From an optimization exercise on the open Yosys and OpenROAD flow, aimed at small area, a short achievable clock period and few clock cycles per item; shortcuts taken in it are not production practice. RTL that was checked went through simulation tests only; none was proved equivalent to the original. Not every run is shown, and edits may drop behaviour that the tests do not exercise. For runs 4 to 6, only the layout was checked, not whether the RTL still works.

File: config.mk
export PLATFORM = sky130hd
export DESIGN_NAME = dot
export DESIGN_NICKNAME = dot
export VERILOG_FILES = /design/flow/design.v
export SDC_FILE = /design/flow/constraint.sdc
export NUM_CORES = 4
export LEC_CHECK = 0
export CAP_MARGIN = 20
export CORE_MARGIN = 2
export CORE_UTILIZATION = 65
export CTS_CLUSTER_DIAMETER = 70
export CTS_CLUSTER_SIZE = 22
export PLACE_DENSITY = 0.8
export SLEW_MARGIN = 20
export SYNTH_HIERARCHICAL = 1
export SYNTH_MINIMUM_KEEP_SIZE = 0
File: constraint.sdc
create_clock -name core_clock -period 11.0 [get_ports {clk}]
set_input_delay 2.2000 -clock core_clock [delete_from_list [all_inputs] [get_ports {clk}]]
set_output_delay 2.2000 -clock core_clock [all_outputs]
set_load 0.01 [all_outputs]
File: design.v
module dot(input logic clk, input logic rst_n,
          output logic slave_waitrequest,
          input logic [3:0] slave_address,
          input logic slave_read, output logic [31:0] slave_readdata,
          input logic slave_write, input logic [31:0] slave_writedata,
          input logic master_waitrequest,
          output logic [31:0] master_address,
          output logic master_read, input logic [31:0] master_readdata, input logic master_readdatavalid,
          output logic master_write, output logic [31:0] master_writedata);
logic [31:0] wbase, xbase;
logic [15:0] len;
logic        busy;       
logic        issuing;    
logic [15:0] nic;        
logic        nph;        
logic [2:0]  oc;         
logic        rph;        
logic        pa, pb;     
logic        ready;      
logic [31:0] wr, xr;
logic [7:0]  bone, btwo, bneg;   
logic        c16;
logic [15:0] as_m_n, as_x_n, ac_m_n, ac_x_n;   
logic        lo_en;                             
logic [31:0] as_r, ac_r;                        
assign as_r = ~{as_m_n, as_x_n};
assign ac_r = ~{ac_m_n, ac_x_n};
logic accept, load, start, wvalid;
assign accept = master_read & ~master_waitrequest;
assign start  = slave_write & (slave_address == 4'd0) & ~busy;
assign load   = busy & issuing & (~master_read | accept) & (oc <= 3'd5);
assign wvalid = master_readdatavalid & rph;
logic [31:0] next_addr;
assign next_addr = (nph ? wbase : xbase) + {14'd0, nic, 2'b00};
always_ff @(posedge clk) begin
   if (!rst_n) begin
      wbase <= 0; xbase <= 0; len <= 0;
      busy <= 0; issuing <= 0; nic <= 0; nph <= 0; oc <= 0; rph <= 0;
      pa <= 0; pb <= 0; ready <= 0;
      master_read <= 0; master_address <= 0;
   end else begin
      if (!busy && slave_write) begin
         case (slave_address)
            4'd2: wbase <= slave_writedata;
            4'd3: xbase <= slave_writedata;
            4'd5: len <= slave_writedata[15:0];
            default: ;
         endcase
      end
      if (start) begin
         busy <= 1;
         issuing <= (len != 0);
         nic <= 0; nph <= 0; rph <= 0;
      end else if (busy && slave_read && !slave_waitrequest) begin
         busy <= 0;
      end
      if (load) begin
         master_read <= 1;
         master_address <= next_addr;
         nph <= ~nph;
         if (nph) nic <= nic + 1'b1;
         if (nph && (nic + 1'b1 == len)) issuing <= 0;
      end else if (accept) begin
         master_read <= 0;
      end
      oc <= oc + {2'b0, accept} - {2'b0, master_readdatavalid};
      if (master_readdatavalid) rph <= ~rph;
      pa <= wvalid;
      pb <= pa;
      ready <= busy & ~start & ~issuing & ~master_read & (oc == 0) & ~pa & ~pb & ~wvalid
               & ~(|(as_r & ac_r));
   end
end
always_ff @(posedge clk) begin
   if (master_readdatavalid & ~rph) xr <= master_readdata;
   if (wvalid) wr <= master_readdata;
   bone <= bd_one;
   btwo <= bd_two;
   bneg <= bd_neg;
end
logic [16:0] bx;    
logic [7:0]  bd_one, bd_two, bd_neg;
assign bx = wvalid ? {xr[15:0], 1'b0} : pa ? {xr[31:16], xr[15]} : 17'd0;
genvar bi;
generate for (bi = 0; bi < 8; bi++) begin : benc
   assign bd_one[bi] = bx[2*bi+1] ^ bx[2*bi];
   assign bd_two[bi] = (bx[2*bi+2] & ~bx[2*bi+1] & ~bx[2*bi]) | (~bx[2*bi+2] & bx[2*bi+1] & bx[2*bi]);
   assign bd_neg[bi] = bx[2*bi+2];
end endgenerate
logic [47:0] ts_n, tc_n;
logic [47:0] as_in_n, ac_in_n;
assign as_in_n = {as_x_n, as_m_n, as_x_n | {16{~lo_en}}};
assign ac_in_n = {ac_x_n, ac_m_n, ac_x_n | {16{~lo_en}}};
logic t379;
logic t380;
logic t383;
logic t384;
logic t387;
logic t388;
logic t391;
logic t392;
logic t395;
logic t396;
logic t399;
logic t400;
logic t403;
logic t404;
logic t407;
logic t408;
logic t411;
logic t412;
logic t415;
logic t416;
logic t419;
logic t420;
logic t423;
logic t424;
logic t427;
logic t428;
logic t431;
logic t432;
logic t435;
logic t436;
logic t439;
logic t440;
logic t443;
logic t444;
logic t447;
logic t448;
logic t451;
logic t452;
logic t455;
logic t456;
logic t459;
logic t460;
logic t463;
logic t464;
logic t467;
logic t468;
logic t471;
logic t472;
logic t475;
logic t476;
logic t479;
logic t480;
logic t483;
logic t484;
logic t487;
logic t488;
logic t491;
logic t492;
logic t495;
logic t496;
logic t499;
logic t500;
logic t503;
logic t504;
logic t507;
logic t508;
logic t511;
logic t512;
logic t515;
logic t516;
logic t519;
logic t520;
logic t523;
logic t524;
logic t527;
logic t528;
logic t531;
logic t532;
logic t535;
logic t536;
logic t539;
logic t540;
logic t543;
logic t544;
logic t547;
logic t548;
logic t551;
logic t552;
logic t555;
logic t556;
logic t559;
logic t560;
logic t563;
logic t564;
logic t567;
logic t568;
logic t571;
logic t572;
logic t575;
logic t576;
logic t579;
logic t580;
logic t583;
logic t584;
logic t587;
logic t588;
logic t591;
logic t592;
logic t595;
logic t596;
logic t599;
logic t600;
logic t603;
logic t604;
logic t607;
logic t608;
logic t611;
logic t612;
logic t615;
logic t616;
logic t619;
logic t620;
logic t623;
logic t624;
logic t627;
logic t628;
logic t631;
logic t632;
logic t635;
logic t636;
logic t639;
logic t640;
logic t643;
logic t644;
logic t647;
logic t648;
logic t651;
logic t652;
logic t655;
logic t656;
logic t659;
logic t660;
logic t663;
logic t664;
logic t667;
logic t668;
logic t671;
logic t672;
logic t675;
logic t676;
logic t679;
logic t680;
logic t683;
logic t684;
logic t687;
logic t688;
logic t691;
logic t692;
logic t695;
logic t696;
logic t699;
logic t700;
logic t703;
logic t704;
logic t707;
logic t708;
logic t711;
logic t712;
logic t715;
logic t716;
logic t719;
logic t720;
logic t723;
logic t724;
logic t727;
logic t728;
logic t731;
logic t732;
logic t735;
logic t736;
logic t739;
logic t740;
logic t743;
logic t744;
logic t747;
logic t748;
logic t751;
logic t752;
logic t755;
logic t756;
logic t759;
logic t760;
logic t763;
logic t764;
logic t767;
logic t768;
logic t771;
logic t772;
logic t775;
logic t776;
logic t779;
logic t780;
logic t783;
logic t784;
logic t787;
logic t788;
logic t791;
logic t792;
logic t795;
logic t796;
logic t799;
logic t800;
logic t803;
logic t804;
logic t807;
logic t808;
logic t811;
logic t812;
logic t815;
logic t816;
logic t819;
logic t820;
logic t823;
logic t824;
logic t827;
logic t828;
logic t831;
logic t832;
logic t835;
logic t836;
logic t839;
logic t840;
logic t843;
logic t844;
logic t847;
logic t848;
logic t851;
logic t852;
logic t855;
logic t856;
logic t859;
logic t860;
logic t863;
logic t864;
logic t867;
logic t868;
logic t871;
logic t872;
logic t875;
logic t876;
logic t879;
logic t880;
logic t883;
logic t884;
logic t887;
logic t888;
logic t891;
logic t892;
logic t895;
logic t896;
logic t899;
logic t900;
logic t903;
logic t904;
logic t907;
logic t908;
logic t911;
logic t912;
logic t915;
logic t916;
logic t919;
logic t920;
logic t923;
logic t924;
logic t927;
logic t928;
logic t931;
logic t932;
logic t935;
logic t936;
logic t939;
logic t940;
logic t943;
logic t944;
logic t947;
logic t948;
logic t951;
logic t952;
logic t955;
logic t956;
logic t959;
logic t960;
logic t963;
logic t964;
logic t967;
logic t968;
logic t971;
logic t972;
logic t975;
logic t976;
logic t979;
logic t980;
logic t983;
logic t984;
logic t987;
logic t988;
logic t991;
logic t992;
logic t995;
logic t996;
logic t999;
logic t1000;
logic t1003;
logic t1004;
logic t1007;
logic t1008;
logic t1011;
logic t1012;
logic t1015;
logic t1016;
logic t1019;
logic t1020;
logic t1023;
logic t1024;
logic t1027;
logic t1028;
logic t1031;
logic t1032;
logic t1035;
logic t1036;
logic t1039;
logic t1040;
logic t1043;
logic t1044;
logic t1047;
logic t1048;
logic t1051;
logic t1052;
logic t1055;
logic t1056;
logic t1059;
logic t1060;
logic t1063;
logic t1064;
logic t1067;
logic t1068;
logic t1071;
logic t1072;
logic t1075;
logic t1076;
logic t1079;
logic t1080;
logic t1083;
logic t1084;
logic t1087;
logic t1088;
logic t1091;
logic t1092;
logic t1095;
logic t1096;
logic t1099;
logic t1100;
logic t1103;
logic t1104;
logic t1107;
logic t1108;
logic t1111;
logic t1112;
logic t1115;
logic t1116;
logic t1119;
logic t1120;
logic t1123;
logic t1124;
logic t1127;
logic t1128;
logic t1131;
logic t1132;
logic t1135;
logic t1136;
logic t1139;
logic t1140;
logic t1143;
logic t1144;
logic t1147;
logic t1148;
logic t1151;
logic t1152;
logic t1155;
logic t1156;
logic t1159;
logic t1160;
logic t1163;
logic t1164;
logic t1167;
logic t1168;
logic t1171;
logic t1172;
logic t1175;
logic t1176;
logic t1179;
logic t1180;
logic t1183;
logic t1184;
logic t1187;
logic t1188;
logic t1191;
logic t1192;
logic t1195;
logic t1196;
logic t1199;
logic t1200;
logic t1203;
logic t1204;
logic t1207;
logic t1208;
logic t1211;
logic t1212;
logic t1215;
logic t1216;
logic t1219;
logic t1220;
logic t1223;
logic t1224;
logic t1227;
logic t1228;
logic t1231;
logic t1232;
logic t1235;
logic t1236;
logic t1239;
logic t1240;
logic t1243;
logic t1244;
logic t1247;
logic t1248;
logic t1251;
logic t1252;
logic t1255;
logic t1256;
logic t1259;
logic t1260;
logic t1263;
logic t1264;
logic t1267;
logic t1268;
logic t1271;
logic t1272;
logic t1275;
logic t1276;
logic t1279;
logic t1280;
logic t1283;
logic t1284;
logic t1287;
logic t1288;
logic t1291;
logic t1292;
logic t1295;
logic t1296;
logic t1299;
logic t1300;
logic t1303;
logic t1304;
logic t1307;
logic t1308;
logic t1311;
logic t1312;
logic t1315;
logic t1316;
logic t1319;
logic t1320;
logic t1323;
logic t1324;
logic t1327;
logic t1328;
logic t1331;
logic t1332;
logic t1335;
logic t1336;
logic t1339;
logic t1340;
logic t1343;
logic t1344;
logic t1347;
logic t1348;
logic t1351;
logic t1352;
logic t1355;
logic t1356;
logic t1359;
logic t1360;
logic t1363;
logic t1364;
logic t1367;
logic t1368;
logic t1371;
logic t1372;
logic t1375;
logic t1376;
logic t1379;
logic t1380;
logic t1383;
logic t1384;
logic t1387;
logic t1388;
logic t1391;
logic t1392;
logic t1395;
logic t1396;
logic t1399;
logic t1400;
logic t1403;
logic t1404;
logic t1407;
logic t1408;
logic t1411;
logic t1412;
logic t1415;
logic t1416;
logic t1419;
logic t1420;
logic t1423;
logic t1424;
logic t1427;
logic t1428;
logic t1431;
logic t1432;
logic t1435;
logic t1436;
logic t1439;
logic t1440;
logic t1443;
logic t1444;
logic t1447;
logic t1448;
logic t1451;
logic t1452;
logic t1455;
logic t1456;
logic t1459;
logic t1460;
logic t1463;
logic t1464;
logic t1467;
logic t1468;
logic t1471;
logic t1472;
logic t1475;
logic t1476;
logic t1479;
logic t1480;
logic t1483;
logic t1484;
logic t1487;
logic t1488;
logic t1491;
logic t1492;
logic t1495;
logic t1496;
logic t1499;
logic t1500;
logic t1503;
logic t1504;
logic t1507;
logic t1508;
logic t1511;
logic t1512;
logic t1515;
logic t1516;
logic t1519;
logic t1520;
logic t1523;
logic t1524;
logic t1527;
logic t1528;
logic t1531;
logic t1532;
logic t1535;
logic t1536;
logic t1539;
logic t1540;
logic t1543;
logic t1544;
logic t1547;
logic t1548;
logic t1551;
logic t1552;
logic t1555;
logic t1556;
logic t1559;
logic t1560;
logic t1563;
logic t1564;
logic t1567;
logic t1568;
logic t1571;
logic t1572;
logic t1575;
logic t1576;
logic t1579;
logic t1580;
logic t1583;
logic t1584;
logic t1587;
logic t1588;
logic t1591;
logic t1592;
logic t1595;
logic t1596;
logic t1599;
logic t1600;
logic t1603;
logic t1604;
logic t1607;
logic t1608;
logic t1611;
logic t1612;
logic t1615;
logic t1616;
logic t1619;
logic t1620;
logic t1623;
logic t1624;
logic t1627;
logic t1628;
logic t1631;
logic t1632;
logic t1635;
logic t1636;
logic t1639;
logic t1640;
logic t1643;
logic t1644;
logic t1647;
logic t1648;
logic t1651;
logic t1652;
logic t1655;
logic t1656;
dot_fa ut379 (.a(as_in_n[0]), .b(ac_in_n[0]), .c(~bneg[0]), .s(t379), .co(t380));
dot_fa ut383 (.a(as_in_n[1]), .b(ac_in_n[1]), .c(~(((bone[0] & wr[1]) | (btwo[0] & wr[0])) ^ bneg[0])), .s(t383), .co(t384));
dot_fa ut387 (.a(as_in_n[2]), .b(ac_in_n[2]), .c(~bneg[1]), .s(t387), .co(t388));
dot_fa ut391 (.a(as_in_n[3]), .b(ac_in_n[3]), .c(~(((bone[0] & wr[3]) | (btwo[0] & wr[2])) ^ bneg[0])), .s(t391), .co(t392));
dot_fa ut395 (.a(as_in_n[4]), .b(ac_in_n[4]), .c(~bneg[2]), .s(t395), .co(t396));
dot_fa ut399 (.a(as_in_n[5]), .b(ac_in_n[5]), .c(~(((bone[0] & wr[5]) | (btwo[0] & wr[4])) ^ bneg[0])), .s(t399), .co(t400));
dot_fa ut403 (.a(as_in_n[6]), .b(ac_in_n[6]), .c(~bneg[3]), .s(t403), .co(t404));
dot_fa ut407 (.a(as_in_n[7]), .b(ac_in_n[7]), .c(~(((bone[0] & wr[7]) | (btwo[0] & wr[6])) ^ bneg[0])), .s(t407), .co(t408));
dot_fa ut411 (.a(as_in_n[8]), .b(ac_in_n[8]), .c(~bneg[4]), .s(t411), .co(t412));
dot_fa ut415 (.a(as_in_n[9]), .b(ac_in_n[9]), .c(~(((bone[0] & wr[9]) | (btwo[0] & wr[8])) ^ bneg[0])), .s(t415), .co(t416));
dot_fa ut419 (.a(as_in_n[10]), .b(ac_in_n[10]), .c(~bneg[5]), .s(t419), .co(t420));
dot_fa ut423 (.a(as_in_n[11]), .b(ac_in_n[11]), .c(~(((bone[0] & wr[11]) | (btwo[0] & wr[10])) ^ bneg[0])), .s(t423), .co(t424));
dot_fa ut427 (.a(as_in_n[12]), .b(ac_in_n[12]), .c(~bneg[6]), .s(t427), .co(t428));
dot_fa ut431 (.a(as_in_n[13]), .b(ac_in_n[13]), .c(~(((bone[0] & wr[13]) | (btwo[0] & wr[12])) ^ bneg[0])), .s(t431), .co(t432));
dot_fa ut435 (.a(as_in_n[14]), .b(ac_in_n[14]), .c(~bneg[7]), .s(t435), .co(t436));
dot_fa ut439 (.a(~(((bone[0] & wr[14]) | (btwo[0] & wr[13])) ^ bneg[0])), .b(~(((bone[1] & wr[12]) | (btwo[1] & wr[11])) ^ bneg[1])), .c(1'b1), .s(t439), .co(t440));
dot_fa ut443 (.a(as_in_n[15]), .b(ac_in_n[15]), .c(~(((bone[0] & wr[15]) | (btwo[0] & wr[14])) ^ bneg[0])), .s(t443), .co(t444));
dot_fa ut447 (.a(~(((bone[1] & wr[13]) | (btwo[1] & wr[12])) ^ bneg[1])), .b(~(((bone[2] & wr[11]) | (btwo[2] & wr[10])) ^ bneg[2])), .c(1'b1), .s(t447), .co(t448));
dot_fa ut451 (.a(as_in_n[16]), .b(ac_in_n[16]), .c(~(((bone[0] & wr[16]) | (btwo[0] & wr[15])) ^ bneg[0])), .s(t451), .co(t452));
dot_fa ut455 (.a(~(((bone[1] & wr[14]) | (btwo[1] & wr[13])) ^ bneg[1])), .b(~(((bone[2] & wr[12]) | (btwo[2] & wr[11])) ^ bneg[2])), .c(1'b1), .s(t455), .co(t456));
dot_fa ut459 (.a(as_in_n[17]), .b(ac_in_n[17]), .c(~(((bone[0] & wr[17]) | (btwo[0] & wr[16])) ^ bneg[0])), .s(t459), .co(t460));
dot_fa ut463 (.a(~(((bone[1] & wr[15]) | (btwo[1] & wr[14])) ^ bneg[1])), .b(~(((bone[2] & wr[13]) | (btwo[2] & wr[12])) ^ bneg[2])), .c(1'b1), .s(t463), .co(t464));
dot_fa ut467 (.a(as_in_n[18]), .b(ac_in_n[18]), .c(~(((bone[0] & wr[18]) | (btwo[0] & wr[17])) ^ bneg[0])), .s(t467), .co(t468));
dot_fa ut471 (.a(~(((bone[1] & wr[16]) | (btwo[1] & wr[15])) ^ bneg[1])), .b(~(((bone[2] & wr[14]) | (btwo[2] & wr[13])) ^ bneg[2])), .c(1'b1), .s(t471), .co(t472));
dot_fa ut475 (.a(as_in_n[19]), .b(ac_in_n[19]), .c(~(((bone[0] & wr[19]) | (btwo[0] & wr[18])) ^ bneg[0])), .s(t475), .co(t476));
dot_fa ut479 (.a(~(((bone[1] & wr[17]) | (btwo[1] & wr[16])) ^ bneg[1])), .b(~(((bone[2] & wr[15]) | (btwo[2] & wr[14])) ^ bneg[2])), .c(1'b1), .s(t479), .co(t480));
dot_fa ut483 (.a(as_in_n[20]), .b(ac_in_n[20]), .c(~(((bone[0] & wr[20]) | (btwo[0] & wr[19])) ^ bneg[0])), .s(t483), .co(t484));
dot_fa ut487 (.a(~(((bone[1] & wr[18]) | (btwo[1] & wr[17])) ^ bneg[1])), .b(~(((bone[2] & wr[16]) | (btwo[2] & wr[15])) ^ bneg[2])), .c(1'b1), .s(t487), .co(t488));
dot_fa ut491 (.a(as_in_n[21]), .b(ac_in_n[21]), .c(~(((bone[0] & wr[21]) | (btwo[0] & wr[20])) ^ bneg[0])), .s(t491), .co(t492));
dot_fa ut495 (.a(~(((bone[1] & wr[19]) | (btwo[1] & wr[18])) ^ bneg[1])), .b(~(((bone[2] & wr[17]) | (btwo[2] & wr[16])) ^ bneg[2])), .c(1'b1), .s(t495), .co(t496));
dot_fa ut499 (.a(as_in_n[22]), .b(ac_in_n[22]), .c(~(((bone[0] & wr[22]) | (btwo[0] & wr[21])) ^ bneg[0])), .s(t499), .co(t500));
dot_fa ut503 (.a(~(((bone[1] & wr[20]) | (btwo[1] & wr[19])) ^ bneg[1])), .b(~(((bone[2] & wr[18]) | (btwo[2] & wr[17])) ^ bneg[2])), .c(1'b1), .s(t503), .co(t504));
dot_fa ut507 (.a(as_in_n[23]), .b(ac_in_n[23]), .c(~(((bone[0] & wr[23]) | (btwo[0] & wr[22])) ^ bneg[0])), .s(t507), .co(t508));
dot_fa ut511 (.a(~(((bone[1] & wr[21]) | (btwo[1] & wr[20])) ^ bneg[1])), .b(~(((bone[2] & wr[19]) | (btwo[2] & wr[18])) ^ bneg[2])), .c(1'b1), .s(t511), .co(t512));
dot_fa ut515 (.a(as_in_n[24]), .b(ac_in_n[24]), .c(~(((bone[0] & wr[24]) | (btwo[0] & wr[23])) ^ bneg[0])), .s(t515), .co(t516));
dot_fa ut519 (.a(~(((bone[1] & wr[22]) | (btwo[1] & wr[21])) ^ bneg[1])), .b(~(((bone[2] & wr[20]) | (btwo[2] & wr[19])) ^ bneg[2])), .c(1'b1), .s(t519), .co(t520));
dot_fa ut523 (.a(as_in_n[25]), .b(ac_in_n[25]), .c(~(((bone[0] & wr[25]) | (btwo[0] & wr[24])) ^ bneg[0])), .s(t523), .co(t524));
dot_fa ut527 (.a(~(((bone[1] & wr[23]) | (btwo[1] & wr[22])) ^ bneg[1])), .b(~(((bone[2] & wr[21]) | (btwo[2] & wr[20])) ^ bneg[2])), .c(1'b1), .s(t527), .co(t528));
dot_fa ut531 (.a(as_in_n[26]), .b(ac_in_n[26]), .c(~(((bone[0] & wr[26]) | (btwo[0] & wr[25])) ^ bneg[0])), .s(t531), .co(t532));
dot_fa ut535 (.a(~(((bone[1] & wr[24]) | (btwo[1] & wr[23])) ^ bneg[1])), .b(~(((bone[2] & wr[22]) | (btwo[2] & wr[21])) ^ bneg[2])), .c(1'b1), .s(t535), .co(t536));
dot_fa ut539 (.a(as_in_n[27]), .b(ac_in_n[27]), .c(~(((bone[0] & wr[27]) | (btwo[0] & wr[26])) ^ bneg[0])), .s(t539), .co(t540));
dot_fa ut543 (.a(~(((bone[1] & wr[25]) | (btwo[1] & wr[24])) ^ bneg[1])), .b(~(((bone[2] & wr[23]) | (btwo[2] & wr[22])) ^ bneg[2])), .c(1'b1), .s(t543), .co(t544));
dot_fa ut547 (.a(as_in_n[28]), .b(ac_in_n[28]), .c(~(((bone[0] & wr[28]) | (btwo[0] & wr[27])) ^ bneg[0])), .s(t547), .co(t548));
dot_fa ut551 (.a(~(((bone[1] & wr[26]) | (btwo[1] & wr[25])) ^ bneg[1])), .b(~(((bone[2] & wr[24]) | (btwo[2] & wr[23])) ^ bneg[2])), .c(1'b1), .s(t551), .co(t552));
dot_fa ut555 (.a(as_in_n[29]), .b(ac_in_n[29]), .c(~(((bone[0] & wr[29]) | (btwo[0] & wr[28])) ^ bneg[0])), .s(t555), .co(t556));
dot_fa ut559 (.a(~(((bone[1] & wr[27]) | (btwo[1] & wr[26])) ^ bneg[1])), .b(~(((bone[2] & wr[25]) | (btwo[2] & wr[24])) ^ bneg[2])), .c(1'b1), .s(t559), .co(t560));
dot_fa ut563 (.a(as_in_n[30]), .b(ac_in_n[30]), .c(~(((bone[0] & wr[30]) | (btwo[0] & wr[29])) ^ bneg[0])), .s(t563), .co(t564));
dot_fa ut567 (.a(~(((bone[1] & wr[28]) | (btwo[1] & wr[27])) ^ bneg[1])), .b(~(((bone[2] & wr[26]) | (btwo[2] & wr[25])) ^ bneg[2])), .c(1'b1), .s(t567), .co(t568));
dot_fa ut571 (.a(as_in_n[31]), .b(ac_in_n[31]), .c(~(((bone[0] & wr[31]) | (btwo[0] & wr[30])) ^ bneg[0])), .s(t571), .co(t572));
dot_fa ut575 (.a(~(((bone[1] & wr[29]) | (btwo[1] & wr[28])) ^ bneg[1])), .b(~(((bone[2] & wr[27]) | (btwo[2] & wr[26])) ^ bneg[2])), .c(1'b1), .s(t575), .co(t576));
dot_fa ut579 (.a(as_in_n[32]), .b(ac_in_n[32]), .c(1'b0), .s(t579), .co(t580));
dot_fa ut583 (.a((((bone[0] | btwo[0]) & wr[31]) ^ bneg[0])), .b(~(((bone[1] & wr[30]) | (btwo[1] & wr[29])) ^ bneg[1])), .c(~(((bone[2] & wr[28]) | (btwo[2] & wr[27])) ^ bneg[2])), .s(t583), .co(t584));
dot_fa ut587 (.a(as_in_n[33]), .b(ac_in_n[33]), .c(1'b0), .s(t587), .co(t588));
dot_fa ut591 (.a(~(((bone[1] & wr[31]) | (btwo[1] & wr[30])) ^ bneg[1])), .b(~(((bone[2] & wr[29]) | (btwo[2] & wr[28])) ^ bneg[2])), .c(1'b1), .s(t591), .co(t592));
dot_fa ut595 (.a(as_in_n[34]), .b(ac_in_n[34]), .c((((bone[1] | btwo[1]) & wr[31]) ^ bneg[1])), .s(t595), .co(t596));
dot_fa ut599 (.a(as_in_n[35]), .b(ac_in_n[35]), .c(1'b0), .s(t599), .co(t600));
dot_fa ut603 (.a(as_in_n[36]), .b(ac_in_n[36]), .c((((bone[2] | btwo[2]) & wr[31]) ^ bneg[2])), .s(t603), .co(t604));
dot_fa ut607 (.a(as_in_n[37]), .b(ac_in_n[37]), .c(1'b0), .s(t607), .co(t608));
dot_fa ut611 (.a(as_in_n[38]), .b(ac_in_n[38]), .c((((bone[3] | btwo[3]) & wr[31]) ^ bneg[3])), .s(t611), .co(t612));
dot_fa ut615 (.a(as_in_n[39]), .b(ac_in_n[39]), .c(1'b0), .s(t615), .co(t616));
dot_fa ut619 (.a(as_in_n[40]), .b(ac_in_n[40]), .c((((bone[4] | btwo[4]) & wr[31]) ^ bneg[4])), .s(t619), .co(t620));
dot_fa ut623 (.a(as_in_n[41]), .b(ac_in_n[41]), .c(1'b0), .s(t623), .co(t624));
dot_fa ut627 (.a(as_in_n[42]), .b(ac_in_n[42]), .c((((bone[5] | btwo[5]) & wr[31]) ^ bneg[5])), .s(t627), .co(t628));
dot_fa ut631 (.a(as_in_n[43]), .b(ac_in_n[43]), .c(1'b0), .s(t631), .co(t632));
dot_fa ut635 (.a(as_in_n[44]), .b(ac_in_n[44]), .c((((bone[6] | btwo[6]) & wr[31]) ^ bneg[6])), .s(t635), .co(t636));
dot_fa ut639 (.a(as_in_n[45]), .b(ac_in_n[45]), .c(1'b0), .s(t639), .co(t640));
dot_fa ut643 (.a(as_in_n[46]), .b(ac_in_n[46]), .c((((bone[7] | btwo[7]) & wr[31]) ^ bneg[7])), .s(t643), .co(t644));
dot_fa ut647 (.a(as_in_n[47]), .b(ac_in_n[47]), .c(1'b0), .s(t647), .co(t648));
dot_fa ut651 (.a(~(((bone[0] & wr[8]) | (btwo[0] & wr[7])) ^ bneg[0])), .b(~(((bone[1] & wr[6]) | (btwo[1] & wr[5])) ^ bneg[1])), .c(1'b1), .s(t651), .co(t652));
dot_fa ut655 (.a(~(((bone[1] & wr[7]) | (btwo[1] & wr[6])) ^ bneg[1])), .b(~(((bone[2] & wr[5]) | (btwo[2] & wr[4])) ^ bneg[2])), .c(1'b1), .s(t655), .co(t656));
dot_fa ut659 (.a(~(((bone[0] & wr[10]) | (btwo[0] & wr[9])) ^ bneg[0])), .b(~(((bone[1] & wr[8]) | (btwo[1] & wr[7])) ^ bneg[1])), .c(~(((bone[2] & wr[6]) | (btwo[2] & wr[5])) ^ bneg[2])), .s(t659), .co(t660));
dot_fa ut663 (.a(~(((bone[3] & wr[4]) | (btwo[3] & wr[3])) ^ bneg[3])), .b(~(((bone[4] & wr[2]) | (btwo[4] & wr[1])) ^ bneg[4])), .c(1'b1), .s(t663), .co(t664));
dot_fa ut667 (.a(~(((bone[1] & wr[9]) | (btwo[1] & wr[8])) ^ bneg[1])), .b(~(((bone[2] & wr[7]) | (btwo[2] & wr[6])) ^ bneg[2])), .c(~(((bone[3] & wr[5]) | (btwo[3] & wr[4])) ^ bneg[3])), .s(t667), .co(t668));
dot_fa ut671 (.a(~(((bone[4] & wr[3]) | (btwo[4] & wr[2])) ^ bneg[4])), .b(~(((bone[5] & wr[1]) | (btwo[5] & wr[0])) ^ bneg[5])), .c(1'b1), .s(t671), .co(t672));
dot_fa ut675 (.a(~(((bone[0] & wr[12]) | (btwo[0] & wr[11])) ^ bneg[0])), .b(~(((bone[1] & wr[10]) | (btwo[1] & wr[9])) ^ bneg[1])), .c(~(((bone[2] & wr[8]) | (btwo[2] & wr[7])) ^ bneg[2])), .s(t675), .co(t676));
dot_fa ut679 (.a(~(((bone[3] & wr[6]) | (btwo[3] & wr[5])) ^ bneg[3])), .b(~(((bone[4] & wr[4]) | (btwo[4] & wr[3])) ^ bneg[4])), .c(~(((bone[5] & wr[2]) | (btwo[5] & wr[1])) ^ bneg[5])), .s(t679), .co(t680));
dot_fa ut683 (.a(~((bone[6] & wr[0]) ^ bneg[6])), .b(t427), .c(1'b1), .s(t683), .co(t684));
dot_fa ut687 (.a(~(((bone[1] & wr[11]) | (btwo[1] & wr[10])) ^ bneg[1])), .b(~(((bone[2] & wr[9]) | (btwo[2] & wr[8])) ^ bneg[2])), .c(~(((bone[3] & wr[7]) | (btwo[3] & wr[6])) ^ bneg[3])), .s(t687), .co(t688));
dot_fa ut691 (.a(~(((bone[4] & wr[5]) | (btwo[4] & wr[4])) ^ bneg[4])), .b(~(((bone[5] & wr[3]) | (btwo[5] & wr[2])) ^ bneg[5])), .c(~(((bone[6] & wr[1]) | (btwo[6] & wr[0])) ^ bneg[6])), .s(t691), .co(t692));
dot_fa ut695 (.a(t428), .b(t431), .c(1'b1), .s(t695), .co(t696));
dot_fa ut699 (.a(~(((bone[2] & wr[10]) | (btwo[2] & wr[9])) ^ bneg[2])), .b(~(((bone[3] & wr[8]) | (btwo[3] & wr[7])) ^ bneg[3])), .c(~(((bone[4] & wr[6]) | (btwo[4] & wr[5])) ^ bneg[4])), .s(t699), .co(t700));
dot_fa ut703 (.a(~(((bone[5] & wr[4]) | (btwo[5] & wr[3])) ^ bneg[5])), .b(~(((bone[6] & wr[2]) | (btwo[6] & wr[1])) ^ bneg[6])), .c(~((bone[7] & wr[0]) ^ bneg[7])), .s(t703), .co(t704));
dot_fa ut707 (.a(t439), .b(t435), .c(t432), .s(t707), .co(t708));
dot_fa ut711 (.a(~(((bone[3] & wr[9]) | (btwo[3] & wr[8])) ^ bneg[3])), .b(~(((bone[4] & wr[7]) | (btwo[4] & wr[6])) ^ bneg[4])), .c(~(((bone[5] & wr[5]) | (btwo[5] & wr[4])) ^ bneg[5])), .s(t711), .co(t712));
dot_fa ut715 (.a(~(((bone[6] & wr[3]) | (btwo[6] & wr[2])) ^ bneg[6])), .b(~(((bone[7] & wr[1]) | (btwo[7] & wr[0])) ^ bneg[7])), .c(t436), .s(t715), .co(t716));
dot_fa ut719 (.a(t440), .b(t447), .c(t443), .s(t719), .co(t720));
dot_fa ut723 (.a(~(((bone[3] & wr[10]) | (btwo[3] & wr[9])) ^ bneg[3])), .b(~(((bone[4] & wr[8]) | (btwo[4] & wr[7])) ^ bneg[4])), .c(~(((bone[5] & wr[6]) | (btwo[5] & wr[5])) ^ bneg[5])), .s(t723), .co(t724));
dot_fa ut727 (.a(~(((bone[6] & wr[4]) | (btwo[6] & wr[3])) ^ bneg[6])), .b(~(((bone[7] & wr[2]) | (btwo[7] & wr[1])) ^ bneg[7])), .c(t448), .s(t727), .co(t728));
dot_fa ut731 (.a(t455), .b(t444), .c(t451), .s(t731), .co(t732));
dot_fa ut735 (.a(~(((bone[3] & wr[11]) | (btwo[3] & wr[10])) ^ bneg[3])), .b(~(((bone[4] & wr[9]) | (btwo[4] & wr[8])) ^ bneg[4])), .c(~(((bone[5] & wr[7]) | (btwo[5] & wr[6])) ^ bneg[5])), .s(t735), .co(t736));
dot_fa ut739 (.a(~(((bone[6] & wr[5]) | (btwo[6] & wr[4])) ^ bneg[6])), .b(~(((bone[7] & wr[3]) | (btwo[7] & wr[2])) ^ bneg[7])), .c(t456), .s(t739), .co(t740));
dot_fa ut743 (.a(t463), .b(t452), .c(t459), .s(t743), .co(t744));
dot_fa ut747 (.a(~(((bone[3] & wr[12]) | (btwo[3] & wr[11])) ^ bneg[3])), .b(~(((bone[4] & wr[10]) | (btwo[4] & wr[9])) ^ bneg[4])), .c(~(((bone[5] & wr[8]) | (btwo[5] & wr[7])) ^ bneg[5])), .s(t747), .co(t748));
dot_fa ut751 (.a(~(((bone[6] & wr[6]) | (btwo[6] & wr[5])) ^ bneg[6])), .b(~(((bone[7] & wr[4]) | (btwo[7] & wr[3])) ^ bneg[7])), .c(t464), .s(t751), .co(t752));
dot_fa ut755 (.a(t471), .b(t460), .c(t467), .s(t755), .co(t756));
dot_fa ut759 (.a(~(((bone[3] & wr[13]) | (btwo[3] & wr[12])) ^ bneg[3])), .b(~(((bone[4] & wr[11]) | (btwo[4] & wr[10])) ^ bneg[4])), .c(~(((bone[5] & wr[9]) | (btwo[5] & wr[8])) ^ bneg[5])), .s(t759), .co(t760));
dot_fa ut763 (.a(~(((bone[6] & wr[7]) | (btwo[6] & wr[6])) ^ bneg[6])), .b(~(((bone[7] & wr[5]) | (btwo[7] & wr[4])) ^ bneg[7])), .c(t472), .s(t763), .co(t764));
dot_fa ut767 (.a(t479), .b(t468), .c(t475), .s(t767), .co(t768));
dot_fa ut771 (.a(~(((bone[3] & wr[14]) | (btwo[3] & wr[13])) ^ bneg[3])), .b(~(((bone[4] & wr[12]) | (btwo[4] & wr[11])) ^ bneg[4])), .c(~(((bone[5] & wr[10]) | (btwo[5] & wr[9])) ^ bneg[5])), .s(t771), .co(t772));
dot_fa ut775 (.a(~(((bone[6] & wr[8]) | (btwo[6] & wr[7])) ^ bneg[6])), .b(~(((bone[7] & wr[6]) | (btwo[7] & wr[5])) ^ bneg[7])), .c(t480), .s(t775), .co(t776));
dot_fa ut779 (.a(t487), .b(t476), .c(t483), .s(t779), .co(t780));
dot_fa ut783 (.a(~(((bone[3] & wr[15]) | (btwo[3] & wr[14])) ^ bneg[3])), .b(~(((bone[4] & wr[13]) | (btwo[4] & wr[12])) ^ bneg[4])), .c(~(((bone[5] & wr[11]) | (btwo[5] & wr[10])) ^ bneg[5])), .s(t783), .co(t784));
dot_fa ut787 (.a(~(((bone[6] & wr[9]) | (btwo[6] & wr[8])) ^ bneg[6])), .b(~(((bone[7] & wr[7]) | (btwo[7] & wr[6])) ^ bneg[7])), .c(t488), .s(t787), .co(t788));
dot_fa ut791 (.a(t495), .b(t484), .c(t491), .s(t791), .co(t792));
dot_fa ut795 (.a(~(((bone[3] & wr[16]) | (btwo[3] & wr[15])) ^ bneg[3])), .b(~(((bone[4] & wr[14]) | (btwo[4] & wr[13])) ^ bneg[4])), .c(~(((bone[5] & wr[12]) | (btwo[5] & wr[11])) ^ bneg[5])), .s(t795), .co(t796));
dot_fa ut799 (.a(~(((bone[6] & wr[10]) | (btwo[6] & wr[9])) ^ bneg[6])), .b(~(((bone[7] & wr[8]) | (btwo[7] & wr[7])) ^ bneg[7])), .c(t496), .s(t799), .co(t800));
dot_fa ut803 (.a(t503), .b(t492), .c(t499), .s(t803), .co(t804));
dot_fa ut807 (.a(~(((bone[3] & wr[17]) | (btwo[3] & wr[16])) ^ bneg[3])), .b(~(((bone[4] & wr[15]) | (btwo[4] & wr[14])) ^ bneg[4])), .c(~(((bone[5] & wr[13]) | (btwo[5] & wr[12])) ^ bneg[5])), .s(t807), .co(t808));
dot_fa ut811 (.a(~(((bone[6] & wr[11]) | (btwo[6] & wr[10])) ^ bneg[6])), .b(~(((bone[7] & wr[9]) | (btwo[7] & wr[8])) ^ bneg[7])), .c(t504), .s(t811), .co(t812));
dot_fa ut815 (.a(t511), .b(t500), .c(t507), .s(t815), .co(t816));
dot_fa ut819 (.a(~(((bone[3] & wr[18]) | (btwo[3] & wr[17])) ^ bneg[3])), .b(~(((bone[4] & wr[16]) | (btwo[4] & wr[15])) ^ bneg[4])), .c(~(((bone[5] & wr[14]) | (btwo[5] & wr[13])) ^ bneg[5])), .s(t819), .co(t820));
dot_fa ut823 (.a(~(((bone[6] & wr[12]) | (btwo[6] & wr[11])) ^ bneg[6])), .b(~(((bone[7] & wr[10]) | (btwo[7] & wr[9])) ^ bneg[7])), .c(t512), .s(t823), .co(t824));
dot_fa ut827 (.a(t519), .b(t508), .c(t515), .s(t827), .co(t828));
dot_fa ut831 (.a(~(((bone[3] & wr[19]) | (btwo[3] & wr[18])) ^ bneg[3])), .b(~(((bone[4] & wr[17]) | (btwo[4] & wr[16])) ^ bneg[4])), .c(~(((bone[5] & wr[15]) | (btwo[5] & wr[14])) ^ bneg[5])), .s(t831), .co(t832));
dot_fa ut835 (.a(~(((bone[6] & wr[13]) | (btwo[6] & wr[12])) ^ bneg[6])), .b(~(((bone[7] & wr[11]) | (btwo[7] & wr[10])) ^ bneg[7])), .c(t520), .s(t835), .co(t836));
dot_fa ut839 (.a(t527), .b(t516), .c(t523), .s(t839), .co(t840));
dot_fa ut843 (.a(~(((bone[3] & wr[20]) | (btwo[3] & wr[19])) ^ bneg[3])), .b(~(((bone[4] & wr[18]) | (btwo[4] & wr[17])) ^ bneg[4])), .c(~(((bone[5] & wr[16]) | (btwo[5] & wr[15])) ^ bneg[5])), .s(t843), .co(t844));
dot_fa ut847 (.a(~(((bone[6] & wr[14]) | (btwo[6] & wr[13])) ^ bneg[6])), .b(~(((bone[7] & wr[12]) | (btwo[7] & wr[11])) ^ bneg[7])), .c(t528), .s(t847), .co(t848));
dot_fa ut851 (.a(t535), .b(t524), .c(t531), .s(t851), .co(t852));
dot_fa ut855 (.a(~(((bone[3] & wr[21]) | (btwo[3] & wr[20])) ^ bneg[3])), .b(~(((bone[4] & wr[19]) | (btwo[4] & wr[18])) ^ bneg[4])), .c(~(((bone[5] & wr[17]) | (btwo[5] & wr[16])) ^ bneg[5])), .s(t855), .co(t856));
dot_fa ut859 (.a(~(((bone[6] & wr[15]) | (btwo[6] & wr[14])) ^ bneg[6])), .b(~(((bone[7] & wr[13]) | (btwo[7] & wr[12])) ^ bneg[7])), .c(t536), .s(t859), .co(t860));
dot_fa ut863 (.a(t543), .b(t532), .c(t539), .s(t863), .co(t864));
dot_fa ut867 (.a(~(((bone[3] & wr[22]) | (btwo[3] & wr[21])) ^ bneg[3])), .b(~(((bone[4] & wr[20]) | (btwo[4] & wr[19])) ^ bneg[4])), .c(~(((bone[5] & wr[18]) | (btwo[5] & wr[17])) ^ bneg[5])), .s(t867), .co(t868));
dot_fa ut871 (.a(~(((bone[6] & wr[16]) | (btwo[6] & wr[15])) ^ bneg[6])), .b(~(((bone[7] & wr[14]) | (btwo[7] & wr[13])) ^ bneg[7])), .c(t544), .s(t871), .co(t872));
dot_fa ut875 (.a(t551), .b(t540), .c(t547), .s(t875), .co(t876));
dot_fa ut879 (.a(~(((bone[3] & wr[23]) | (btwo[3] & wr[22])) ^ bneg[3])), .b(~(((bone[4] & wr[21]) | (btwo[4] & wr[20])) ^ bneg[4])), .c(~(((bone[5] & wr[19]) | (btwo[5] & wr[18])) ^ bneg[5])), .s(t879), .co(t880));
dot_fa ut883 (.a(~(((bone[6] & wr[17]) | (btwo[6] & wr[16])) ^ bneg[6])), .b(~(((bone[7] & wr[15]) | (btwo[7] & wr[14])) ^ bneg[7])), .c(t552), .s(t883), .co(t884));
dot_fa ut887 (.a(t559), .b(t548), .c(t555), .s(t887), .co(t888));
dot_fa ut891 (.a(~(((bone[3] & wr[24]) | (btwo[3] & wr[23])) ^ bneg[3])), .b(~(((bone[4] & wr[22]) | (btwo[4] & wr[21])) ^ bneg[4])), .c(~(((bone[5] & wr[20]) | (btwo[5] & wr[19])) ^ bneg[5])), .s(t891), .co(t892));
dot_fa ut895 (.a(~(((bone[6] & wr[18]) | (btwo[6] & wr[17])) ^ bneg[6])), .b(~(((bone[7] & wr[16]) | (btwo[7] & wr[15])) ^ bneg[7])), .c(t560), .s(t895), .co(t896));
dot_fa ut899 (.a(t567), .b(t556), .c(t563), .s(t899), .co(t900));
dot_fa ut903 (.a(~(((bone[3] & wr[25]) | (btwo[3] & wr[24])) ^ bneg[3])), .b(~(((bone[4] & wr[23]) | (btwo[4] & wr[22])) ^ bneg[4])), .c(~(((bone[5] & wr[21]) | (btwo[5] & wr[20])) ^ bneg[5])), .s(t903), .co(t904));
dot_fa ut907 (.a(~(((bone[6] & wr[19]) | (btwo[6] & wr[18])) ^ bneg[6])), .b(~(((bone[7] & wr[17]) | (btwo[7] & wr[16])) ^ bneg[7])), .c(t568), .s(t907), .co(t908));
dot_fa ut911 (.a(t575), .b(t564), .c(t571), .s(t911), .co(t912));
dot_fa ut915 (.a(~(((bone[3] & wr[26]) | (btwo[3] & wr[25])) ^ bneg[3])), .b(~(((bone[4] & wr[24]) | (btwo[4] & wr[23])) ^ bneg[4])), .c(~(((bone[5] & wr[22]) | (btwo[5] & wr[21])) ^ bneg[5])), .s(t915), .co(t916));
dot_fa ut919 (.a(~(((bone[6] & wr[20]) | (btwo[6] & wr[19])) ^ bneg[6])), .b(~(((bone[7] & wr[18]) | (btwo[7] & wr[17])) ^ bneg[7])), .c(t579), .s(t919), .co(t920));
dot_fa ut923 (.a(t576), .b(t572), .c(t583), .s(t923), .co(t924));
dot_fa ut927 (.a(~(((bone[3] & wr[27]) | (btwo[3] & wr[26])) ^ bneg[3])), .b(~(((bone[4] & wr[25]) | (btwo[4] & wr[24])) ^ bneg[4])), .c(~(((bone[5] & wr[23]) | (btwo[5] & wr[22])) ^ bneg[5])), .s(t927), .co(t928));
dot_fa ut931 (.a(~(((bone[6] & wr[21]) | (btwo[6] & wr[20])) ^ bneg[6])), .b(~(((bone[7] & wr[19]) | (btwo[7] & wr[18])) ^ bneg[7])), .c(t580), .s(t931), .co(t932));
dot_fa ut935 (.a(t587), .b(t591), .c(t584), .s(t935), .co(t936));
dot_fa ut939 (.a(~(((bone[2] & wr[30]) | (btwo[2] & wr[29])) ^ bneg[2])), .b(~(((bone[3] & wr[28]) | (btwo[3] & wr[27])) ^ bneg[3])), .c(~(((bone[4] & wr[26]) | (btwo[4] & wr[25])) ^ bneg[4])), .s(t939), .co(t940));
dot_fa ut943 (.a(~(((bone[5] & wr[24]) | (btwo[5] & wr[23])) ^ bneg[5])), .b(~(((bone[6] & wr[22]) | (btwo[6] & wr[21])) ^ bneg[6])), .c(~(((bone[7] & wr[20]) | (btwo[7] & wr[19])) ^ bneg[7])), .s(t943), .co(t944));
dot_fa ut947 (.a(t588), .b(t592), .c(t595), .s(t947), .co(t948));
dot_fa ut951 (.a(~(((bone[2] & wr[31]) | (btwo[2] & wr[30])) ^ bneg[2])), .b(~(((bone[3] & wr[29]) | (btwo[3] & wr[28])) ^ bneg[3])), .c(~(((bone[4] & wr[27]) | (btwo[4] & wr[26])) ^ bneg[4])), .s(t951), .co(t952));
dot_fa ut955 (.a(~(((bone[5] & wr[25]) | (btwo[5] & wr[24])) ^ bneg[5])), .b(~(((bone[6] & wr[23]) | (btwo[6] & wr[22])) ^ bneg[6])), .c(~(((bone[7] & wr[21]) | (btwo[7] & wr[20])) ^ bneg[7])), .s(t955), .co(t956));
dot_fa ut959 (.a(t599), .b(t596), .c(1'b1), .s(t959), .co(t960));
dot_fa ut963 (.a(~(((bone[3] & wr[30]) | (btwo[3] & wr[29])) ^ bneg[3])), .b(~(((bone[4] & wr[28]) | (btwo[4] & wr[27])) ^ bneg[4])), .c(~(((bone[5] & wr[26]) | (btwo[5] & wr[25])) ^ bneg[5])), .s(t963), .co(t964));
dot_fa ut967 (.a(~(((bone[6] & wr[24]) | (btwo[6] & wr[23])) ^ bneg[6])), .b(~(((bone[7] & wr[22]) | (btwo[7] & wr[21])) ^ bneg[7])), .c(t600), .s(t967), .co(t968));
dot_fa ut971 (.a(~(((bone[3] & wr[31]) | (btwo[3] & wr[30])) ^ bneg[3])), .b(~(((bone[4] & wr[29]) | (btwo[4] & wr[28])) ^ bneg[4])), .c(~(((bone[5] & wr[27]) | (btwo[5] & wr[26])) ^ bneg[5])), .s(t971), .co(t972));
dot_fa ut975 (.a(~(((bone[6] & wr[25]) | (btwo[6] & wr[24])) ^ bneg[6])), .b(~(((bone[7] & wr[23]) | (btwo[7] & wr[22])) ^ bneg[7])), .c(1'b1), .s(t975), .co(t976));
dot_fa ut979 (.a(~(((bone[4] & wr[30]) | (btwo[4] & wr[29])) ^ bneg[4])), .b(~(((bone[5] & wr[28]) | (btwo[5] & wr[27])) ^ bneg[5])), .c(~(((bone[6] & wr[26]) | (btwo[6] & wr[25])) ^ bneg[6])), .s(t979), .co(t980));
dot_fa ut983 (.a(~(((bone[4] & wr[31]) | (btwo[4] & wr[30])) ^ bneg[4])), .b(~(((bone[5] & wr[29]) | (btwo[5] & wr[28])) ^ bneg[5])), .c(1'b1), .s(t983), .co(t984));
dot_fa ut987 (.a(~(((bone[0] & wr[4]) | (btwo[0] & wr[3])) ^ bneg[0])), .b(~(((bone[1] & wr[2]) | (btwo[1] & wr[1])) ^ bneg[1])), .c(1'b1), .s(t987), .co(t988));
dot_fa ut991 (.a(~(((bone[1] & wr[3]) | (btwo[1] & wr[2])) ^ bneg[1])), .b(~(((bone[2] & wr[1]) | (btwo[2] & wr[0])) ^ bneg[2])), .c(1'b1), .s(t991), .co(t992));
dot_fa ut995 (.a(~(((bone[0] & wr[6]) | (btwo[0] & wr[5])) ^ bneg[0])), .b(~(((bone[1] & wr[4]) | (btwo[1] & wr[3])) ^ bneg[1])), .c(~(((bone[2] & wr[2]) | (btwo[2] & wr[1])) ^ bneg[2])), .s(t995), .co(t996));
dot_fa ut999 (.a(~((bone[3] & wr[0]) ^ bneg[3])), .b(t403), .c(1'b1), .s(t999), .co(t1000));
dot_fa ut1003 (.a(~(((bone[1] & wr[5]) | (btwo[1] & wr[4])) ^ bneg[1])), .b(~(((bone[2] & wr[3]) | (btwo[2] & wr[2])) ^ bneg[2])), .c(~(((bone[3] & wr[1]) | (btwo[3] & wr[0])) ^ bneg[3])), .s(t1003), .co(t1004));
dot_fa ut1007 (.a(t404), .b(t407), .c(1'b1), .s(t1007), .co(t1008));
dot_fa ut1011 (.a(~(((bone[2] & wr[4]) | (btwo[2] & wr[3])) ^ bneg[2])), .b(~(((bone[3] & wr[2]) | (btwo[3] & wr[1])) ^ bneg[3])), .c(~((bone[4] & wr[0]) ^ bneg[4])), .s(t1011), .co(t1012));
dot_fa ut1015 (.a(t651), .b(t411), .c(t408), .s(t1015), .co(t1016));
dot_fa ut1019 (.a(~(((bone[3] & wr[3]) | (btwo[3] & wr[2])) ^ bneg[3])), .b(~(((bone[4] & wr[1]) | (btwo[4] & wr[0])) ^ bneg[4])), .c(t412), .s(t1019), .co(t1020));
dot_fa ut1023 (.a(t652), .b(t655), .c(t415), .s(t1023), .co(t1024));
dot_fa ut1027 (.a(~((bone[5] & wr[0]) ^ bneg[5])), .b(t656), .c(t663), .s(t1027), .co(t1028));
dot_fa ut1031 (.a(t419), .b(t416), .c(t659), .s(t1031), .co(t1032));
dot_fa ut1035 (.a(t420), .b(t664), .c(t671), .s(t1035), .co(t1036));
dot_fa ut1039 (.a(t660), .b(t423), .c(t667), .s(t1039), .co(t1040));
dot_fa ut1043 (.a(t672), .b(t424), .c(t668), .s(t1043), .co(t1044));
dot_fa ut1047 (.a(t675), .b(t679), .c(t683), .s(t1047), .co(t1048));
dot_fa ut1051 (.a(t676), .b(t680), .c(t687), .s(t1051), .co(t1052));
dot_fa ut1055 (.a(t691), .b(t684), .c(t695), .s(t1055), .co(t1056));
dot_fa ut1059 (.a(t688), .b(t692), .c(t699), .s(t1059), .co(t1060));
dot_fa ut1063 (.a(t703), .b(t696), .c(t707), .s(t1063), .co(t1064));
dot_fa ut1067 (.a(t700), .b(t704), .c(t711), .s(t1067), .co(t1068));
dot_fa ut1071 (.a(t715), .b(t708), .c(t719), .s(t1071), .co(t1072));
dot_fa ut1075 (.a(t712), .b(t723), .c(t716), .s(t1075), .co(t1076));
dot_fa ut1079 (.a(t727), .b(t720), .c(t731), .s(t1079), .co(t1080));
dot_fa ut1083 (.a(t724), .b(t735), .c(t728), .s(t1083), .co(t1084));
dot_fa ut1087 (.a(t739), .b(t732), .c(t743), .s(t1087), .co(t1088));
dot_fa ut1091 (.a(t736), .b(t747), .c(t740), .s(t1091), .co(t1092));
dot_fa ut1095 (.a(t751), .b(t744), .c(t755), .s(t1095), .co(t1096));
dot_fa ut1099 (.a(t748), .b(t759), .c(t752), .s(t1099), .co(t1100));
dot_fa ut1103 (.a(t763), .b(t756), .c(t767), .s(t1103), .co(t1104));
dot_fa ut1107 (.a(t760), .b(t771), .c(t764), .s(t1107), .co(t1108));
dot_fa ut1111 (.a(t775), .b(t768), .c(t779), .s(t1111), .co(t1112));
dot_fa ut1115 (.a(t772), .b(t783), .c(t776), .s(t1115), .co(t1116));
dot_fa ut1119 (.a(t787), .b(t780), .c(t791), .s(t1119), .co(t1120));
dot_fa ut1123 (.a(t784), .b(t795), .c(t788), .s(t1123), .co(t1124));
dot_fa ut1127 (.a(t799), .b(t792), .c(t803), .s(t1127), .co(t1128));
dot_fa ut1131 (.a(t796), .b(t807), .c(t800), .s(t1131), .co(t1132));
dot_fa ut1135 (.a(t811), .b(t804), .c(t815), .s(t1135), .co(t1136));
dot_fa ut1139 (.a(t808), .b(t819), .c(t812), .s(t1139), .co(t1140));
dot_fa ut1143 (.a(t823), .b(t816), .c(t827), .s(t1143), .co(t1144));
dot_fa ut1147 (.a(t820), .b(t831), .c(t824), .s(t1147), .co(t1148));
dot_fa ut1151 (.a(t835), .b(t828), .c(t839), .s(t1151), .co(t1152));
dot_fa ut1155 (.a(t832), .b(t843), .c(t836), .s(t1155), .co(t1156));
dot_fa ut1159 (.a(t847), .b(t840), .c(t851), .s(t1159), .co(t1160));
dot_fa ut1163 (.a(t844), .b(t855), .c(t848), .s(t1163), .co(t1164));
dot_fa ut1167 (.a(t859), .b(t852), .c(t863), .s(t1167), .co(t1168));
dot_fa ut1171 (.a(t856), .b(t867), .c(t860), .s(t1171), .co(t1172));
dot_fa ut1175 (.a(t871), .b(t864), .c(t875), .s(t1175), .co(t1176));
dot_fa ut1179 (.a(t868), .b(t879), .c(t872), .s(t1179), .co(t1180));
dot_fa ut1183 (.a(t883), .b(t876), .c(t887), .s(t1183), .co(t1184));
dot_fa ut1187 (.a(t880), .b(t891), .c(t884), .s(t1187), .co(t1188));
dot_fa ut1191 (.a(t895), .b(t888), .c(t899), .s(t1191), .co(t1192));
dot_fa ut1195 (.a(t892), .b(t903), .c(t896), .s(t1195), .co(t1196));
dot_fa ut1199 (.a(t907), .b(t900), .c(t911), .s(t1199), .co(t1200));
dot_fa ut1203 (.a(t904), .b(t915), .c(t919), .s(t1203), .co(t1204));
dot_fa ut1207 (.a(t908), .b(t912), .c(t923), .s(t1207), .co(t1208));
dot_fa ut1211 (.a(t916), .b(t927), .c(t920), .s(t1211), .co(t1212));
dot_fa ut1215 (.a(t931), .b(t924), .c(t935), .s(t1215), .co(t1216));
dot_fa ut1219 (.a(t928), .b(t939), .c(t943), .s(t1219), .co(t1220));
dot_fa ut1223 (.a(t932), .b(t936), .c(t947), .s(t1223), .co(t1224));
dot_fa ut1227 (.a(t940), .b(t944), .c(t951), .s(t1227), .co(t1228));
dot_fa ut1231 (.a(t955), .b(t959), .c(t948), .s(t1231), .co(t1232));
dot_fa ut1235 (.a(t952), .b(t956), .c(t603), .s(t1235), .co(t1236));
dot_fa ut1239 (.a(t963), .b(t967), .c(t960), .s(t1239), .co(t1240));
dot_fa ut1243 (.a(t607), .b(t975), .c(t604), .s(t1243), .co(t1244));
dot_fa ut1247 (.a(t964), .b(t971), .c(t968), .s(t1247), .co(t1248));
dot_fa ut1251 (.a(~(((bone[7] & wr[24]) | (btwo[7] & wr[23])) ^ bneg[7])), .b(t608), .c(t976), .s(t1251), .co(t1252));
dot_fa ut1255 (.a(t972), .b(t611), .c(t979), .s(t1255), .co(t1256));
dot_fa ut1259 (.a(~(((bone[6] & wr[27]) | (btwo[6] & wr[26])) ^ bneg[6])), .b(~(((bone[7] & wr[25]) | (btwo[7] & wr[24])) ^ bneg[7])), .c(t615), .s(t1259), .co(t1260));
dot_fa ut1263 (.a(t983), .b(t612), .c(t980), .s(t1263), .co(t1264));
dot_fa ut1267 (.a(~(((bone[5] & wr[30]) | (btwo[5] & wr[29])) ^ bneg[5])), .b(~(((bone[6] & wr[28]) | (btwo[6] & wr[27])) ^ bneg[6])), .c(~(((bone[7] & wr[26]) | (btwo[7] & wr[25])) ^ bneg[7])), .s(t1267), .co(t1268));
dot_fa ut1271 (.a(t616), .b(t984), .c(t619), .s(t1271), .co(t1272));
dot_fa ut1275 (.a(~(((bone[5] & wr[31]) | (btwo[5] & wr[30])) ^ bneg[5])), .b(~(((bone[6] & wr[29]) | (btwo[6] & wr[28])) ^ bneg[6])), .c(~(((bone[7] & wr[27]) | (btwo[7] & wr[26])) ^ bneg[7])), .s(t1275), .co(t1276));
dot_fa ut1279 (.a(t623), .b(t620), .c(1'b1), .s(t1279), .co(t1280));
dot_fa ut1283 (.a(~(((bone[6] & wr[30]) | (btwo[6] & wr[29])) ^ bneg[6])), .b(~(((bone[7] & wr[28]) | (btwo[7] & wr[27])) ^ bneg[7])), .c(t624), .s(t1283), .co(t1284));
dot_fa ut1287 (.a(~(((bone[6] & wr[31]) | (btwo[6] & wr[30])) ^ bneg[6])), .b(~(((bone[7] & wr[29]) | (btwo[7] & wr[28])) ^ bneg[7])), .c(1'b1), .s(t1287), .co(t1288));
dot_fa ut1291 (.a(~(((bone[0] & wr[2]) | (btwo[0] & wr[1])) ^ bneg[0])), .b(~((bone[1] & wr[0]) ^ bneg[1])), .c(1'b1), .s(t1291), .co(t1292));
dot_fa ut1295 (.a(~(((bone[1] & wr[1]) | (btwo[1] & wr[0])) ^ bneg[1])), .b(t388), .c(1'b1), .s(t1295), .co(t1296));
dot_fa ut1299 (.a(~((bone[2] & wr[0]) ^ bneg[2])), .b(t987), .c(t395), .s(t1299), .co(t1300));
dot_fa ut1303 (.a(t396), .b(t988), .c(t991), .s(t1303), .co(t1304));
dot_fa ut1307 (.a(t992), .b(t400), .c(t995), .s(t1307), .co(t1308));
dot_fa ut1311 (.a(t996), .b(t1003), .c(t1000), .s(t1311), .co(t1312));
dot_fa ut1315 (.a(t1004), .b(t1011), .c(t1008), .s(t1315), .co(t1316));
dot_fa ut1319 (.a(t1012), .b(t1019), .c(t1016), .s(t1319), .co(t1320));
dot_fa ut1323 (.a(t1020), .b(t1027), .c(t1024), .s(t1323), .co(t1324));
dot_fa ut1327 (.a(t1028), .b(t1035), .c(t1032), .s(t1327), .co(t1328));
dot_fa ut1331 (.a(t1036), .b(t1040), .c(t1043), .s(t1331), .co(t1332));
dot_fa ut1335 (.a(t1044), .b(t1051), .c(t1048), .s(t1335), .co(t1336));
dot_fa ut1339 (.a(t1052), .b(t1059), .c(t1056), .s(t1339), .co(t1340));
dot_fa ut1343 (.a(t1060), .b(t1067), .c(t1064), .s(t1343), .co(t1344));
dot_fa ut1347 (.a(t1068), .b(t1075), .c(t1072), .s(t1347), .co(t1348));
dot_fa ut1351 (.a(t1076), .b(t1083), .c(t1080), .s(t1351), .co(t1352));
dot_fa ut1355 (.a(t1084), .b(t1091), .c(t1088), .s(t1355), .co(t1356));
dot_fa ut1359 (.a(t1092), .b(t1099), .c(t1096), .s(t1359), .co(t1360));
dot_fa ut1363 (.a(t1100), .b(t1107), .c(t1104), .s(t1363), .co(t1364));
dot_fa ut1367 (.a(t1108), .b(t1115), .c(t1112), .s(t1367), .co(t1368));
dot_fa ut1371 (.a(t1116), .b(t1123), .c(t1120), .s(t1371), .co(t1372));
dot_fa ut1375 (.a(t1124), .b(t1131), .c(t1128), .s(t1375), .co(t1376));
dot_fa ut1379 (.a(t1132), .b(t1139), .c(t1136), .s(t1379), .co(t1380));
dot_fa ut1383 (.a(t1140), .b(t1147), .c(t1144), .s(t1383), .co(t1384));
dot_fa ut1387 (.a(t1148), .b(t1155), .c(t1152), .s(t1387), .co(t1388));
dot_fa ut1391 (.a(t1156), .b(t1163), .c(t1160), .s(t1391), .co(t1392));
dot_fa ut1395 (.a(t1164), .b(t1171), .c(t1168), .s(t1395), .co(t1396));
dot_fa ut1399 (.a(t1172), .b(t1179), .c(t1176), .s(t1399), .co(t1400));
dot_fa ut1403 (.a(t1180), .b(t1187), .c(t1184), .s(t1403), .co(t1404));
dot_fa ut1407 (.a(t1188), .b(t1195), .c(t1192), .s(t1407), .co(t1408));
dot_fa ut1411 (.a(t1196), .b(t1203), .c(t1200), .s(t1411), .co(t1412));
dot_fa ut1415 (.a(t1204), .b(t1211), .c(t1208), .s(t1415), .co(t1416));
dot_fa ut1419 (.a(t1219), .b(t1212), .c(t1216), .s(t1419), .co(t1420));
dot_fa ut1423 (.a(t1220), .b(t1227), .c(t1224), .s(t1423), .co(t1424));
dot_fa ut1427 (.a(t1228), .b(t1235), .c(t1239), .s(t1427), .co(t1428));
dot_fa ut1431 (.a(t1236), .b(t1243), .c(t1247), .s(t1431), .co(t1432));
dot_fa ut1435 (.a(t1251), .b(t1244), .c(t1248), .s(t1435), .co(t1436));
dot_fa ut1439 (.a(t1259), .b(t1252), .c(t1256), .s(t1439), .co(t1440));
dot_fa ut1443 (.a(t1267), .b(t1260), .c(t1264), .s(t1443), .co(t1444));
dot_fa ut1447 (.a(t1268), .b(t1275), .c(t1279), .s(t1447), .co(t1448));
dot_fa ut1451 (.a(t1276), .b(t627), .c(t1283), .s(t1451), .co(t1452));
dot_fa ut1455 (.a(t631), .b(t1287), .c(t628), .s(t1455), .co(t1456));
dot_fa ut1459 (.a(~(((bone[7] & wr[30]) | (btwo[7] & wr[29])) ^ bneg[7])), .b(t632), .c(t1288), .s(t1459), .co(t1460));
dot_fa ut1463 (.a(~(((bone[7] & wr[31]) | (btwo[7] & wr[30])) ^ bneg[7])), .b(t639), .c(1'b1), .s(t1463), .co(t1464));
dot_fa ut1467 (.a(~((bone[0] & wr[0]) ^ bneg[0])), .b(t379), .c(1'b1), .s(t1467), .co(t1468));
dot_fa ut1471 (.a(t380), .b(t383), .c(1'b1), .s(t1471), .co(t1472));
dot_fa ut1475 (.a(t1291), .b(t387), .c(t384), .s(t1475), .co(t1476));
dot_fa ut1479 (.a(t1292), .b(t391), .c(t1295), .s(t1479), .co(t1480));
dot_fa ut1483 (.a(t392), .b(t1296), .c(t1299), .s(t1483), .co(t1484));
dot_fa ut1487 (.a(t399), .b(t1300), .c(t1303), .s(t1487), .co(t1488));
dot_fa ut1491 (.a(t999), .b(t1304), .c(t1307), .s(t1491), .co(t1492));
dot_fa ut1495 (.a(t1007), .b(t1308), .c(t1311), .s(t1495), .co(t1496));
dot_fa ut1499 (.a(t1015), .b(t1312), .c(t1315), .s(t1499), .co(t1500));
dot_fa ut1503 (.a(t1023), .b(t1316), .c(t1319), .s(t1503), .co(t1504));
dot_fa ut1507 (.a(t1031), .b(t1320), .c(t1323), .s(t1507), .co(t1508));
dot_fa ut1511 (.a(t1039), .b(t1324), .c(t1327), .s(t1511), .co(t1512));
dot_fa ut1515 (.a(t1047), .b(t1328), .c(t1331), .s(t1515), .co(t1516));
dot_fa ut1519 (.a(t1055), .b(t1332), .c(t1335), .s(t1519), .co(t1520));
dot_fa ut1523 (.a(t1063), .b(t1336), .c(t1339), .s(t1523), .co(t1524));
dot_fa ut1527 (.a(t1071), .b(t1340), .c(t1343), .s(t1527), .co(t1528));
dot_fa ut1531 (.a(t1079), .b(t1344), .c(t1347), .s(t1531), .co(t1532));
dot_fa ut1535 (.a(t1087), .b(t1348), .c(t1351), .s(t1535), .co(t1536));
dot_fa ut1539 (.a(t1095), .b(t1352), .c(t1355), .s(t1539), .co(t1540));
dot_fa ut1543 (.a(t1103), .b(t1356), .c(t1359), .s(t1543), .co(t1544));
dot_fa ut1547 (.a(t1111), .b(t1360), .c(t1363), .s(t1547), .co(t1548));
dot_fa ut1551 (.a(t1119), .b(t1364), .c(t1367), .s(t1551), .co(t1552));
dot_fa ut1555 (.a(t1127), .b(t1368), .c(t1371), .s(t1555), .co(t1556));
dot_fa ut1559 (.a(t1135), .b(t1372), .c(t1375), .s(t1559), .co(t1560));
dot_fa ut1563 (.a(t1143), .b(t1376), .c(t1379), .s(t1563), .co(t1564));
dot_fa ut1567 (.a(t1151), .b(t1380), .c(t1383), .s(t1567), .co(t1568));
dot_fa ut1571 (.a(t1159), .b(t1384), .c(t1387), .s(t1571), .co(t1572));
dot_fa ut1575 (.a(t1167), .b(t1388), .c(t1391), .s(t1575), .co(t1576));
dot_fa ut1579 (.a(t1175), .b(t1392), .c(t1395), .s(t1579), .co(t1580));
dot_fa ut1583 (.a(t1183), .b(t1396), .c(t1399), .s(t1583), .co(t1584));
dot_fa ut1587 (.a(t1191), .b(t1400), .c(t1403), .s(t1587), .co(t1588));
dot_fa ut1591 (.a(t1199), .b(t1404), .c(t1407), .s(t1591), .co(t1592));
dot_fa ut1595 (.a(t1207), .b(t1408), .c(t1411), .s(t1595), .co(t1596));
dot_fa ut1599 (.a(t1215), .b(t1412), .c(t1415), .s(t1599), .co(t1600));
dot_fa ut1603 (.a(t1223), .b(t1416), .c(t1419), .s(t1603), .co(t1604));
dot_fa ut1607 (.a(t1231), .b(t1420), .c(t1423), .s(t1607), .co(t1608));
dot_fa ut1611 (.a(t1232), .b(t1427), .c(t1424), .s(t1611), .co(t1612));
dot_fa ut1615 (.a(t1240), .b(t1431), .c(t1428), .s(t1615), .co(t1616));
dot_fa ut1619 (.a(t1255), .b(t1432), .c(t1435), .s(t1619), .co(t1620));
dot_fa ut1623 (.a(t1263), .b(t1436), .c(t1439), .s(t1623), .co(t1624));
dot_fa ut1627 (.a(t1271), .b(t1440), .c(t1443), .s(t1627), .co(t1628));
dot_fa ut1631 (.a(t1272), .b(t1447), .c(t1444), .s(t1631), .co(t1632));
dot_fa ut1635 (.a(t1280), .b(t1451), .c(t1448), .s(t1635), .co(t1636));
dot_fa ut1639 (.a(t1284), .b(t1455), .c(t1452), .s(t1639), .co(t1640));
dot_fa ut1643 (.a(t635), .b(t1459), .c(t1456), .s(t1643), .co(t1644));
dot_fa ut1647 (.a(t636), .b(t1463), .c(t1460), .s(t1647), .co(t1648));
dot_fa ut1651 (.a(t640), .b(t1464), .c(t643), .s(t1651), .co(t1652));
dot_fa ut1655 (.a(t647), .b(t644), .c(1'b1), .s(t1655), .co(t1656));
assign ts_n[0] = ~c16;
assign tc_n[0] = t1467;
assign ts_n[1] = t1468;
assign tc_n[1] = t1471;
assign ts_n[2] = t1472;
assign tc_n[2] = t1475;
assign ts_n[3] = t1476;
assign tc_n[3] = t1479;
assign ts_n[4] = t1480;
assign tc_n[4] = t1483;
assign ts_n[5] = t1484;
assign tc_n[5] = t1487;
assign ts_n[6] = t1488;
assign tc_n[6] = t1491;
assign ts_n[7] = t1492;
assign tc_n[7] = t1495;
assign ts_n[8] = t1496;
assign tc_n[8] = t1499;
assign ts_n[9] = t1500;
assign tc_n[9] = t1503;
assign ts_n[10] = t1504;
assign tc_n[10] = t1507;
assign ts_n[11] = t1508;
assign tc_n[11] = t1511;
assign ts_n[12] = t1512;
assign tc_n[12] = t1515;
assign ts_n[13] = t1516;
assign tc_n[13] = t1519;
assign ts_n[14] = t1520;
assign tc_n[14] = t1523;
assign ts_n[15] = t1524;
assign tc_n[15] = t1527;
assign ts_n[16] = t1528;
assign tc_n[16] = t1531;
assign ts_n[17] = t1532;
assign tc_n[17] = t1535;
assign ts_n[18] = t1536;
assign tc_n[18] = t1539;
assign ts_n[19] = t1540;
assign tc_n[19] = t1543;
assign ts_n[20] = t1544;
assign tc_n[20] = t1547;
assign ts_n[21] = t1548;
assign tc_n[21] = t1551;
assign ts_n[22] = t1552;
assign tc_n[22] = t1555;
assign ts_n[23] = t1556;
assign tc_n[23] = t1559;
assign ts_n[24] = t1560;
assign tc_n[24] = t1563;
assign ts_n[25] = t1564;
assign tc_n[25] = t1567;
assign ts_n[26] = t1568;
assign tc_n[26] = t1571;
assign ts_n[27] = t1572;
assign tc_n[27] = t1575;
assign ts_n[28] = t1576;
assign tc_n[28] = t1579;
assign ts_n[29] = t1580;
assign tc_n[29] = t1583;
assign ts_n[30] = t1584;
assign tc_n[30] = t1587;
assign ts_n[31] = t1588;
assign tc_n[31] = t1591;
assign ts_n[32] = t1592;
assign tc_n[32] = t1595;
assign ts_n[33] = t1596;
assign tc_n[33] = t1599;
assign ts_n[34] = t1600;
assign tc_n[34] = t1603;
assign ts_n[35] = t1604;
assign tc_n[35] = t1607;
assign ts_n[36] = t1608;
assign tc_n[36] = t1611;
assign ts_n[37] = t1615;
assign tc_n[37] = t1612;
assign ts_n[38] = t1619;
assign tc_n[38] = t1616;
assign ts_n[39] = t1623;
assign tc_n[39] = t1620;
assign ts_n[40] = t1624;
assign tc_n[40] = t1627;
assign ts_n[41] = t1628;
assign tc_n[41] = t1631;
assign ts_n[42] = t1635;
assign tc_n[42] = t1632;
assign ts_n[43] = t1639;
assign tc_n[43] = t1636;
assign ts_n[44] = t1643;
assign tc_n[44] = t1640;
assign ts_n[45] = t1647;
assign tc_n[45] = t1644;
assign ts_n[46] = t1651;
assign tc_n[46] = t1648;
assign ts_n[47] = t1655;
assign tc_n[47] = t1652;
logic nxa, nxb;
assign nxa = wvalid;
assign nxb = ~pa & ~wvalid & ~start;
logic [15:0] lo_s_n, lo_c_n;
logic [16:0] lo_sum;
assign lo_sum = {1'b0, ~lo_s_n} + {1'b0, ~lo_c_n};
assign c16 = pb & lo_sum[16];
always_ff @(posedge clk) begin
   lo_s_n <= ts_n[15:0];
   lo_c_n <= tc_n[15:0];
   lo_en <= ~wvalid;
   as_m_n <= ~(({16{pa}} & ~ts_n[47:32]) | ({16{nxa}} & ~ts_n[15:0]) | ({16{nxb}} & ~ts_n[31:16]));
   as_x_n <= ~(({16{pa}} & ~ts_n[31:16]) | ({16{nxa}} & ~ts_n[31:16]) | ({16{nxb}} & ~ts_n[15:0]));
   ac_m_n <= ~(({16{pa}} & ~tc_n[47:32]) | ({16{nxa}} & ~tc_n[15:0]) | ({16{nxb}} & ~tc_n[31:16]));
   ac_x_n <= ~(({16{pa}} & ~tc_n[31:16]) | ({16{nxa}} & ~tc_n[31:16]) | ({16{nxb}} & ~tc_n[15:0]));
end
assign slave_waitrequest = busy & ~ready;
assign slave_readdata = as_r | ac_r;
assign master_write = 1'b0;
assign master_writedata = 32'd0;
endmodule
module dot_fa(input logic a, input logic b, input logic c, output logic s, output logic co);
assign s = a ^ b ^ c;
assign co = (a & b) | (a & c) | (b & c);
endmodule
File: flow/run.sh
#!/bin/bash
export SETUP_SLACK_MARGIN=7
bash standard.sh > standard.log 2>&1
File: standard.sh
#!/bin/bash
# synth_recipe.tcl (not shown) runs the flow's synth.tcl, then flattens the netlist and writes it again
# the make line also repeats each setting of config.mk as NAME=value (left out here)
make -C /OpenROAD-flow-scripts/flow DESIGN_CONFIG=/design/flow/config.mk WORK_HOME=/design/flow/orfs CLKGATE_MAP_FILE= SYNTH_SCRIPT=/design/flow/synth_recipe.tcl "${@:-finish}"
==> metrics.yaml, run 1 <==
post-dp-hpwl_mm: 57.58
syn_area_per_cell_um2: 9.800
slew_violations: 0
synth_top_family_by_area: "adder cells"
holdPathStages: 2
post_dp_cell_area_um2: 26850
insertion_delay_ns: 0.56
worstPathCellList: "buf_4 -> o21ai_0 -> xnor2_2 -> fa_1 -> fa_1 -> fa_1 -> fa_1 -> fa_1 -> o22ai_1 -> nor2_1"
initial_core_util_pct: 65.80
r2r_cells: 10
synthXorXnorAreaFrac_pct: 10.54
drtPass1Iterations: 8
final_common_cell: "fa_1"
grt_pass1_vias: 21416
cts_root_buffer: "clkbuf_16"
synthTopCellsByArea: "fa_1 25%, dfxtp_1 20%, xnor2_1 10%, edfxtp_1 7.6%, a22oi_1 7.3%"
fmax_mhz: 246.1
die_area_um2: 40720
rsz0062_at_grt: "yes"
core_um2: 38650
yosysUniqueCellTypes: 70
crit_top_cell: "fa_1"
path_class: "flop to flop"
min_path_type: "flop to flop"
clk_path_buf_depth: 3
async_flop_share_pct: 0
cpLargestDelayFamily: "adder cells"
seq_area_frac_synth_pct: 28.02
fin_nets: 3120
clk_pin_slew_ns: 0.09
die-height_um: 201.8
critical_path_arrival_ns: 4.52
final_antenna_net_count: 0
final.min_clock_period_ns: 4.063
drtIter0Drc: 3265
std_cell_rows: 72
critPathMaxStageDelay_ns: 0.54
ios: 173
grt-busiest-layer: "met2"
multi_input_area_um2: 17300
cts_buffers: 23
grt_antenna_before_repair: 2
post-cts-setup-buffers: 60
nFillCells: 2659
timing.rr.start: "wr[31]$_DFFE_PP_"
gr-total-overflow: 0
ys_ff_latch: 324
worst_slack_ns: 6.937
cp_slowest_cell: "fa_1"
grtUsageMet1_pct: 56.00
drc: 0
outcome: "finished clean"
worstHoldStart: "wbase[31]$_SDFFE_PN0P_"
yosysMostFrequentCell: "fa_1"
synth_compound_area_share_pct: 15.14
antenna_cells: 0
yosysWarnings: 7
skew_ns: 0.02152
cts.sinks: 324
numPortBuffers: 139
cp.depth: 10
final_layout_size_suffix_gt1_share_pct: 8.506
post-route-period-util_pct: 36.94
most-common-layout-cells: "315 x fa_1, 286 x xnor2_1, 248 x a22oi_1"
met2_length_mm: 36.02
fin_util_pct: 74.62
h-tree-depth: 1
tritoncts: "yes"
cts-hold-fix-buffers: 0
synth_flop_cell: "dfxtp_1"
synth_mux_area_share_pct: 2.175
syn_area_um2: 25430
cp-start-kind: "flop"
seq_area_um2: 7172
synth-edff-count: 64
dieWidth_um: 201.8
met3_usage_pct: 13.96
synth_cells: 2595
hold_viol_final: 0
pre_cts_slack_ns: 5.436
synthTopCellsByCount: "322 x fa_1, 290 x xnor2_1, 260 x dfxtp_1"
path_max_fanout: 16
cp-startpoint: "wr[31]$_DFFE_PP_"
top_layer: "met5"
synthSimpleGateAreaFrac_pct: 11.47
cap_violations: 0
grt_max_degree: 66
critPathCaptureType: "flop"
crit_buf_inv: 1
drt-met1-wl_mm: 31.27
globalRouteMet2Util_pct: 58.65
required_ns: 11.46
synthAdderAreaFrac_pct: 27.12
Testbench counts for the RTL of run 1, summed over its fixed seeds: cycles 91,778, items 45,420.
==> run 1: path summary, 6_finish.rpt <==
path                                          endpoint  slack (ns)
worst max-delay path                 ac_m_n[3]$_DFF_P_        6.94
worst min-delay path            wbase[31]$_SDFFE_PN0P_        0.46
worst max register to register       ac_m_n[3]$_DFF_P_        6.94
worst min register to register  wbase[31]$_SDFFE_PN0P_        0.46
==> run 1: area by class of cell <==
cell class | instances | share of cell area (%)
Tap cell | 518 | 2.247
Multi-Input combinational cell | 2026 | 59.99
Inverter | 58 | 0.9024
Sequential cell | 324 | 24.87
Clock buffer | 28 | 2.061
Clock inverter | 13 | 0.5076
Timing Repair Buffer | 255 | 9.423
==> run 1: per-module statistics from Yosys (local to each module, per instance) <==
module	flops+latches	copies in the design	cells
dot	324	1	2275
dot_fa	0	320	1
==> run 1: flip-flops by register name, summed over array words and instances, names as in the netlist, 32 cells and up <==
signal and flops:
master_address 32, wbase 32, wr 32, xbase 32
xr 32
Run 1, routed metal, one colour a layer:
Only two layers are drawn.
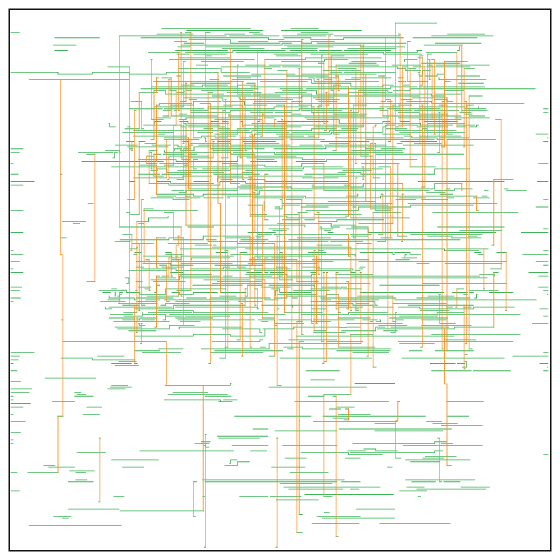
colour	layer	wire length
green	M3	13300 um
orange	M4	5830 um

Run 1, cell placement:
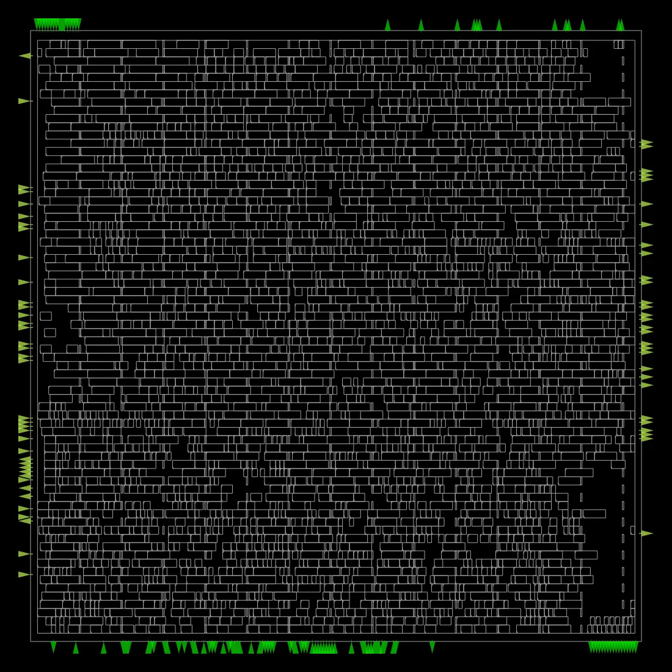
Seq cells: 324
Tapcells: 518
Final Non-Filler Cells: 3222

Run 1, met4 routing:
Scale bar: 50 um. Supply wires on this layer in grey.
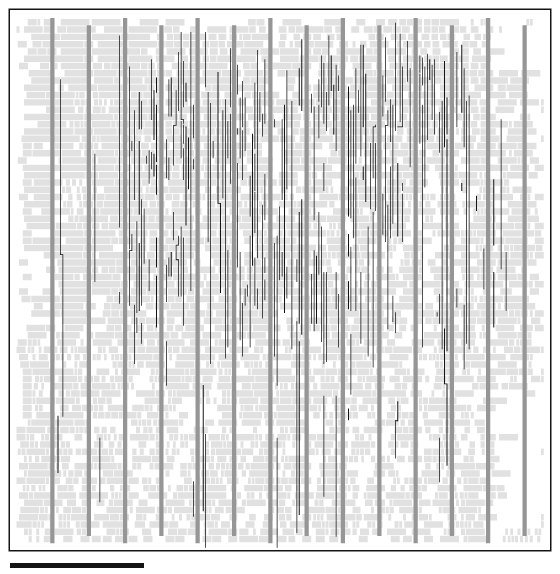
share of all routed wire	6.8%
nets with wire on the layer	167
vias: 21879
final wirelength: 86.43 mm

--- run 2 (diff from run 1) ---
--- a/config.mk
+++ b/config.mk
@@ -8,8 +8,9 @@
 export CAP_MARGIN = 20
 export CORE_MARGIN = 2
-export CORE_UTILIZATION = 65
+export CORE_UTILIZATION = 55
+export CTS_BUF_LIST = sky130_fd_sc_hd__clkbuf_8 sky130_fd_sc_hd__clkbuf_16
 export CTS_CLUSTER_DIAMETER = 70
 export CTS_CLUSTER_SIZE = 22
-export PLACE_DENSITY = 0.8
+export PLACE_DENSITY = 0.7
 export SLEW_MARGIN = 20
 export SYNTH_HIERARCHICAL = 1
==> metrics.yaml, run 2 <==
numPortBuffers: 139  # unchanged
yosysWarnings: 7  # unchanged
synth_cells: 2595  # unchanged
final_cells: 3288  # +2.0%
syn_area_um2: 25430  # unchanged
buffer_area_share_pct: 8.598  # -0.83 points
clk_pin_slew_ns: 0.09  # about the same
grt_antenna_before_repair: 0  # -2
multi_input_area_share_pct: 59.98  # about the same
fmax_mhz: 248.7  # +1.1%
tritoncts: "yes"
grt_max_degree: 66  # unchanged
yosysMostFrequentCell: "fa_1"
met3_usage_pct: 10.01  # -4.0 points
required_ns: 11.48  # +0.02 ns
final_common_cell: "fa_1"
globalRouteMet2Util_pct: 51.38  # -7.3 points
largest_class: "multi-input combinational cells"
synthTopCellsByCount: "322 x fa_1, 290 x xnor2_1, 260 x dfxtp_1"
regToRegEndpoint: "ac_m_n[1]$_DFF_P_"
grtUsageMet1_pct: 49.47  # -6.5 points
cp.depth: 10  # unchanged
final.min_clock_period_ns: 4.020  # -0.04275 ns
timing.rr.start: "btwo[0]$_DFF_P_"
post-route-period-util_pct: 36.55  # -0.39 points
synthTopCellsByArea: "fa_1 25%, dfxtp_1 20%, xnor2_1 10%, edfxtp_1 7.6%, a22oi_1 7.3%"
critPathCaptureType: "flop"
cts_buffers: 24  # +4.3%
crit_buf_inv: 1  # unchanged
outcome: "finished clean"
signal_buffers: 236  # -7.5%
synth_mux_area_share_pct: 2.175  # unchanged
crit_top_cell: "fa_1"
drc: 0  # unchanged
synthAdderAreaFrac_pct: 27.12  # unchanged
synth_compound_area_share_pct: 15.14  # unchanged
drtIter0Drc: 2804  # -14%
cts_root_buffer: "clkbuf_16"
post-dp-hpwl_mm: 59.25  # +2.9%
std_cell_rows: 78  # +8.3%
seq_area_um2: 7172  # unchanged
grt-busiest-layer: "met2"
initial_core_util_pct: 55.92  # -9.9 points
worstPathCellList: "buf_8 -> o21ai_0 -> xnor2_2 -> fa_1 -> fa_1 -> fa_1 -> fa_1 -> fa_1 -> o22ai_1 -> nor2_1"
met2_length_mm: 36.70  # +1.9%
final_antenna_net_count: 0  # unchanged
multi_input_cells: 2026  # unchanged
critical_path_arrival_ns: 4.50  # -0.02 ns
top_layer: "met5"
==> run 2: cell counts after synthesis <==
No cell type changed its count.
==> run 2: worst min path at each step <==
| stage | start | to | slack, ns | depth (start not counted) |
|---|---|---|---|---|
| 3_5_place_dp | xbase[27]$_SDFFE_PN0P_ | xbase[27]$_SDFFE_PN0P_ | 0.45 | 2 |
| 2_1_floorplan | wbase[10]$_SDFFE_PN0P_ | wbase[10]$_SDFFE_PN0P_ | 0.43 | 2 |
| 6_report | wbase[17]$_SDFFE_PN0P_ | wbase[17]$_SDFFE_PN0P_ | 0.46 | 2 |
| 4_1_cts | xbase[27]$_SDFFE_PN0P_ | xbase[27]$_SDFFE_PN0P_ | 0.46 | 2 |
| 5_1_grt | wbase[8]$_SDFFE_PN0P_ | wbase[8]$_SDFFE_PN0P_ | 0.47 | 2 |
| 3_3_place_gp | wbase[13]$_SDFFE_PN0P_ | wbase[13]$_SDFFE_PN0P_ | 0.44 | 2 |
==> run 2: timing repair <==
action	in CTS	in global routing
buffers inserted	54	12
pin swaps	0	3
cloned	0	2
hold buffers	0	0
gates resized for setup	24	38
endpoints found under the setup margin	137	85
Run 2, zoomed window:
Region (139, 30) to (189, 80) um. Cells in grey, sequential cells in the stronger grey; small squares are vias.
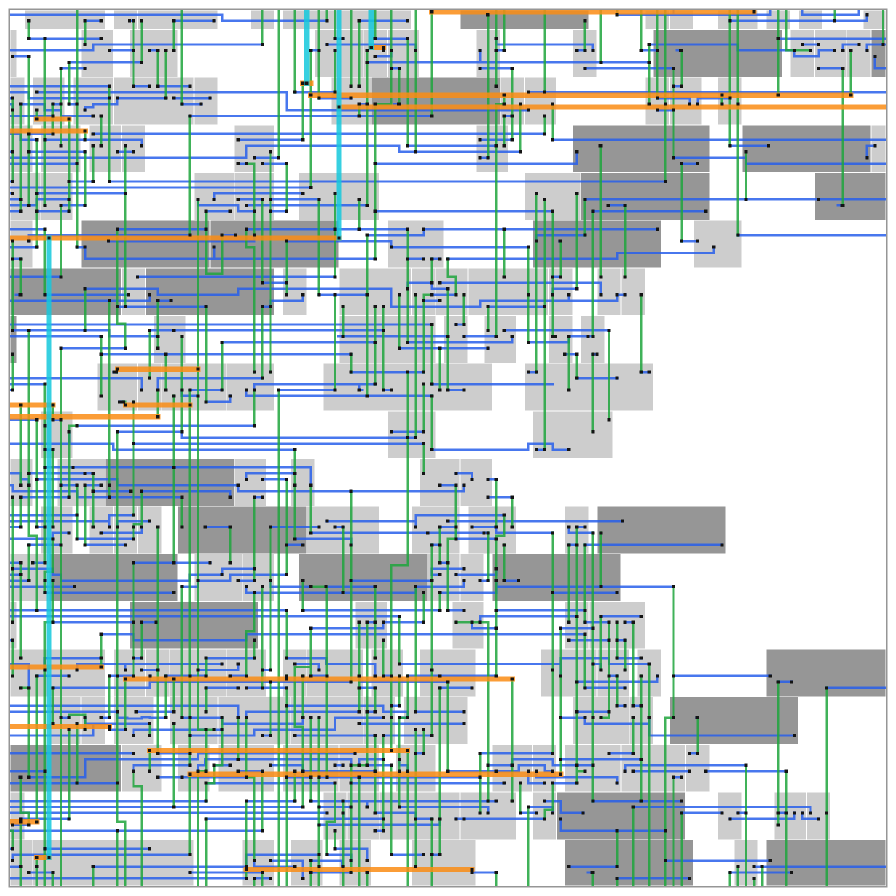
colour	layer
cyan	M4
blue	M1
orange	M3
green	M2
cells with their middle in the window	156
netlist names of flops here include	nic (9), oc (3), as_x_n (2)
most frequent	nor2_1 (23), dfxtp_1 (23), nand2_1 (14)
sequential cells in the window	24

Run 2, wiring heat map:
Scale bar: 50 um. The die is cut into 22 by 22 equal tiles; dark purple is low, yellow is high, scaled to the fullest tile. Values are wire area over tile area, all layers added.
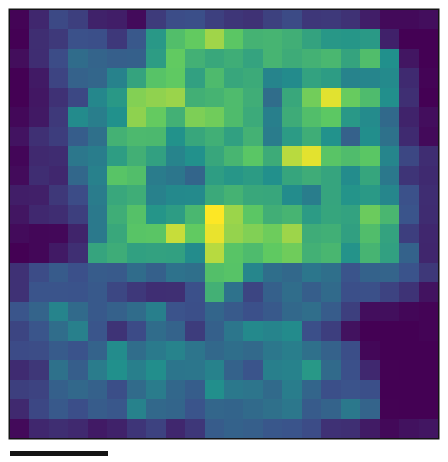
emptiest ninth of the die	lower right
nearly empty tiles	6.6%
tiles over half the peak	31%

Run 2, met4 routing:
Scale bar: 50 um. Supply wires on this layer in grey.
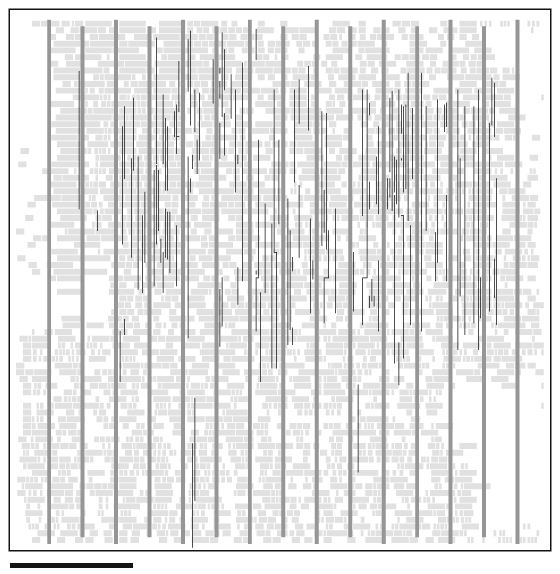
vias: 21208
final wirelength: 86.18 mm

--- run 3 (diff from run 2) ---
--- a/config.mk
+++ b/config.mk
@@ -9,7 +9,6 @@
 export CORE_MARGIN = 2
 export CORE_UTILIZATION = 55
-export CTS_BUF_LIST = sky130_fd_sc_hd__clkbuf_8 sky130_fd_sc_hd__clkbuf_16
-export CTS_CLUSTER_DIAMETER = 70
-export CTS_CLUSTER_SIZE = 22
+export CTS_CLUSTER_DIAMETER = 60
+export CTS_CLUSTER_SIZE = 28
 export PLACE_DENSITY = 0.7
 export SLEW_MARGIN = 20
==> metrics.yaml, run 3 <==
cts_root_buffer: "clkbuf_16"
met2_length_mm: 37.05  # +0.95%
post-route-period-util_pct: 36.92  # +0.37 points
holdPathStages: 2  # unchanged
drc: 0  # unchanged
worstHoldStart: "xbase[15]$_SDFFE_PN0P_"
critical_path_arrival_ns: 1.86  # -2.64 ns
design_area_um2: 28950
grt_antenna_before_repair: 1  # +1
globalRouteMet2Util_pct: 51.58  # +0.20 points
top_layer: "met5"
timing.rr.start: "btwo[0]$_DFF_P_"
grt_max_degree: 66  # unchanged
final_antenna_net_count: 0  # unchanged
seq_area_frac_synth_pct: 28.02
std_cell_rows: 78  # unchanged
fin_nets: 3109
final_cells: 3300  # +0.36%
grtUsageMet1_pct: 49.04  # -0.44 points
met3_usage_pct: 10.70  # +0.69 points
regToRegEndpoint: "ac_m_n[1]$_DFF_P_"
synth_mux_area_share_pct: 2.175  # unchanged
syn_area_um2: 25430  # unchanged
synth_cells: 2595  # unchanged
critPathCaptureType: "output port"
initial_core_util_pct: 55.92  # unchanged
outcome: "finished clean"
grt-busiest-layer: "met2"
yosysMostFrequentCell: "fa_1"
min_to: "xbase[15]$_SDFFE_PN0P_"
final.min_clock_period_ns: 4.061  # +0.04031 ns
cts_buffers: 28  # +17%
synthTopCellsByCount: "322 x fa_1, 290 x xnor2_1, 260 x dfxtp_1"
vias_per_cell: 6.433
drtIter0Drc: 2791  # -0.46%
clk_pin_slew_ns: 0.08  # about the same
post-cts-setup-buffers: 61  # +13%
synthTopCellsByArea: "fa_1 25%, dfxtp_1 20%, xnor2_1 10%, edfxtp_1 7.6%, a22oi_1 7.3%"
cts-hold-fix-buffers: 0  # unchanged
numPortBuffers: 139  # unchanged
tritoncts: "yes"
fmax_mhz: 246.3  # -0.99%
synth_compound_area_share_pct: 15.14  # unchanged
final_common_cell: "fa_1"
post-dp-hpwl_mm: 59.25  # unchanged
post_cts_resized: 28  # +17%
==> run 3: cell counts after synthesis <==
No cell type changed its count.
==> run 3: logic make-up (layout without fill, tap and decap cells) <==
logic type | count (synthesis) | in the layout
multiplexers | 53 | 53
flip-flops | 324 | 324
XOR/XNOR | 306 | 306
AO/OA/AOI/OAI | 585 | 585
adder cells (fa/ha/maj) | 358 | 358
other | 2 | 83
AND/OR/NAND/NOR | 642 | 642
buffers and inverters | 325 | 349
==> run 3: final cells by class <==
cell class	instances	area, um2
antenna	1	2.502
clock buffer	30	718.2
clock inverter	22	306.5
fill	3728	16530
inverter	58	247.7
multi-input combinational	2026	17290
sequential	324	7192
tap	600	750.7
timing repair buffer	239	2449
==> run 3: modules after synthesis (local to each module, per instance) <==
module / cell area (um2) / flip-flops and latches
dot: 19020 / 324
dot_fa: 20.02 / 0
==> run 3: worst max-delay path, stage by stage (launching register included) <==
cell and delay, ns:
dfxtp_1 0.59, nand2_1 0.13, clkdlybuf4s50_1 0.51
Run 3, routed metal, one colour a layer:
Only two layers are drawn.
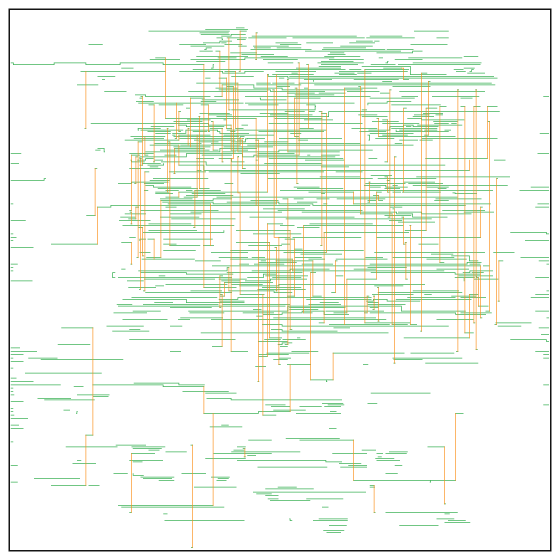
colour	layer	wire length
green	M3	11600 um
orange	M4	3970 um

Run 3, zoomed window:
Region (139, 30) to (189, 80) um. Cells in grey, sequential cells in the stronger grey; small squares are vias.
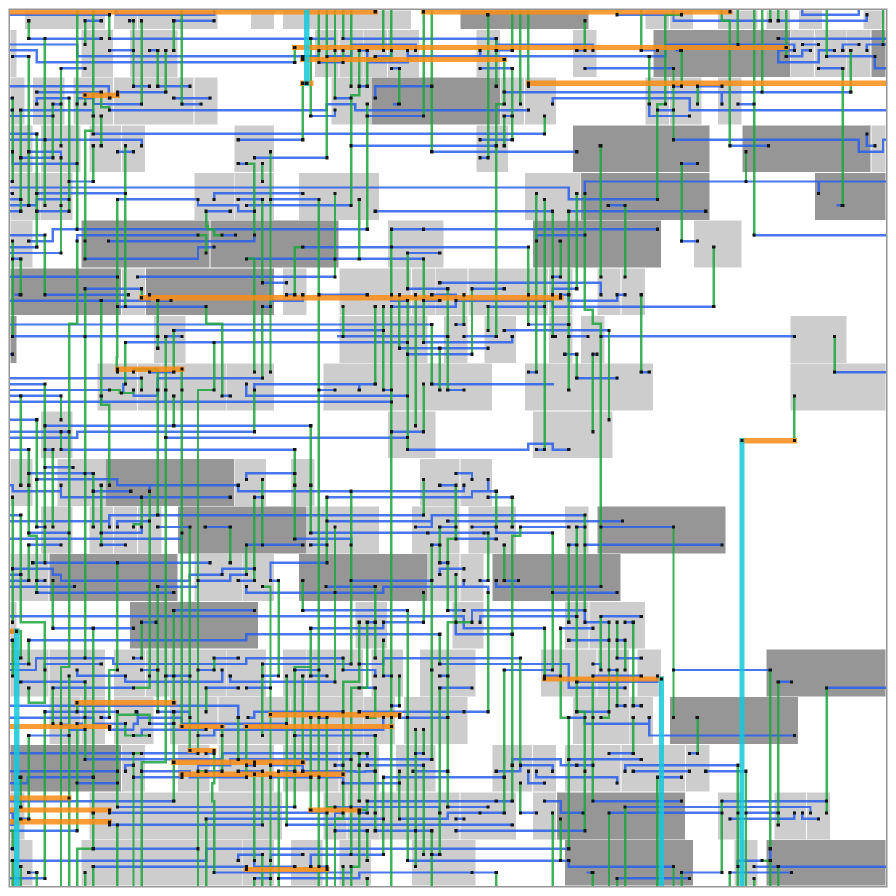
colour	layer
orange	M3
blue	M1
cyan	M4
green	M2
most frequent	nor2_1 (23), dfxtp_1 (22), nand2_1 (15)
sequential cells in the window	24
netlist names of flops here include	nic (9), oc (3), as_x_n (2)
cells with their middle in the window	159

Run 3, wiring heat map:
Scale bar: 50 um. The die is cut into 22 by 22 equal tiles; dark purple is low, yellow is high, scaled to the fullest tile. Values are wire area over tile area, all layers added.
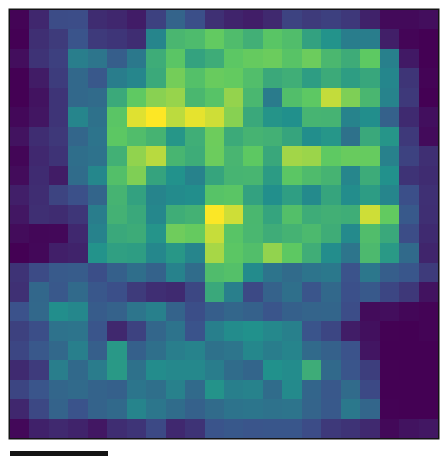
fullest tile	0.81
tiles over half the peak	32%
emptiest ninth of the die	lower right
mean over tiles	0.31
nearly empty tiles	5.8%
vias: 21228
Total GRT Usage: 35.45%
final wirelength: 85.86 mm

--- run 4 (diff from run 3) ---
--- a/design.v
+++ b/design.v
@@ -1151,11 +1151,23 @@
 assign nxa = wvalid;
 assign nxb = ~pa & ~wvalid & ~start;
-logic [15:0] lo_s_n, lo_c_n;
-logic [16:0] lo_sum;
-assign lo_sum = {1'b0, ~lo_s_n} + {1'b0, ~lo_c_n};
-assign c16 = pb & lo_sum[16];
+logic [15:0] g, p;
+logic [7:0] gg, pp, gq;
+logic [7:1] pq;
+assign g = ~(ts_n[15:0] | tc_n[15:0]);
+assign p = ~(ts_n[15:0] & tc_n[15:0]);
+genvar gi;
+generate for (gi = 0; gi < 8; gi++) begin : grp
+   assign gg[gi] = g[2*gi+1] | (p[2*gi+1] & g[2*gi]);
+   assign pp[gi] = p[2*gi+1] & p[2*gi];
+end endgenerate
+logic [7:0] cg;
+assign cg[0] = gq[0];
+generate for (gi = 1; gi < 8; gi++) begin : cch
+   assign cg[gi] = gq[gi] | (pq[gi] & cg[gi-1]);
+end endgenerate
+assign c16 = cg[7];
 always_ff @(posedge clk) begin
-   lo_s_n <= ts_n[15:0];
-   lo_c_n <= tc_n[15:0];
+   gq <= pa ? gg : 8'd0;
+   pq <= pa ? pp[7:1] : 7'd0;
    lo_en <= ~wvalid;
    as_m_n <= ~(({16{pa}} & ~ts_n[47:32]) | ({16{nxa}} & ~ts_n[15:0]) | ({16{nxb}} & ~ts_n[31:16]));
--- a/config.mk
+++ b/config.mk
@@ -9,6 +9,4 @@
 export CORE_MARGIN = 2
 export CORE_UTILIZATION = 55
-export CTS_CLUSTER_DIAMETER = 60
-export CTS_CLUSTER_SIZE = 28
 export PLACE_DENSITY = 0.7
 export SLEW_MARGIN = 20
==> metrics.yaml, run 4 <==
crit_top_cell: "fa_1"
std_cell_rows: 78  # unchanged
grt-busiest-layer: "met2"
setup_viol: 0
min_path_type: "flop to flop"
fmax_mhz: 248.1  # +0.73%
h-tree-depth: 2
crit_buf_inv: 2  # +1
slew_violations: 0
antenna_cells: 0  # -1
grt_pass1_vias: 21769
design_area_um2: 29000  # +0.17%
initial_core_util_pct: 55.31  # -0.61 points
ios: 173
path_max_fanout: 33
hold_viol_final: 0
worstPathCellList: "inv_2 -> buf_6 -> xnor2_1 -> fa_1 -> fa_1 -> fa_1 -> fa_1 -> fa_1 -> nor2_1 -> a21oi_1"
grt_max_degree: 67  # +1.5%
fin_nets: 3101  # -0.26%
synth_cells: 2560  # -1.3%
syn_area_per_cell_um2: 9.741
grt_antenna_before_repair: 0  # -1
reg2reg_slack_ns: 6.97
cap_violations: 0
critPathMaxStageDelay_ns: 0.77  # +0.18 ns
outcome: "finished clean"
synth.largest_area_cell: "fa_1"
tns_ns: 0
insertion_delay_ns: 0.56
globalRouteMet2Util_pct: 63.30  # +12 points
most-common-layout-cells: "316 x fa_1, 294 x xnor2_1, 248 x a22oi_1"
place.gp.congestion: 0.9923
clk_path_buf_depth: 3
holdPathStages: 2  # unchanged
yosysUniqueCellTypes: 70
top_layer: "met4"
cp-start-kind: "flop"
post_cts_resized: 32  # +14%
synthTopCellsByCount: "322 x fa_1, 296 x xnor2_1, 251 x a22oi_1"
post-route-period-util_pct: 36.65  # -0.27 points
cts_buffers: 37  # +32%
min_to: "wbase[16]$_SDFFE_PN0P_"
critPathCaptureType: "flop"
synth-edff-count: 64
async_flop_share_pct: 0
regToRegEndpoint: "ac_x_n[9]$_DFF_P_"
cp_slowest_cell: "fa_1"
synthTopCellsByArea: "fa_1 26%, dfxtp_1 20%, xnor2_1 10%, edfxtp_1 7.7%, a22oi_1 7.6%"
post-dp-hpwl_mm: 63.25  # +6.7%
cp-startpoint: "bneg[2]$_DFF_P_"
yosysMostFrequentCell: "fa_1"
skew_ns: 0.01855
dp_cells: 3157
post-cts-setup-buffers: 84  # +38%
grt_pass1_wl_mm: 136.3
syn_area_um2: 24940  # -1.9%
dr_wl_met3_mm: 9.512
drc: 0  # unchanged
tritoncts: "yes"
fin_util_pct: 64.32
synth_flop_cell: "dfxtp_1"
gr-total-overflow: 0
final.min_clock_period_ns: 4.031  # -0.02954 ns
critical_path_arrival_ns: 4.50  # +2.64 ns
die-height_um: 216.9
final_antenna_net_count: 0  # unchanged
seq_area_frac_synth_pct: 27.21  # -0.81 points
drtIter0Drc: 2650  # -5.1%
rsz0062_at_grt: "yes"
numPortBuffers: 139  # unchanged
worstHoldStart: "wbase[16]$_SDFFE_PN0P_"
worst_slack_ns: 6.969
timing.rr.start: "bneg[2]$_DFF_P_"
cp.depth: 10  # +8
met2_length_mm: 42.62  # +15%
vias_per_cell: 6.482  # +0.77%
required_ns: 11.47
core_um2: 45090
pre_cts_slack_ns: 6.238
cpLargestDelayFamily: "adder cells"
crit_path_end: "ac_x_n[9]$_DFF_P_"
slew_headroom_pct: 40.83
clk_pin_slew_ns: 0.06  # -0.02 ns
final_common_cell: "fa_1"
final_cells: 3312  # +0.36%
met3_usage_pct: 9.043  # -1.7 points
grtUsageMet1_pct: 48.66  # -0.38 points
cts_root_buffer: "clkbuf_16"
cts-hold-fix-buffers: 0  # unchanged
[run 4: cell types whose count changed after synthesis, moves of 7 or more]
cell / change
nor2_1: +21
a221oi_1: +7
ha_1: -16
buf_2: +8
nand3_1: -7
dfxtp_1: -17
a211oi_1: +9
inv_1: -29
clkbuf_1: -7
[run 4: cells by family after synthesis]
kind of cell / Yosys count / synth area share (%)
XOR/XNOR: 306 / 10.75
AO/OA/AOI/OAI: 594 / 15.77
flip-flops: 307 / 27.21
adder cells (fa/ha/maj): 343 / 26.89
multiplexers: 54 / 2.263
buffers and inverters: 291 / 5.002
other: 2 / 0.03012
AND/OR/NAND/NOR: 663 / 12.08
[run 4: cell type report]
| type | instances | area, um2 |
|---|---|---|
| Inverter | 29 | 121.4 |
| Sequential cell | 307 | 6817 |
| Clock buffer | 50 | 1046 |
| Multi-Input combinational cell | 2042 | 17290 |
| Fill cell | 3650 | 16090 |
| Tap cell | 600 | 750.7 |
| Timing Repair Buffer | 268 | 2746 |
| Clock inverter | 16 | 226.5 |
[run 4: tightest hold or removal path, stage by stage (launching register included)]
cell and delay, ns:
dfxtp_1 0.30, nand2_1 0.05, a21oi_1 0.05
Run 4, wiring heat map:
Scale bar: 50 um. The die is cut into 22 by 22 equal tiles; dark purple is low, yellow is high, scaled to the fullest tile. Values are wire area over tile area, all layers added.
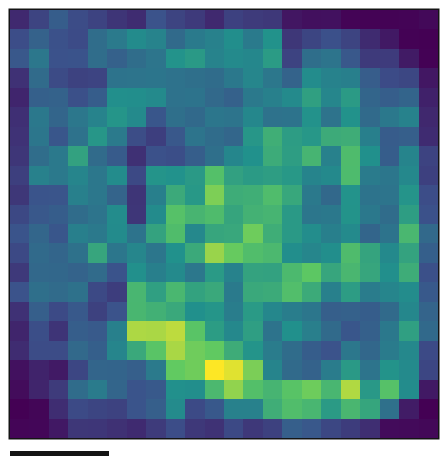
mean over tiles	0.34
fullest tile	0.86
tiles over half the peak	26%
nearly empty tiles	2.5%
Routed WL per cell: 27.58 um
vias: 21469
Total GRT Usage: 38.91%
final wirelength: 91.35 mm

Run 4, zoomed window:
Region (138, 29) to (188, 79) um. Cells in grey, sequential cells in the stronger grey; small squares are vias.
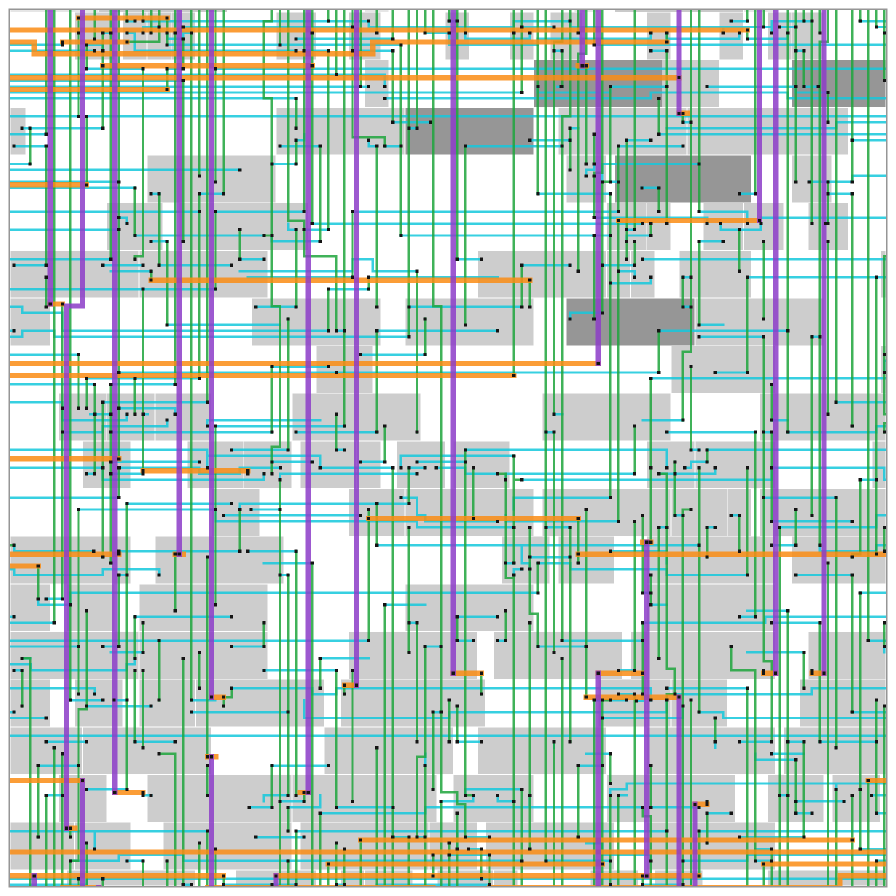
colour	layer
orange	M3
cyan	M1
purple	M4
green	M2
sequential cells in the window	5
most frequent	fa_1 (42), xnor2_1 (13), a22oi_1 (12)
cells with their middle in the window	110
netlist names of flops here include	as_x_n (2)

Run 4, routed metal, one colour a layer:
Only two layers are drawn.
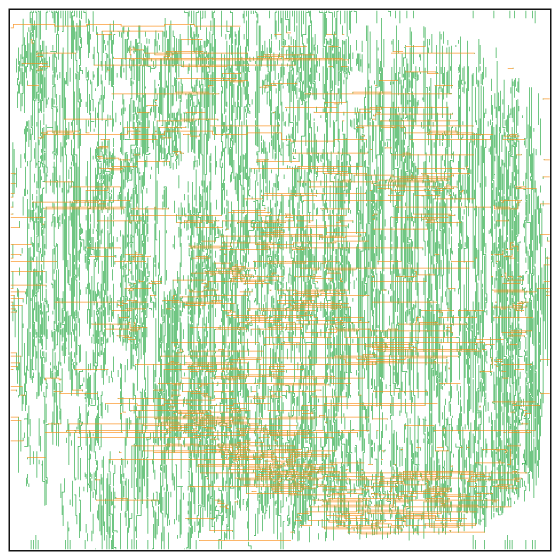

--- run 5 (diff from run 4) ---
==> flow/run.sh (replaced) <==
#!/bin/bash
export SETUP_SLACK_MARGIN=7.2
bash standard.sh > standard.log 2>&1
--- a/config.mk
+++ b/config.mk
@@ -9,4 +9,6 @@
 export CORE_MARGIN = 2
 export CORE_UTILIZATION = 55
+export CTS_CLUSTER_DIAMETER = 70
+export CTS_CLUSTER_SIZE = 22
 export PLACE_DENSITY = 0.7
 export SLEW_MARGIN = 20
==> metrics.yaml, run 5 <==
clk_pin_slew_ns: 0.08  # +0.02 ns
numPortBuffers: 139  # unchanged
h-tree-depth: 1  # -1
post_dp_cell_area_um2: 26590
cp-start-kind: "flop"
gr-total-overflow: 0  # unchanged
cap_violations: 0  # unchanged
cts-hold-fix-buffers: 0  # unchanged
grt_pass1_wl_mm: 135.6  # -0.54%
min_to: "xbase[9]$_SDFFE_PN0P_"
die-height_um: 216.9  # unchanged
cts_root_buffer: "clkbuf_16"
tns_ns: 0  # unchanged
setup_viol: 0  # unchanged
synthTopCellsByArea: "fa_1 26%, dfxtp_1 20%, xnor2_1 10%, edfxtp_1 7.7%, a22oi_1 7.6%"
post-dp-hpwl_mm: 63.94  # +1.1%
grtUsageMet1_pct: 53.22  # +4.6 points
required_ns: 11.52  # +0.05 ns
core_um2: 45090  # unchanged
pre_cts_slack_ns: 5.880  # -0.3579 ns
synth_cells: 2560  # unchanged
syn_area_per_cell_um2: 9.741  # unchanged
clk_path_buf_depth: 3  # unchanged
outcome: "finished clean"
most-common-layout-cells: "281 x xnor2_1, 266 x fa_1, 238 x nand2_1"
synth.largest_area_cell: "fa_1"
drc: 0  # unchanged
reg2reg_slack_ns: 7.01  # +0.04 ns
grt_pass1_vias: 21207  # -2.6%
initial_core_util_pct: 55.31  # unchanged
tritoncts: "yes"
final_antenna_net_count: 0  # unchanged
final_common_cell: "xnor2_1"
final.min_clock_period_ns: 3.993  # -0.03777 ns
grt_max_degree: 72  # +7.5%
ios: 173  # unchanged
regToRegEndpoint: "gq[7]$_SDFF_PN0_"
drtIter0Drc: 2647  # -0.11%
place.gp.congestion: 0.9766  # -1.6%
fin_util_pct: 65.49  # +1.2 points
grt-busiest-layer: "met2"
seq_area_frac_synth_pct: 27.21  # unchanged
critical_path_arrival_ns: 4.51  # about the same
synthTopCellsByCount: "322 x fa_1, 296 x xnor2_1, 251 x a22oi_1"
insertion_delay_ns: 0.60  # +0.04 ns
dp_cells: 3157  # unchanged
hold_viol_final: 0  # unchanged
yosysUniqueCellTypes: 70  # unchanged
fin_nets: 3106  # +0.16%
critPathCaptureType: "flop"
holdPathStages: 2  # unchanged
worstHoldStart: "xbase[9]$_SDFFE_PN0P_"
cts_buffers: 25  # -32%
worst_slack_ns: 7.007  # +0.03777 ns
crit_path_end: "gq[7]$_SDFF_PN0_"
post-cts-setup-buffers: 84  # unchanged
design_area_um2: 29530  # +1.8%
skew_ns: 0.02029  # +0.001737 ns
met3_usage_pct: 8.218  # -0.82 points
syn_area_um2: 24940  # unchanged
yosysMostFrequentCell: "fa_1"
async_flop_share_pct: 0  # unchanged
min_path_type: "flop to flop"
fmax_mhz: 250.4  # +0.95%
synth_flop_cell: "dfxtp_1"
rsz0062_at_grt: "yes"
cp-startpoint: "wr[13]$_DFFE_PP_"
synth-edff-count: 64  # unchanged
timing.rr.start: "wr[13]$_DFFE_PP_"
==> run 5: layer usage <==
layer	vias up	wire [um]
li1	8973	-
met1	10787	36980
met2	1384	41620
met3	267	9920
met4	0	4790
met5	-	0
==> run 5: cell families after synthesis <==
kind of cell	after synthesis	synth area share, %
muxes	54	2.263
other	2	0.03012
DFF	307	27.21
buffers and inverters	291	5.002
adders and majority gates	343	26.89
xor gates and xnor gates	306	10.75
AOI/OAI and AO/OA	594	15.77
and+or+nand+nor	663	12.08
==> run 5: area by class of cell <==
| class | count | area (um2) |
|---|---|---|
| antenna | 1 | 2.502 |
| clock buffer | 27 | 633.1 |
| clock inverter | 19 | 252.7 |
| fill | 3628 | 15560 |
| inverter | 29 | 121.4 |
| multi-input combinational | 2042 | 17730 |
| sequential | 307 | 6937 |
| tap | 600 | 750.7 |
| timing repair buffer | 285 | 3099 |
==> run 5: worst max-delay path, stage by stage, from the launching register on <==
cell	delay (ns)
edfxtp_1	0.45
buf_12	0.17
a22oi_2	0.22
xnor2_2	0.10
fa_1	0.54
fa_1	0.44
fa_2	0.36
fa_1	0.53
fa_2	0.50
or2_4	0.24
maj3_2	0.28
nor2_1	0.07
Run 5, routed metal, one colour a layer:
Only two layers are drawn.
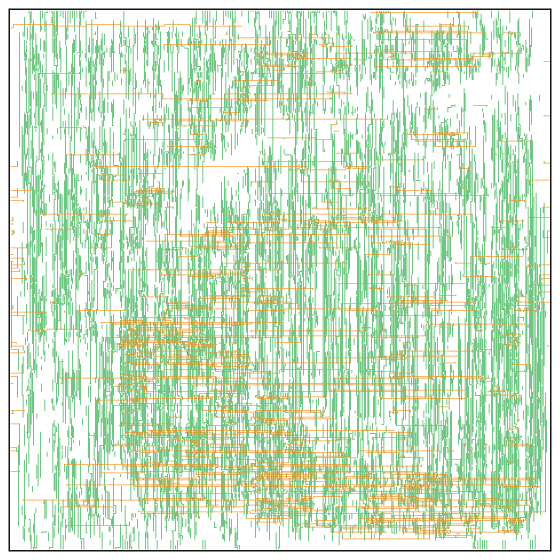
colour	layer	wire length
green	M2	41.6 mm
orange	M3	9920 um

Run 5, wiring heat map:
Scale bar: 50 um. The die is cut into 22 by 22 equal tiles; dark purple is low, yellow is high, scaled to the fullest tile. Values are wire area over tile area, all layers added.
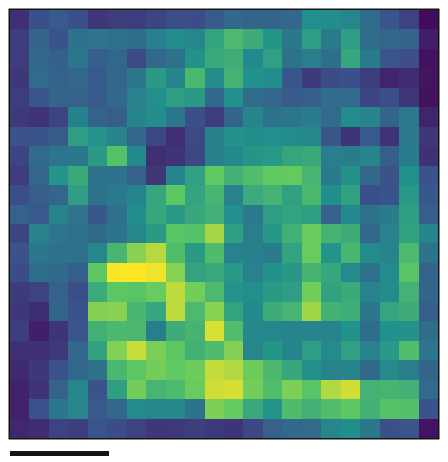
Routed WL per cell: 28.19 um
final wirelength: 93.30 mm
vias: 21411
Total GRT Usage: 38.76%

Run 5, cell placement:
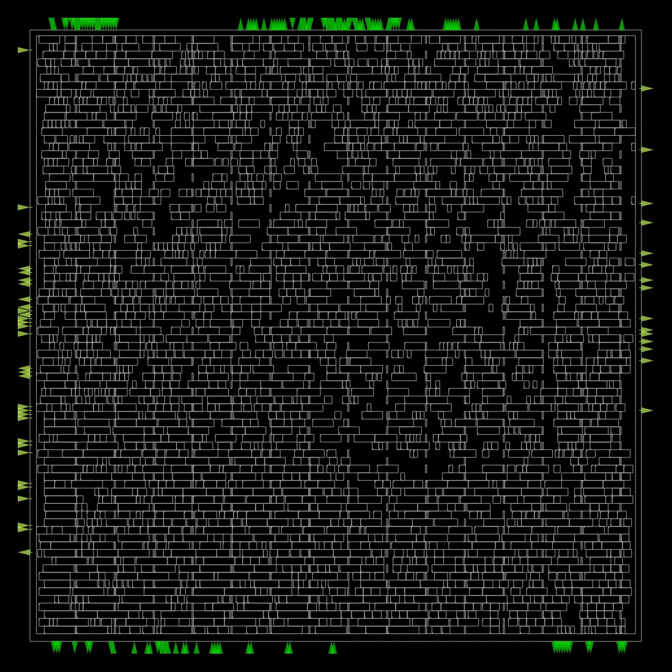
fillcell total: 3628
Row Count: 78
Final Non-Filler Cells: 3310

--- run 6: outline of the changes from run 5 ---
design.v: 1186 -> 2428 lines; modules unchanged: 0
  dot: edited, 1182 -> 2428 lines
  removed: dot_fa
==> run.sh (new file) <==
#!/bin/bash
# synth_recipe.tcl (not shown) runs the flow's synth.tcl, then flattens the netlist and writes it again
# the make line also repeats each setting of config.mk as NAME=value (left out here)
make -C /OpenROAD-flow-scripts/flow DESIGN_CONFIG=/design/flow/config.mk WORK_HOME=/design/flow/orfs CLKGATE_MAP_FILE= SYNTH_SCRIPT=/design/flow/synth_recipe.tcl finish
==> config.mk (replaced) <==
export PLATFORM = sky130hd
export DESIGN_NAME = dot
export DESIGN_NICKNAME = dot
export VERILOG_FILES = /design/flow/design.v
export SDC_FILE = /design/flow/constraint.sdc
export NUM_CORES = 4
export LEC_CHECK = 0
export CAP_MARGIN = 20
export CORE_MARGIN = 2
export CORE_UTILIZATION = 40
export PLACE_DENSITY = 0.6
export SLEW_MARGIN = 20
removed: flow/run.sh
removed: standard.sh
==> metrics.yaml, run 6 <==
outcome: "finished clean"
fmax_mhz: 178.7  # -29%
synth_mux_area_share_pct: 3.494  # +1.2 points
numPortBuffers: 139  # unchanged
cpLargestDelayFamily: "adder cells"
met2_length_mm: 43.43  # +4.3%
design_area_um2: 32730  # +11%
crit_path_end: "c16$_DFF_P_"
cts-hold-fix-buffers: 0  # unchanged
regToRegEndpoint: "c16$_DFF_P_"
synth_cells: 3117  # +22%
async_flop_share_pct: 0  # unchanged
timing.rr.start: "pa$_SDFF_PN0_"
grt-busiest-layer: "met2"
yosysMostFrequentCell: "fa_1"
synthAdderAreaFrac_pct: 38.72  # +12 points
dp_cells: 4082  # +29%
synthSimpleGateAreaFrac_pct: 19.48  # +7.4 points
drt-met1-wl_mm: 39.40  # +6.6%
cp-start-kind: "flop"
met3_usage_pct: 6.764  # -1.5 points
grt_use_total_pct: 26.16  # -13 points
drc: 0  # unchanged
fin_util_pct: 44.94  # -21 points
grt_pass1_wl_mm: 146.1  # +7.8%
gr-total-overflow: 0  # unchanged
cp-startpoint: "pa$_SDFF_PN0_"
synthXorXnorAreaFrac_pct: 1.132  # -9.6 points
final_common_cell: "fa_1"
initial_core_util_pct: 40.36  # -15 points
final_cells: 4144  # +25%
yosysUniqueCellTypes: 73  # +4.3%
clk_pin_slew_ns: 0.06  # -0.02 ns
synth.largest_area_cell: "fa_1"
required_ns: 11.43  # -0.09 ns
insertion_delay_ns: 0.57  # -0.03 ns
cap_violations: 0  # unchanged
place.gp.congestion: 0.9249  # -5.3%
tritoncts: "yes"
grt_max_degree: 124  # +72%
top_layer: "met5"
## run 6: cell types whose count changed in the layout (fill, tap and decap cells not counted), sizes merged, moves of 49 or more
cell / previous run / this run
conb: 82 / 33
xnor2: 296 / 26
a22oi: 251 / 3
inv: 36 / 476
buf: 141 / 44
and2: 9 / 341
nor2: 217 / 123
nand2: 243 / 403
fa: 322 / 528
## run 6: final cells by class
cell class	instances	area (um2)	area share, %
diodes	2	5.005	0.01529
clock buffers	51	1026	3.135
clock inverters	7	112.6	0.3441
inverters	474	1780	5.440
multi-input cells	2185	20520	62.71
flip-flops and latches	284	6339	19.37
well taps	959	1200	3.666
repair buffers	182	1742	5.322
Run 6, cell placement:
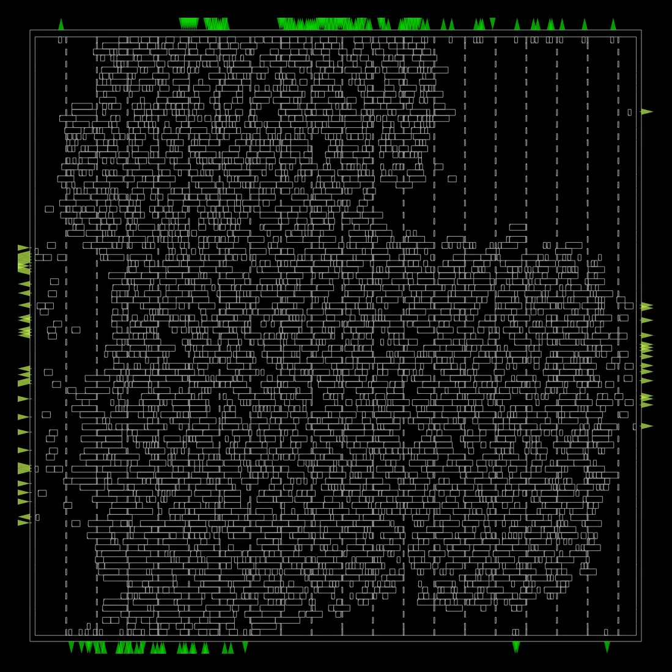
fillcell total: 7055
Row Count: 99
Tapcells: 959

Run 6, zoomed window:
Region (181, 44) to (231, 94) um. Cells in grey, sequential cells in the stronger grey; small squares are vias.
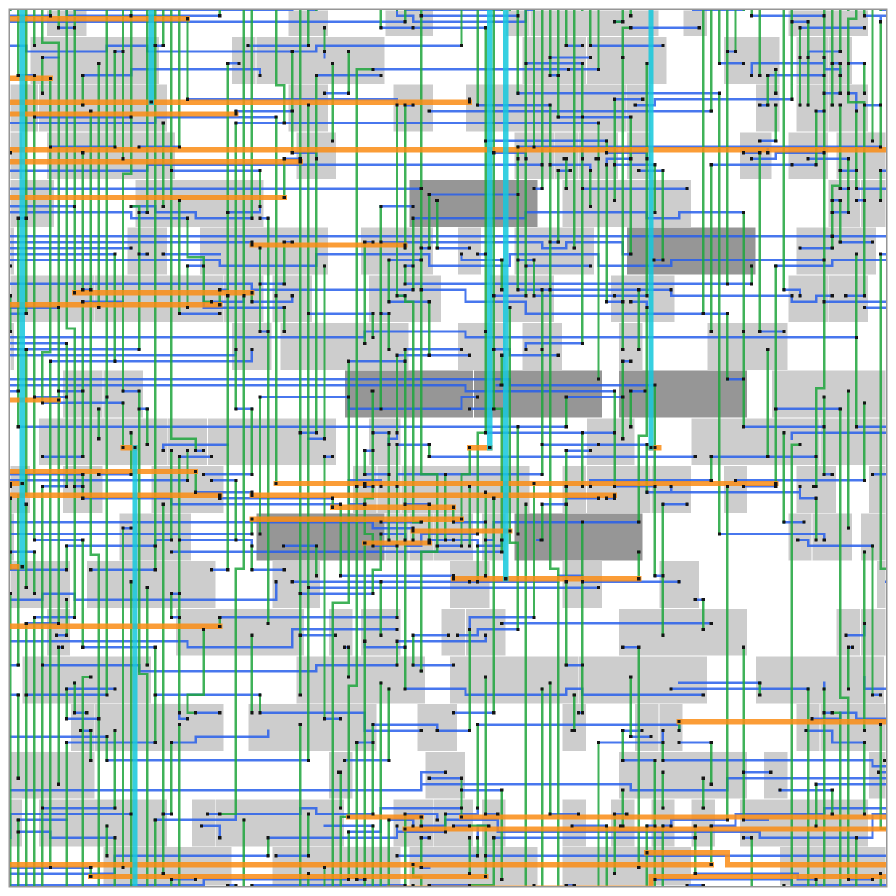
colour	layer
orange	M3
cyan	M4
green	M2
blue	M1
cells with their middle in the window	141
netlist names of flops here include	as_r (4), ac_r (3)
most frequent	fa_1 (38), inv_1 (20), and2_1 (17)
sequential cells in the window	7

Run 6, wiring heat map:
Scale bar: 100 um. The die is cut into 28 by 28 equal tiles; dark purple is low, yellow is high, scaled to the fullest tile. Values are wire area over tile area, all layers added.
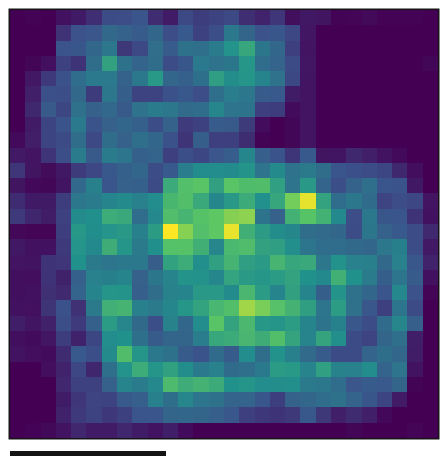
vias: 22079
final wirelength: 96.34 mm

-- static timing again, ports no longer ideal --
Ports are ideal in the flow. The routed layouts listed here were re-timed in OpenROAD. Step 1 assumes that a clkbuf_16 drives the clock port and a buf_2 every other input. Step 2 moves the port delays by t, midway between the first and last clock arrival at a register: inputs arrive t later, outputs are due t later. That takes back most of the time a late clock gives input paths. a / b / c = no drivers / after step 1 / after step 2; a / b = the first two.
run | t, ns | slack for setup (ns) | hold slack, ns | worst register clock-pin slew, ns
run 1 | 0.605 | 6.937 / 6.937 / 6.374 | 0.456 / 0.456 / 0.456 | 0.09 / 0.09
run 2 | 0.623 | 6.980 / 6.934 / 6.421 | 0.456 / 0.456 / 0.456 | 0.09 / 0.09
run 3 | 0.670 | 6.939 / 6.882 / 6.428 | 0.453 / 0.453 / 0.453 | 0.10 / 0.10
run 4 | 0.611 | 6.969 / 6.959 / 6.508 | 0.450 / 0.450 / 0.450 | 0.06 / 0.06
run 5 | 0.645 | 7.007 / 7.007 / 6.641 | 0.454 / 0.454 / 0.454 | 0.09 / 0.09
run 6 | 0.613 | 5.403 / 5.403 / 5.403 | 0.446 / 0.446 / 0.446 | 0.07 / 0.07
After both steps setup and hold are still met in every run listed. The setup slack of run 1, which loses most, moves by 0.000 ns with the drivers and by -0.563 ns with both steps.
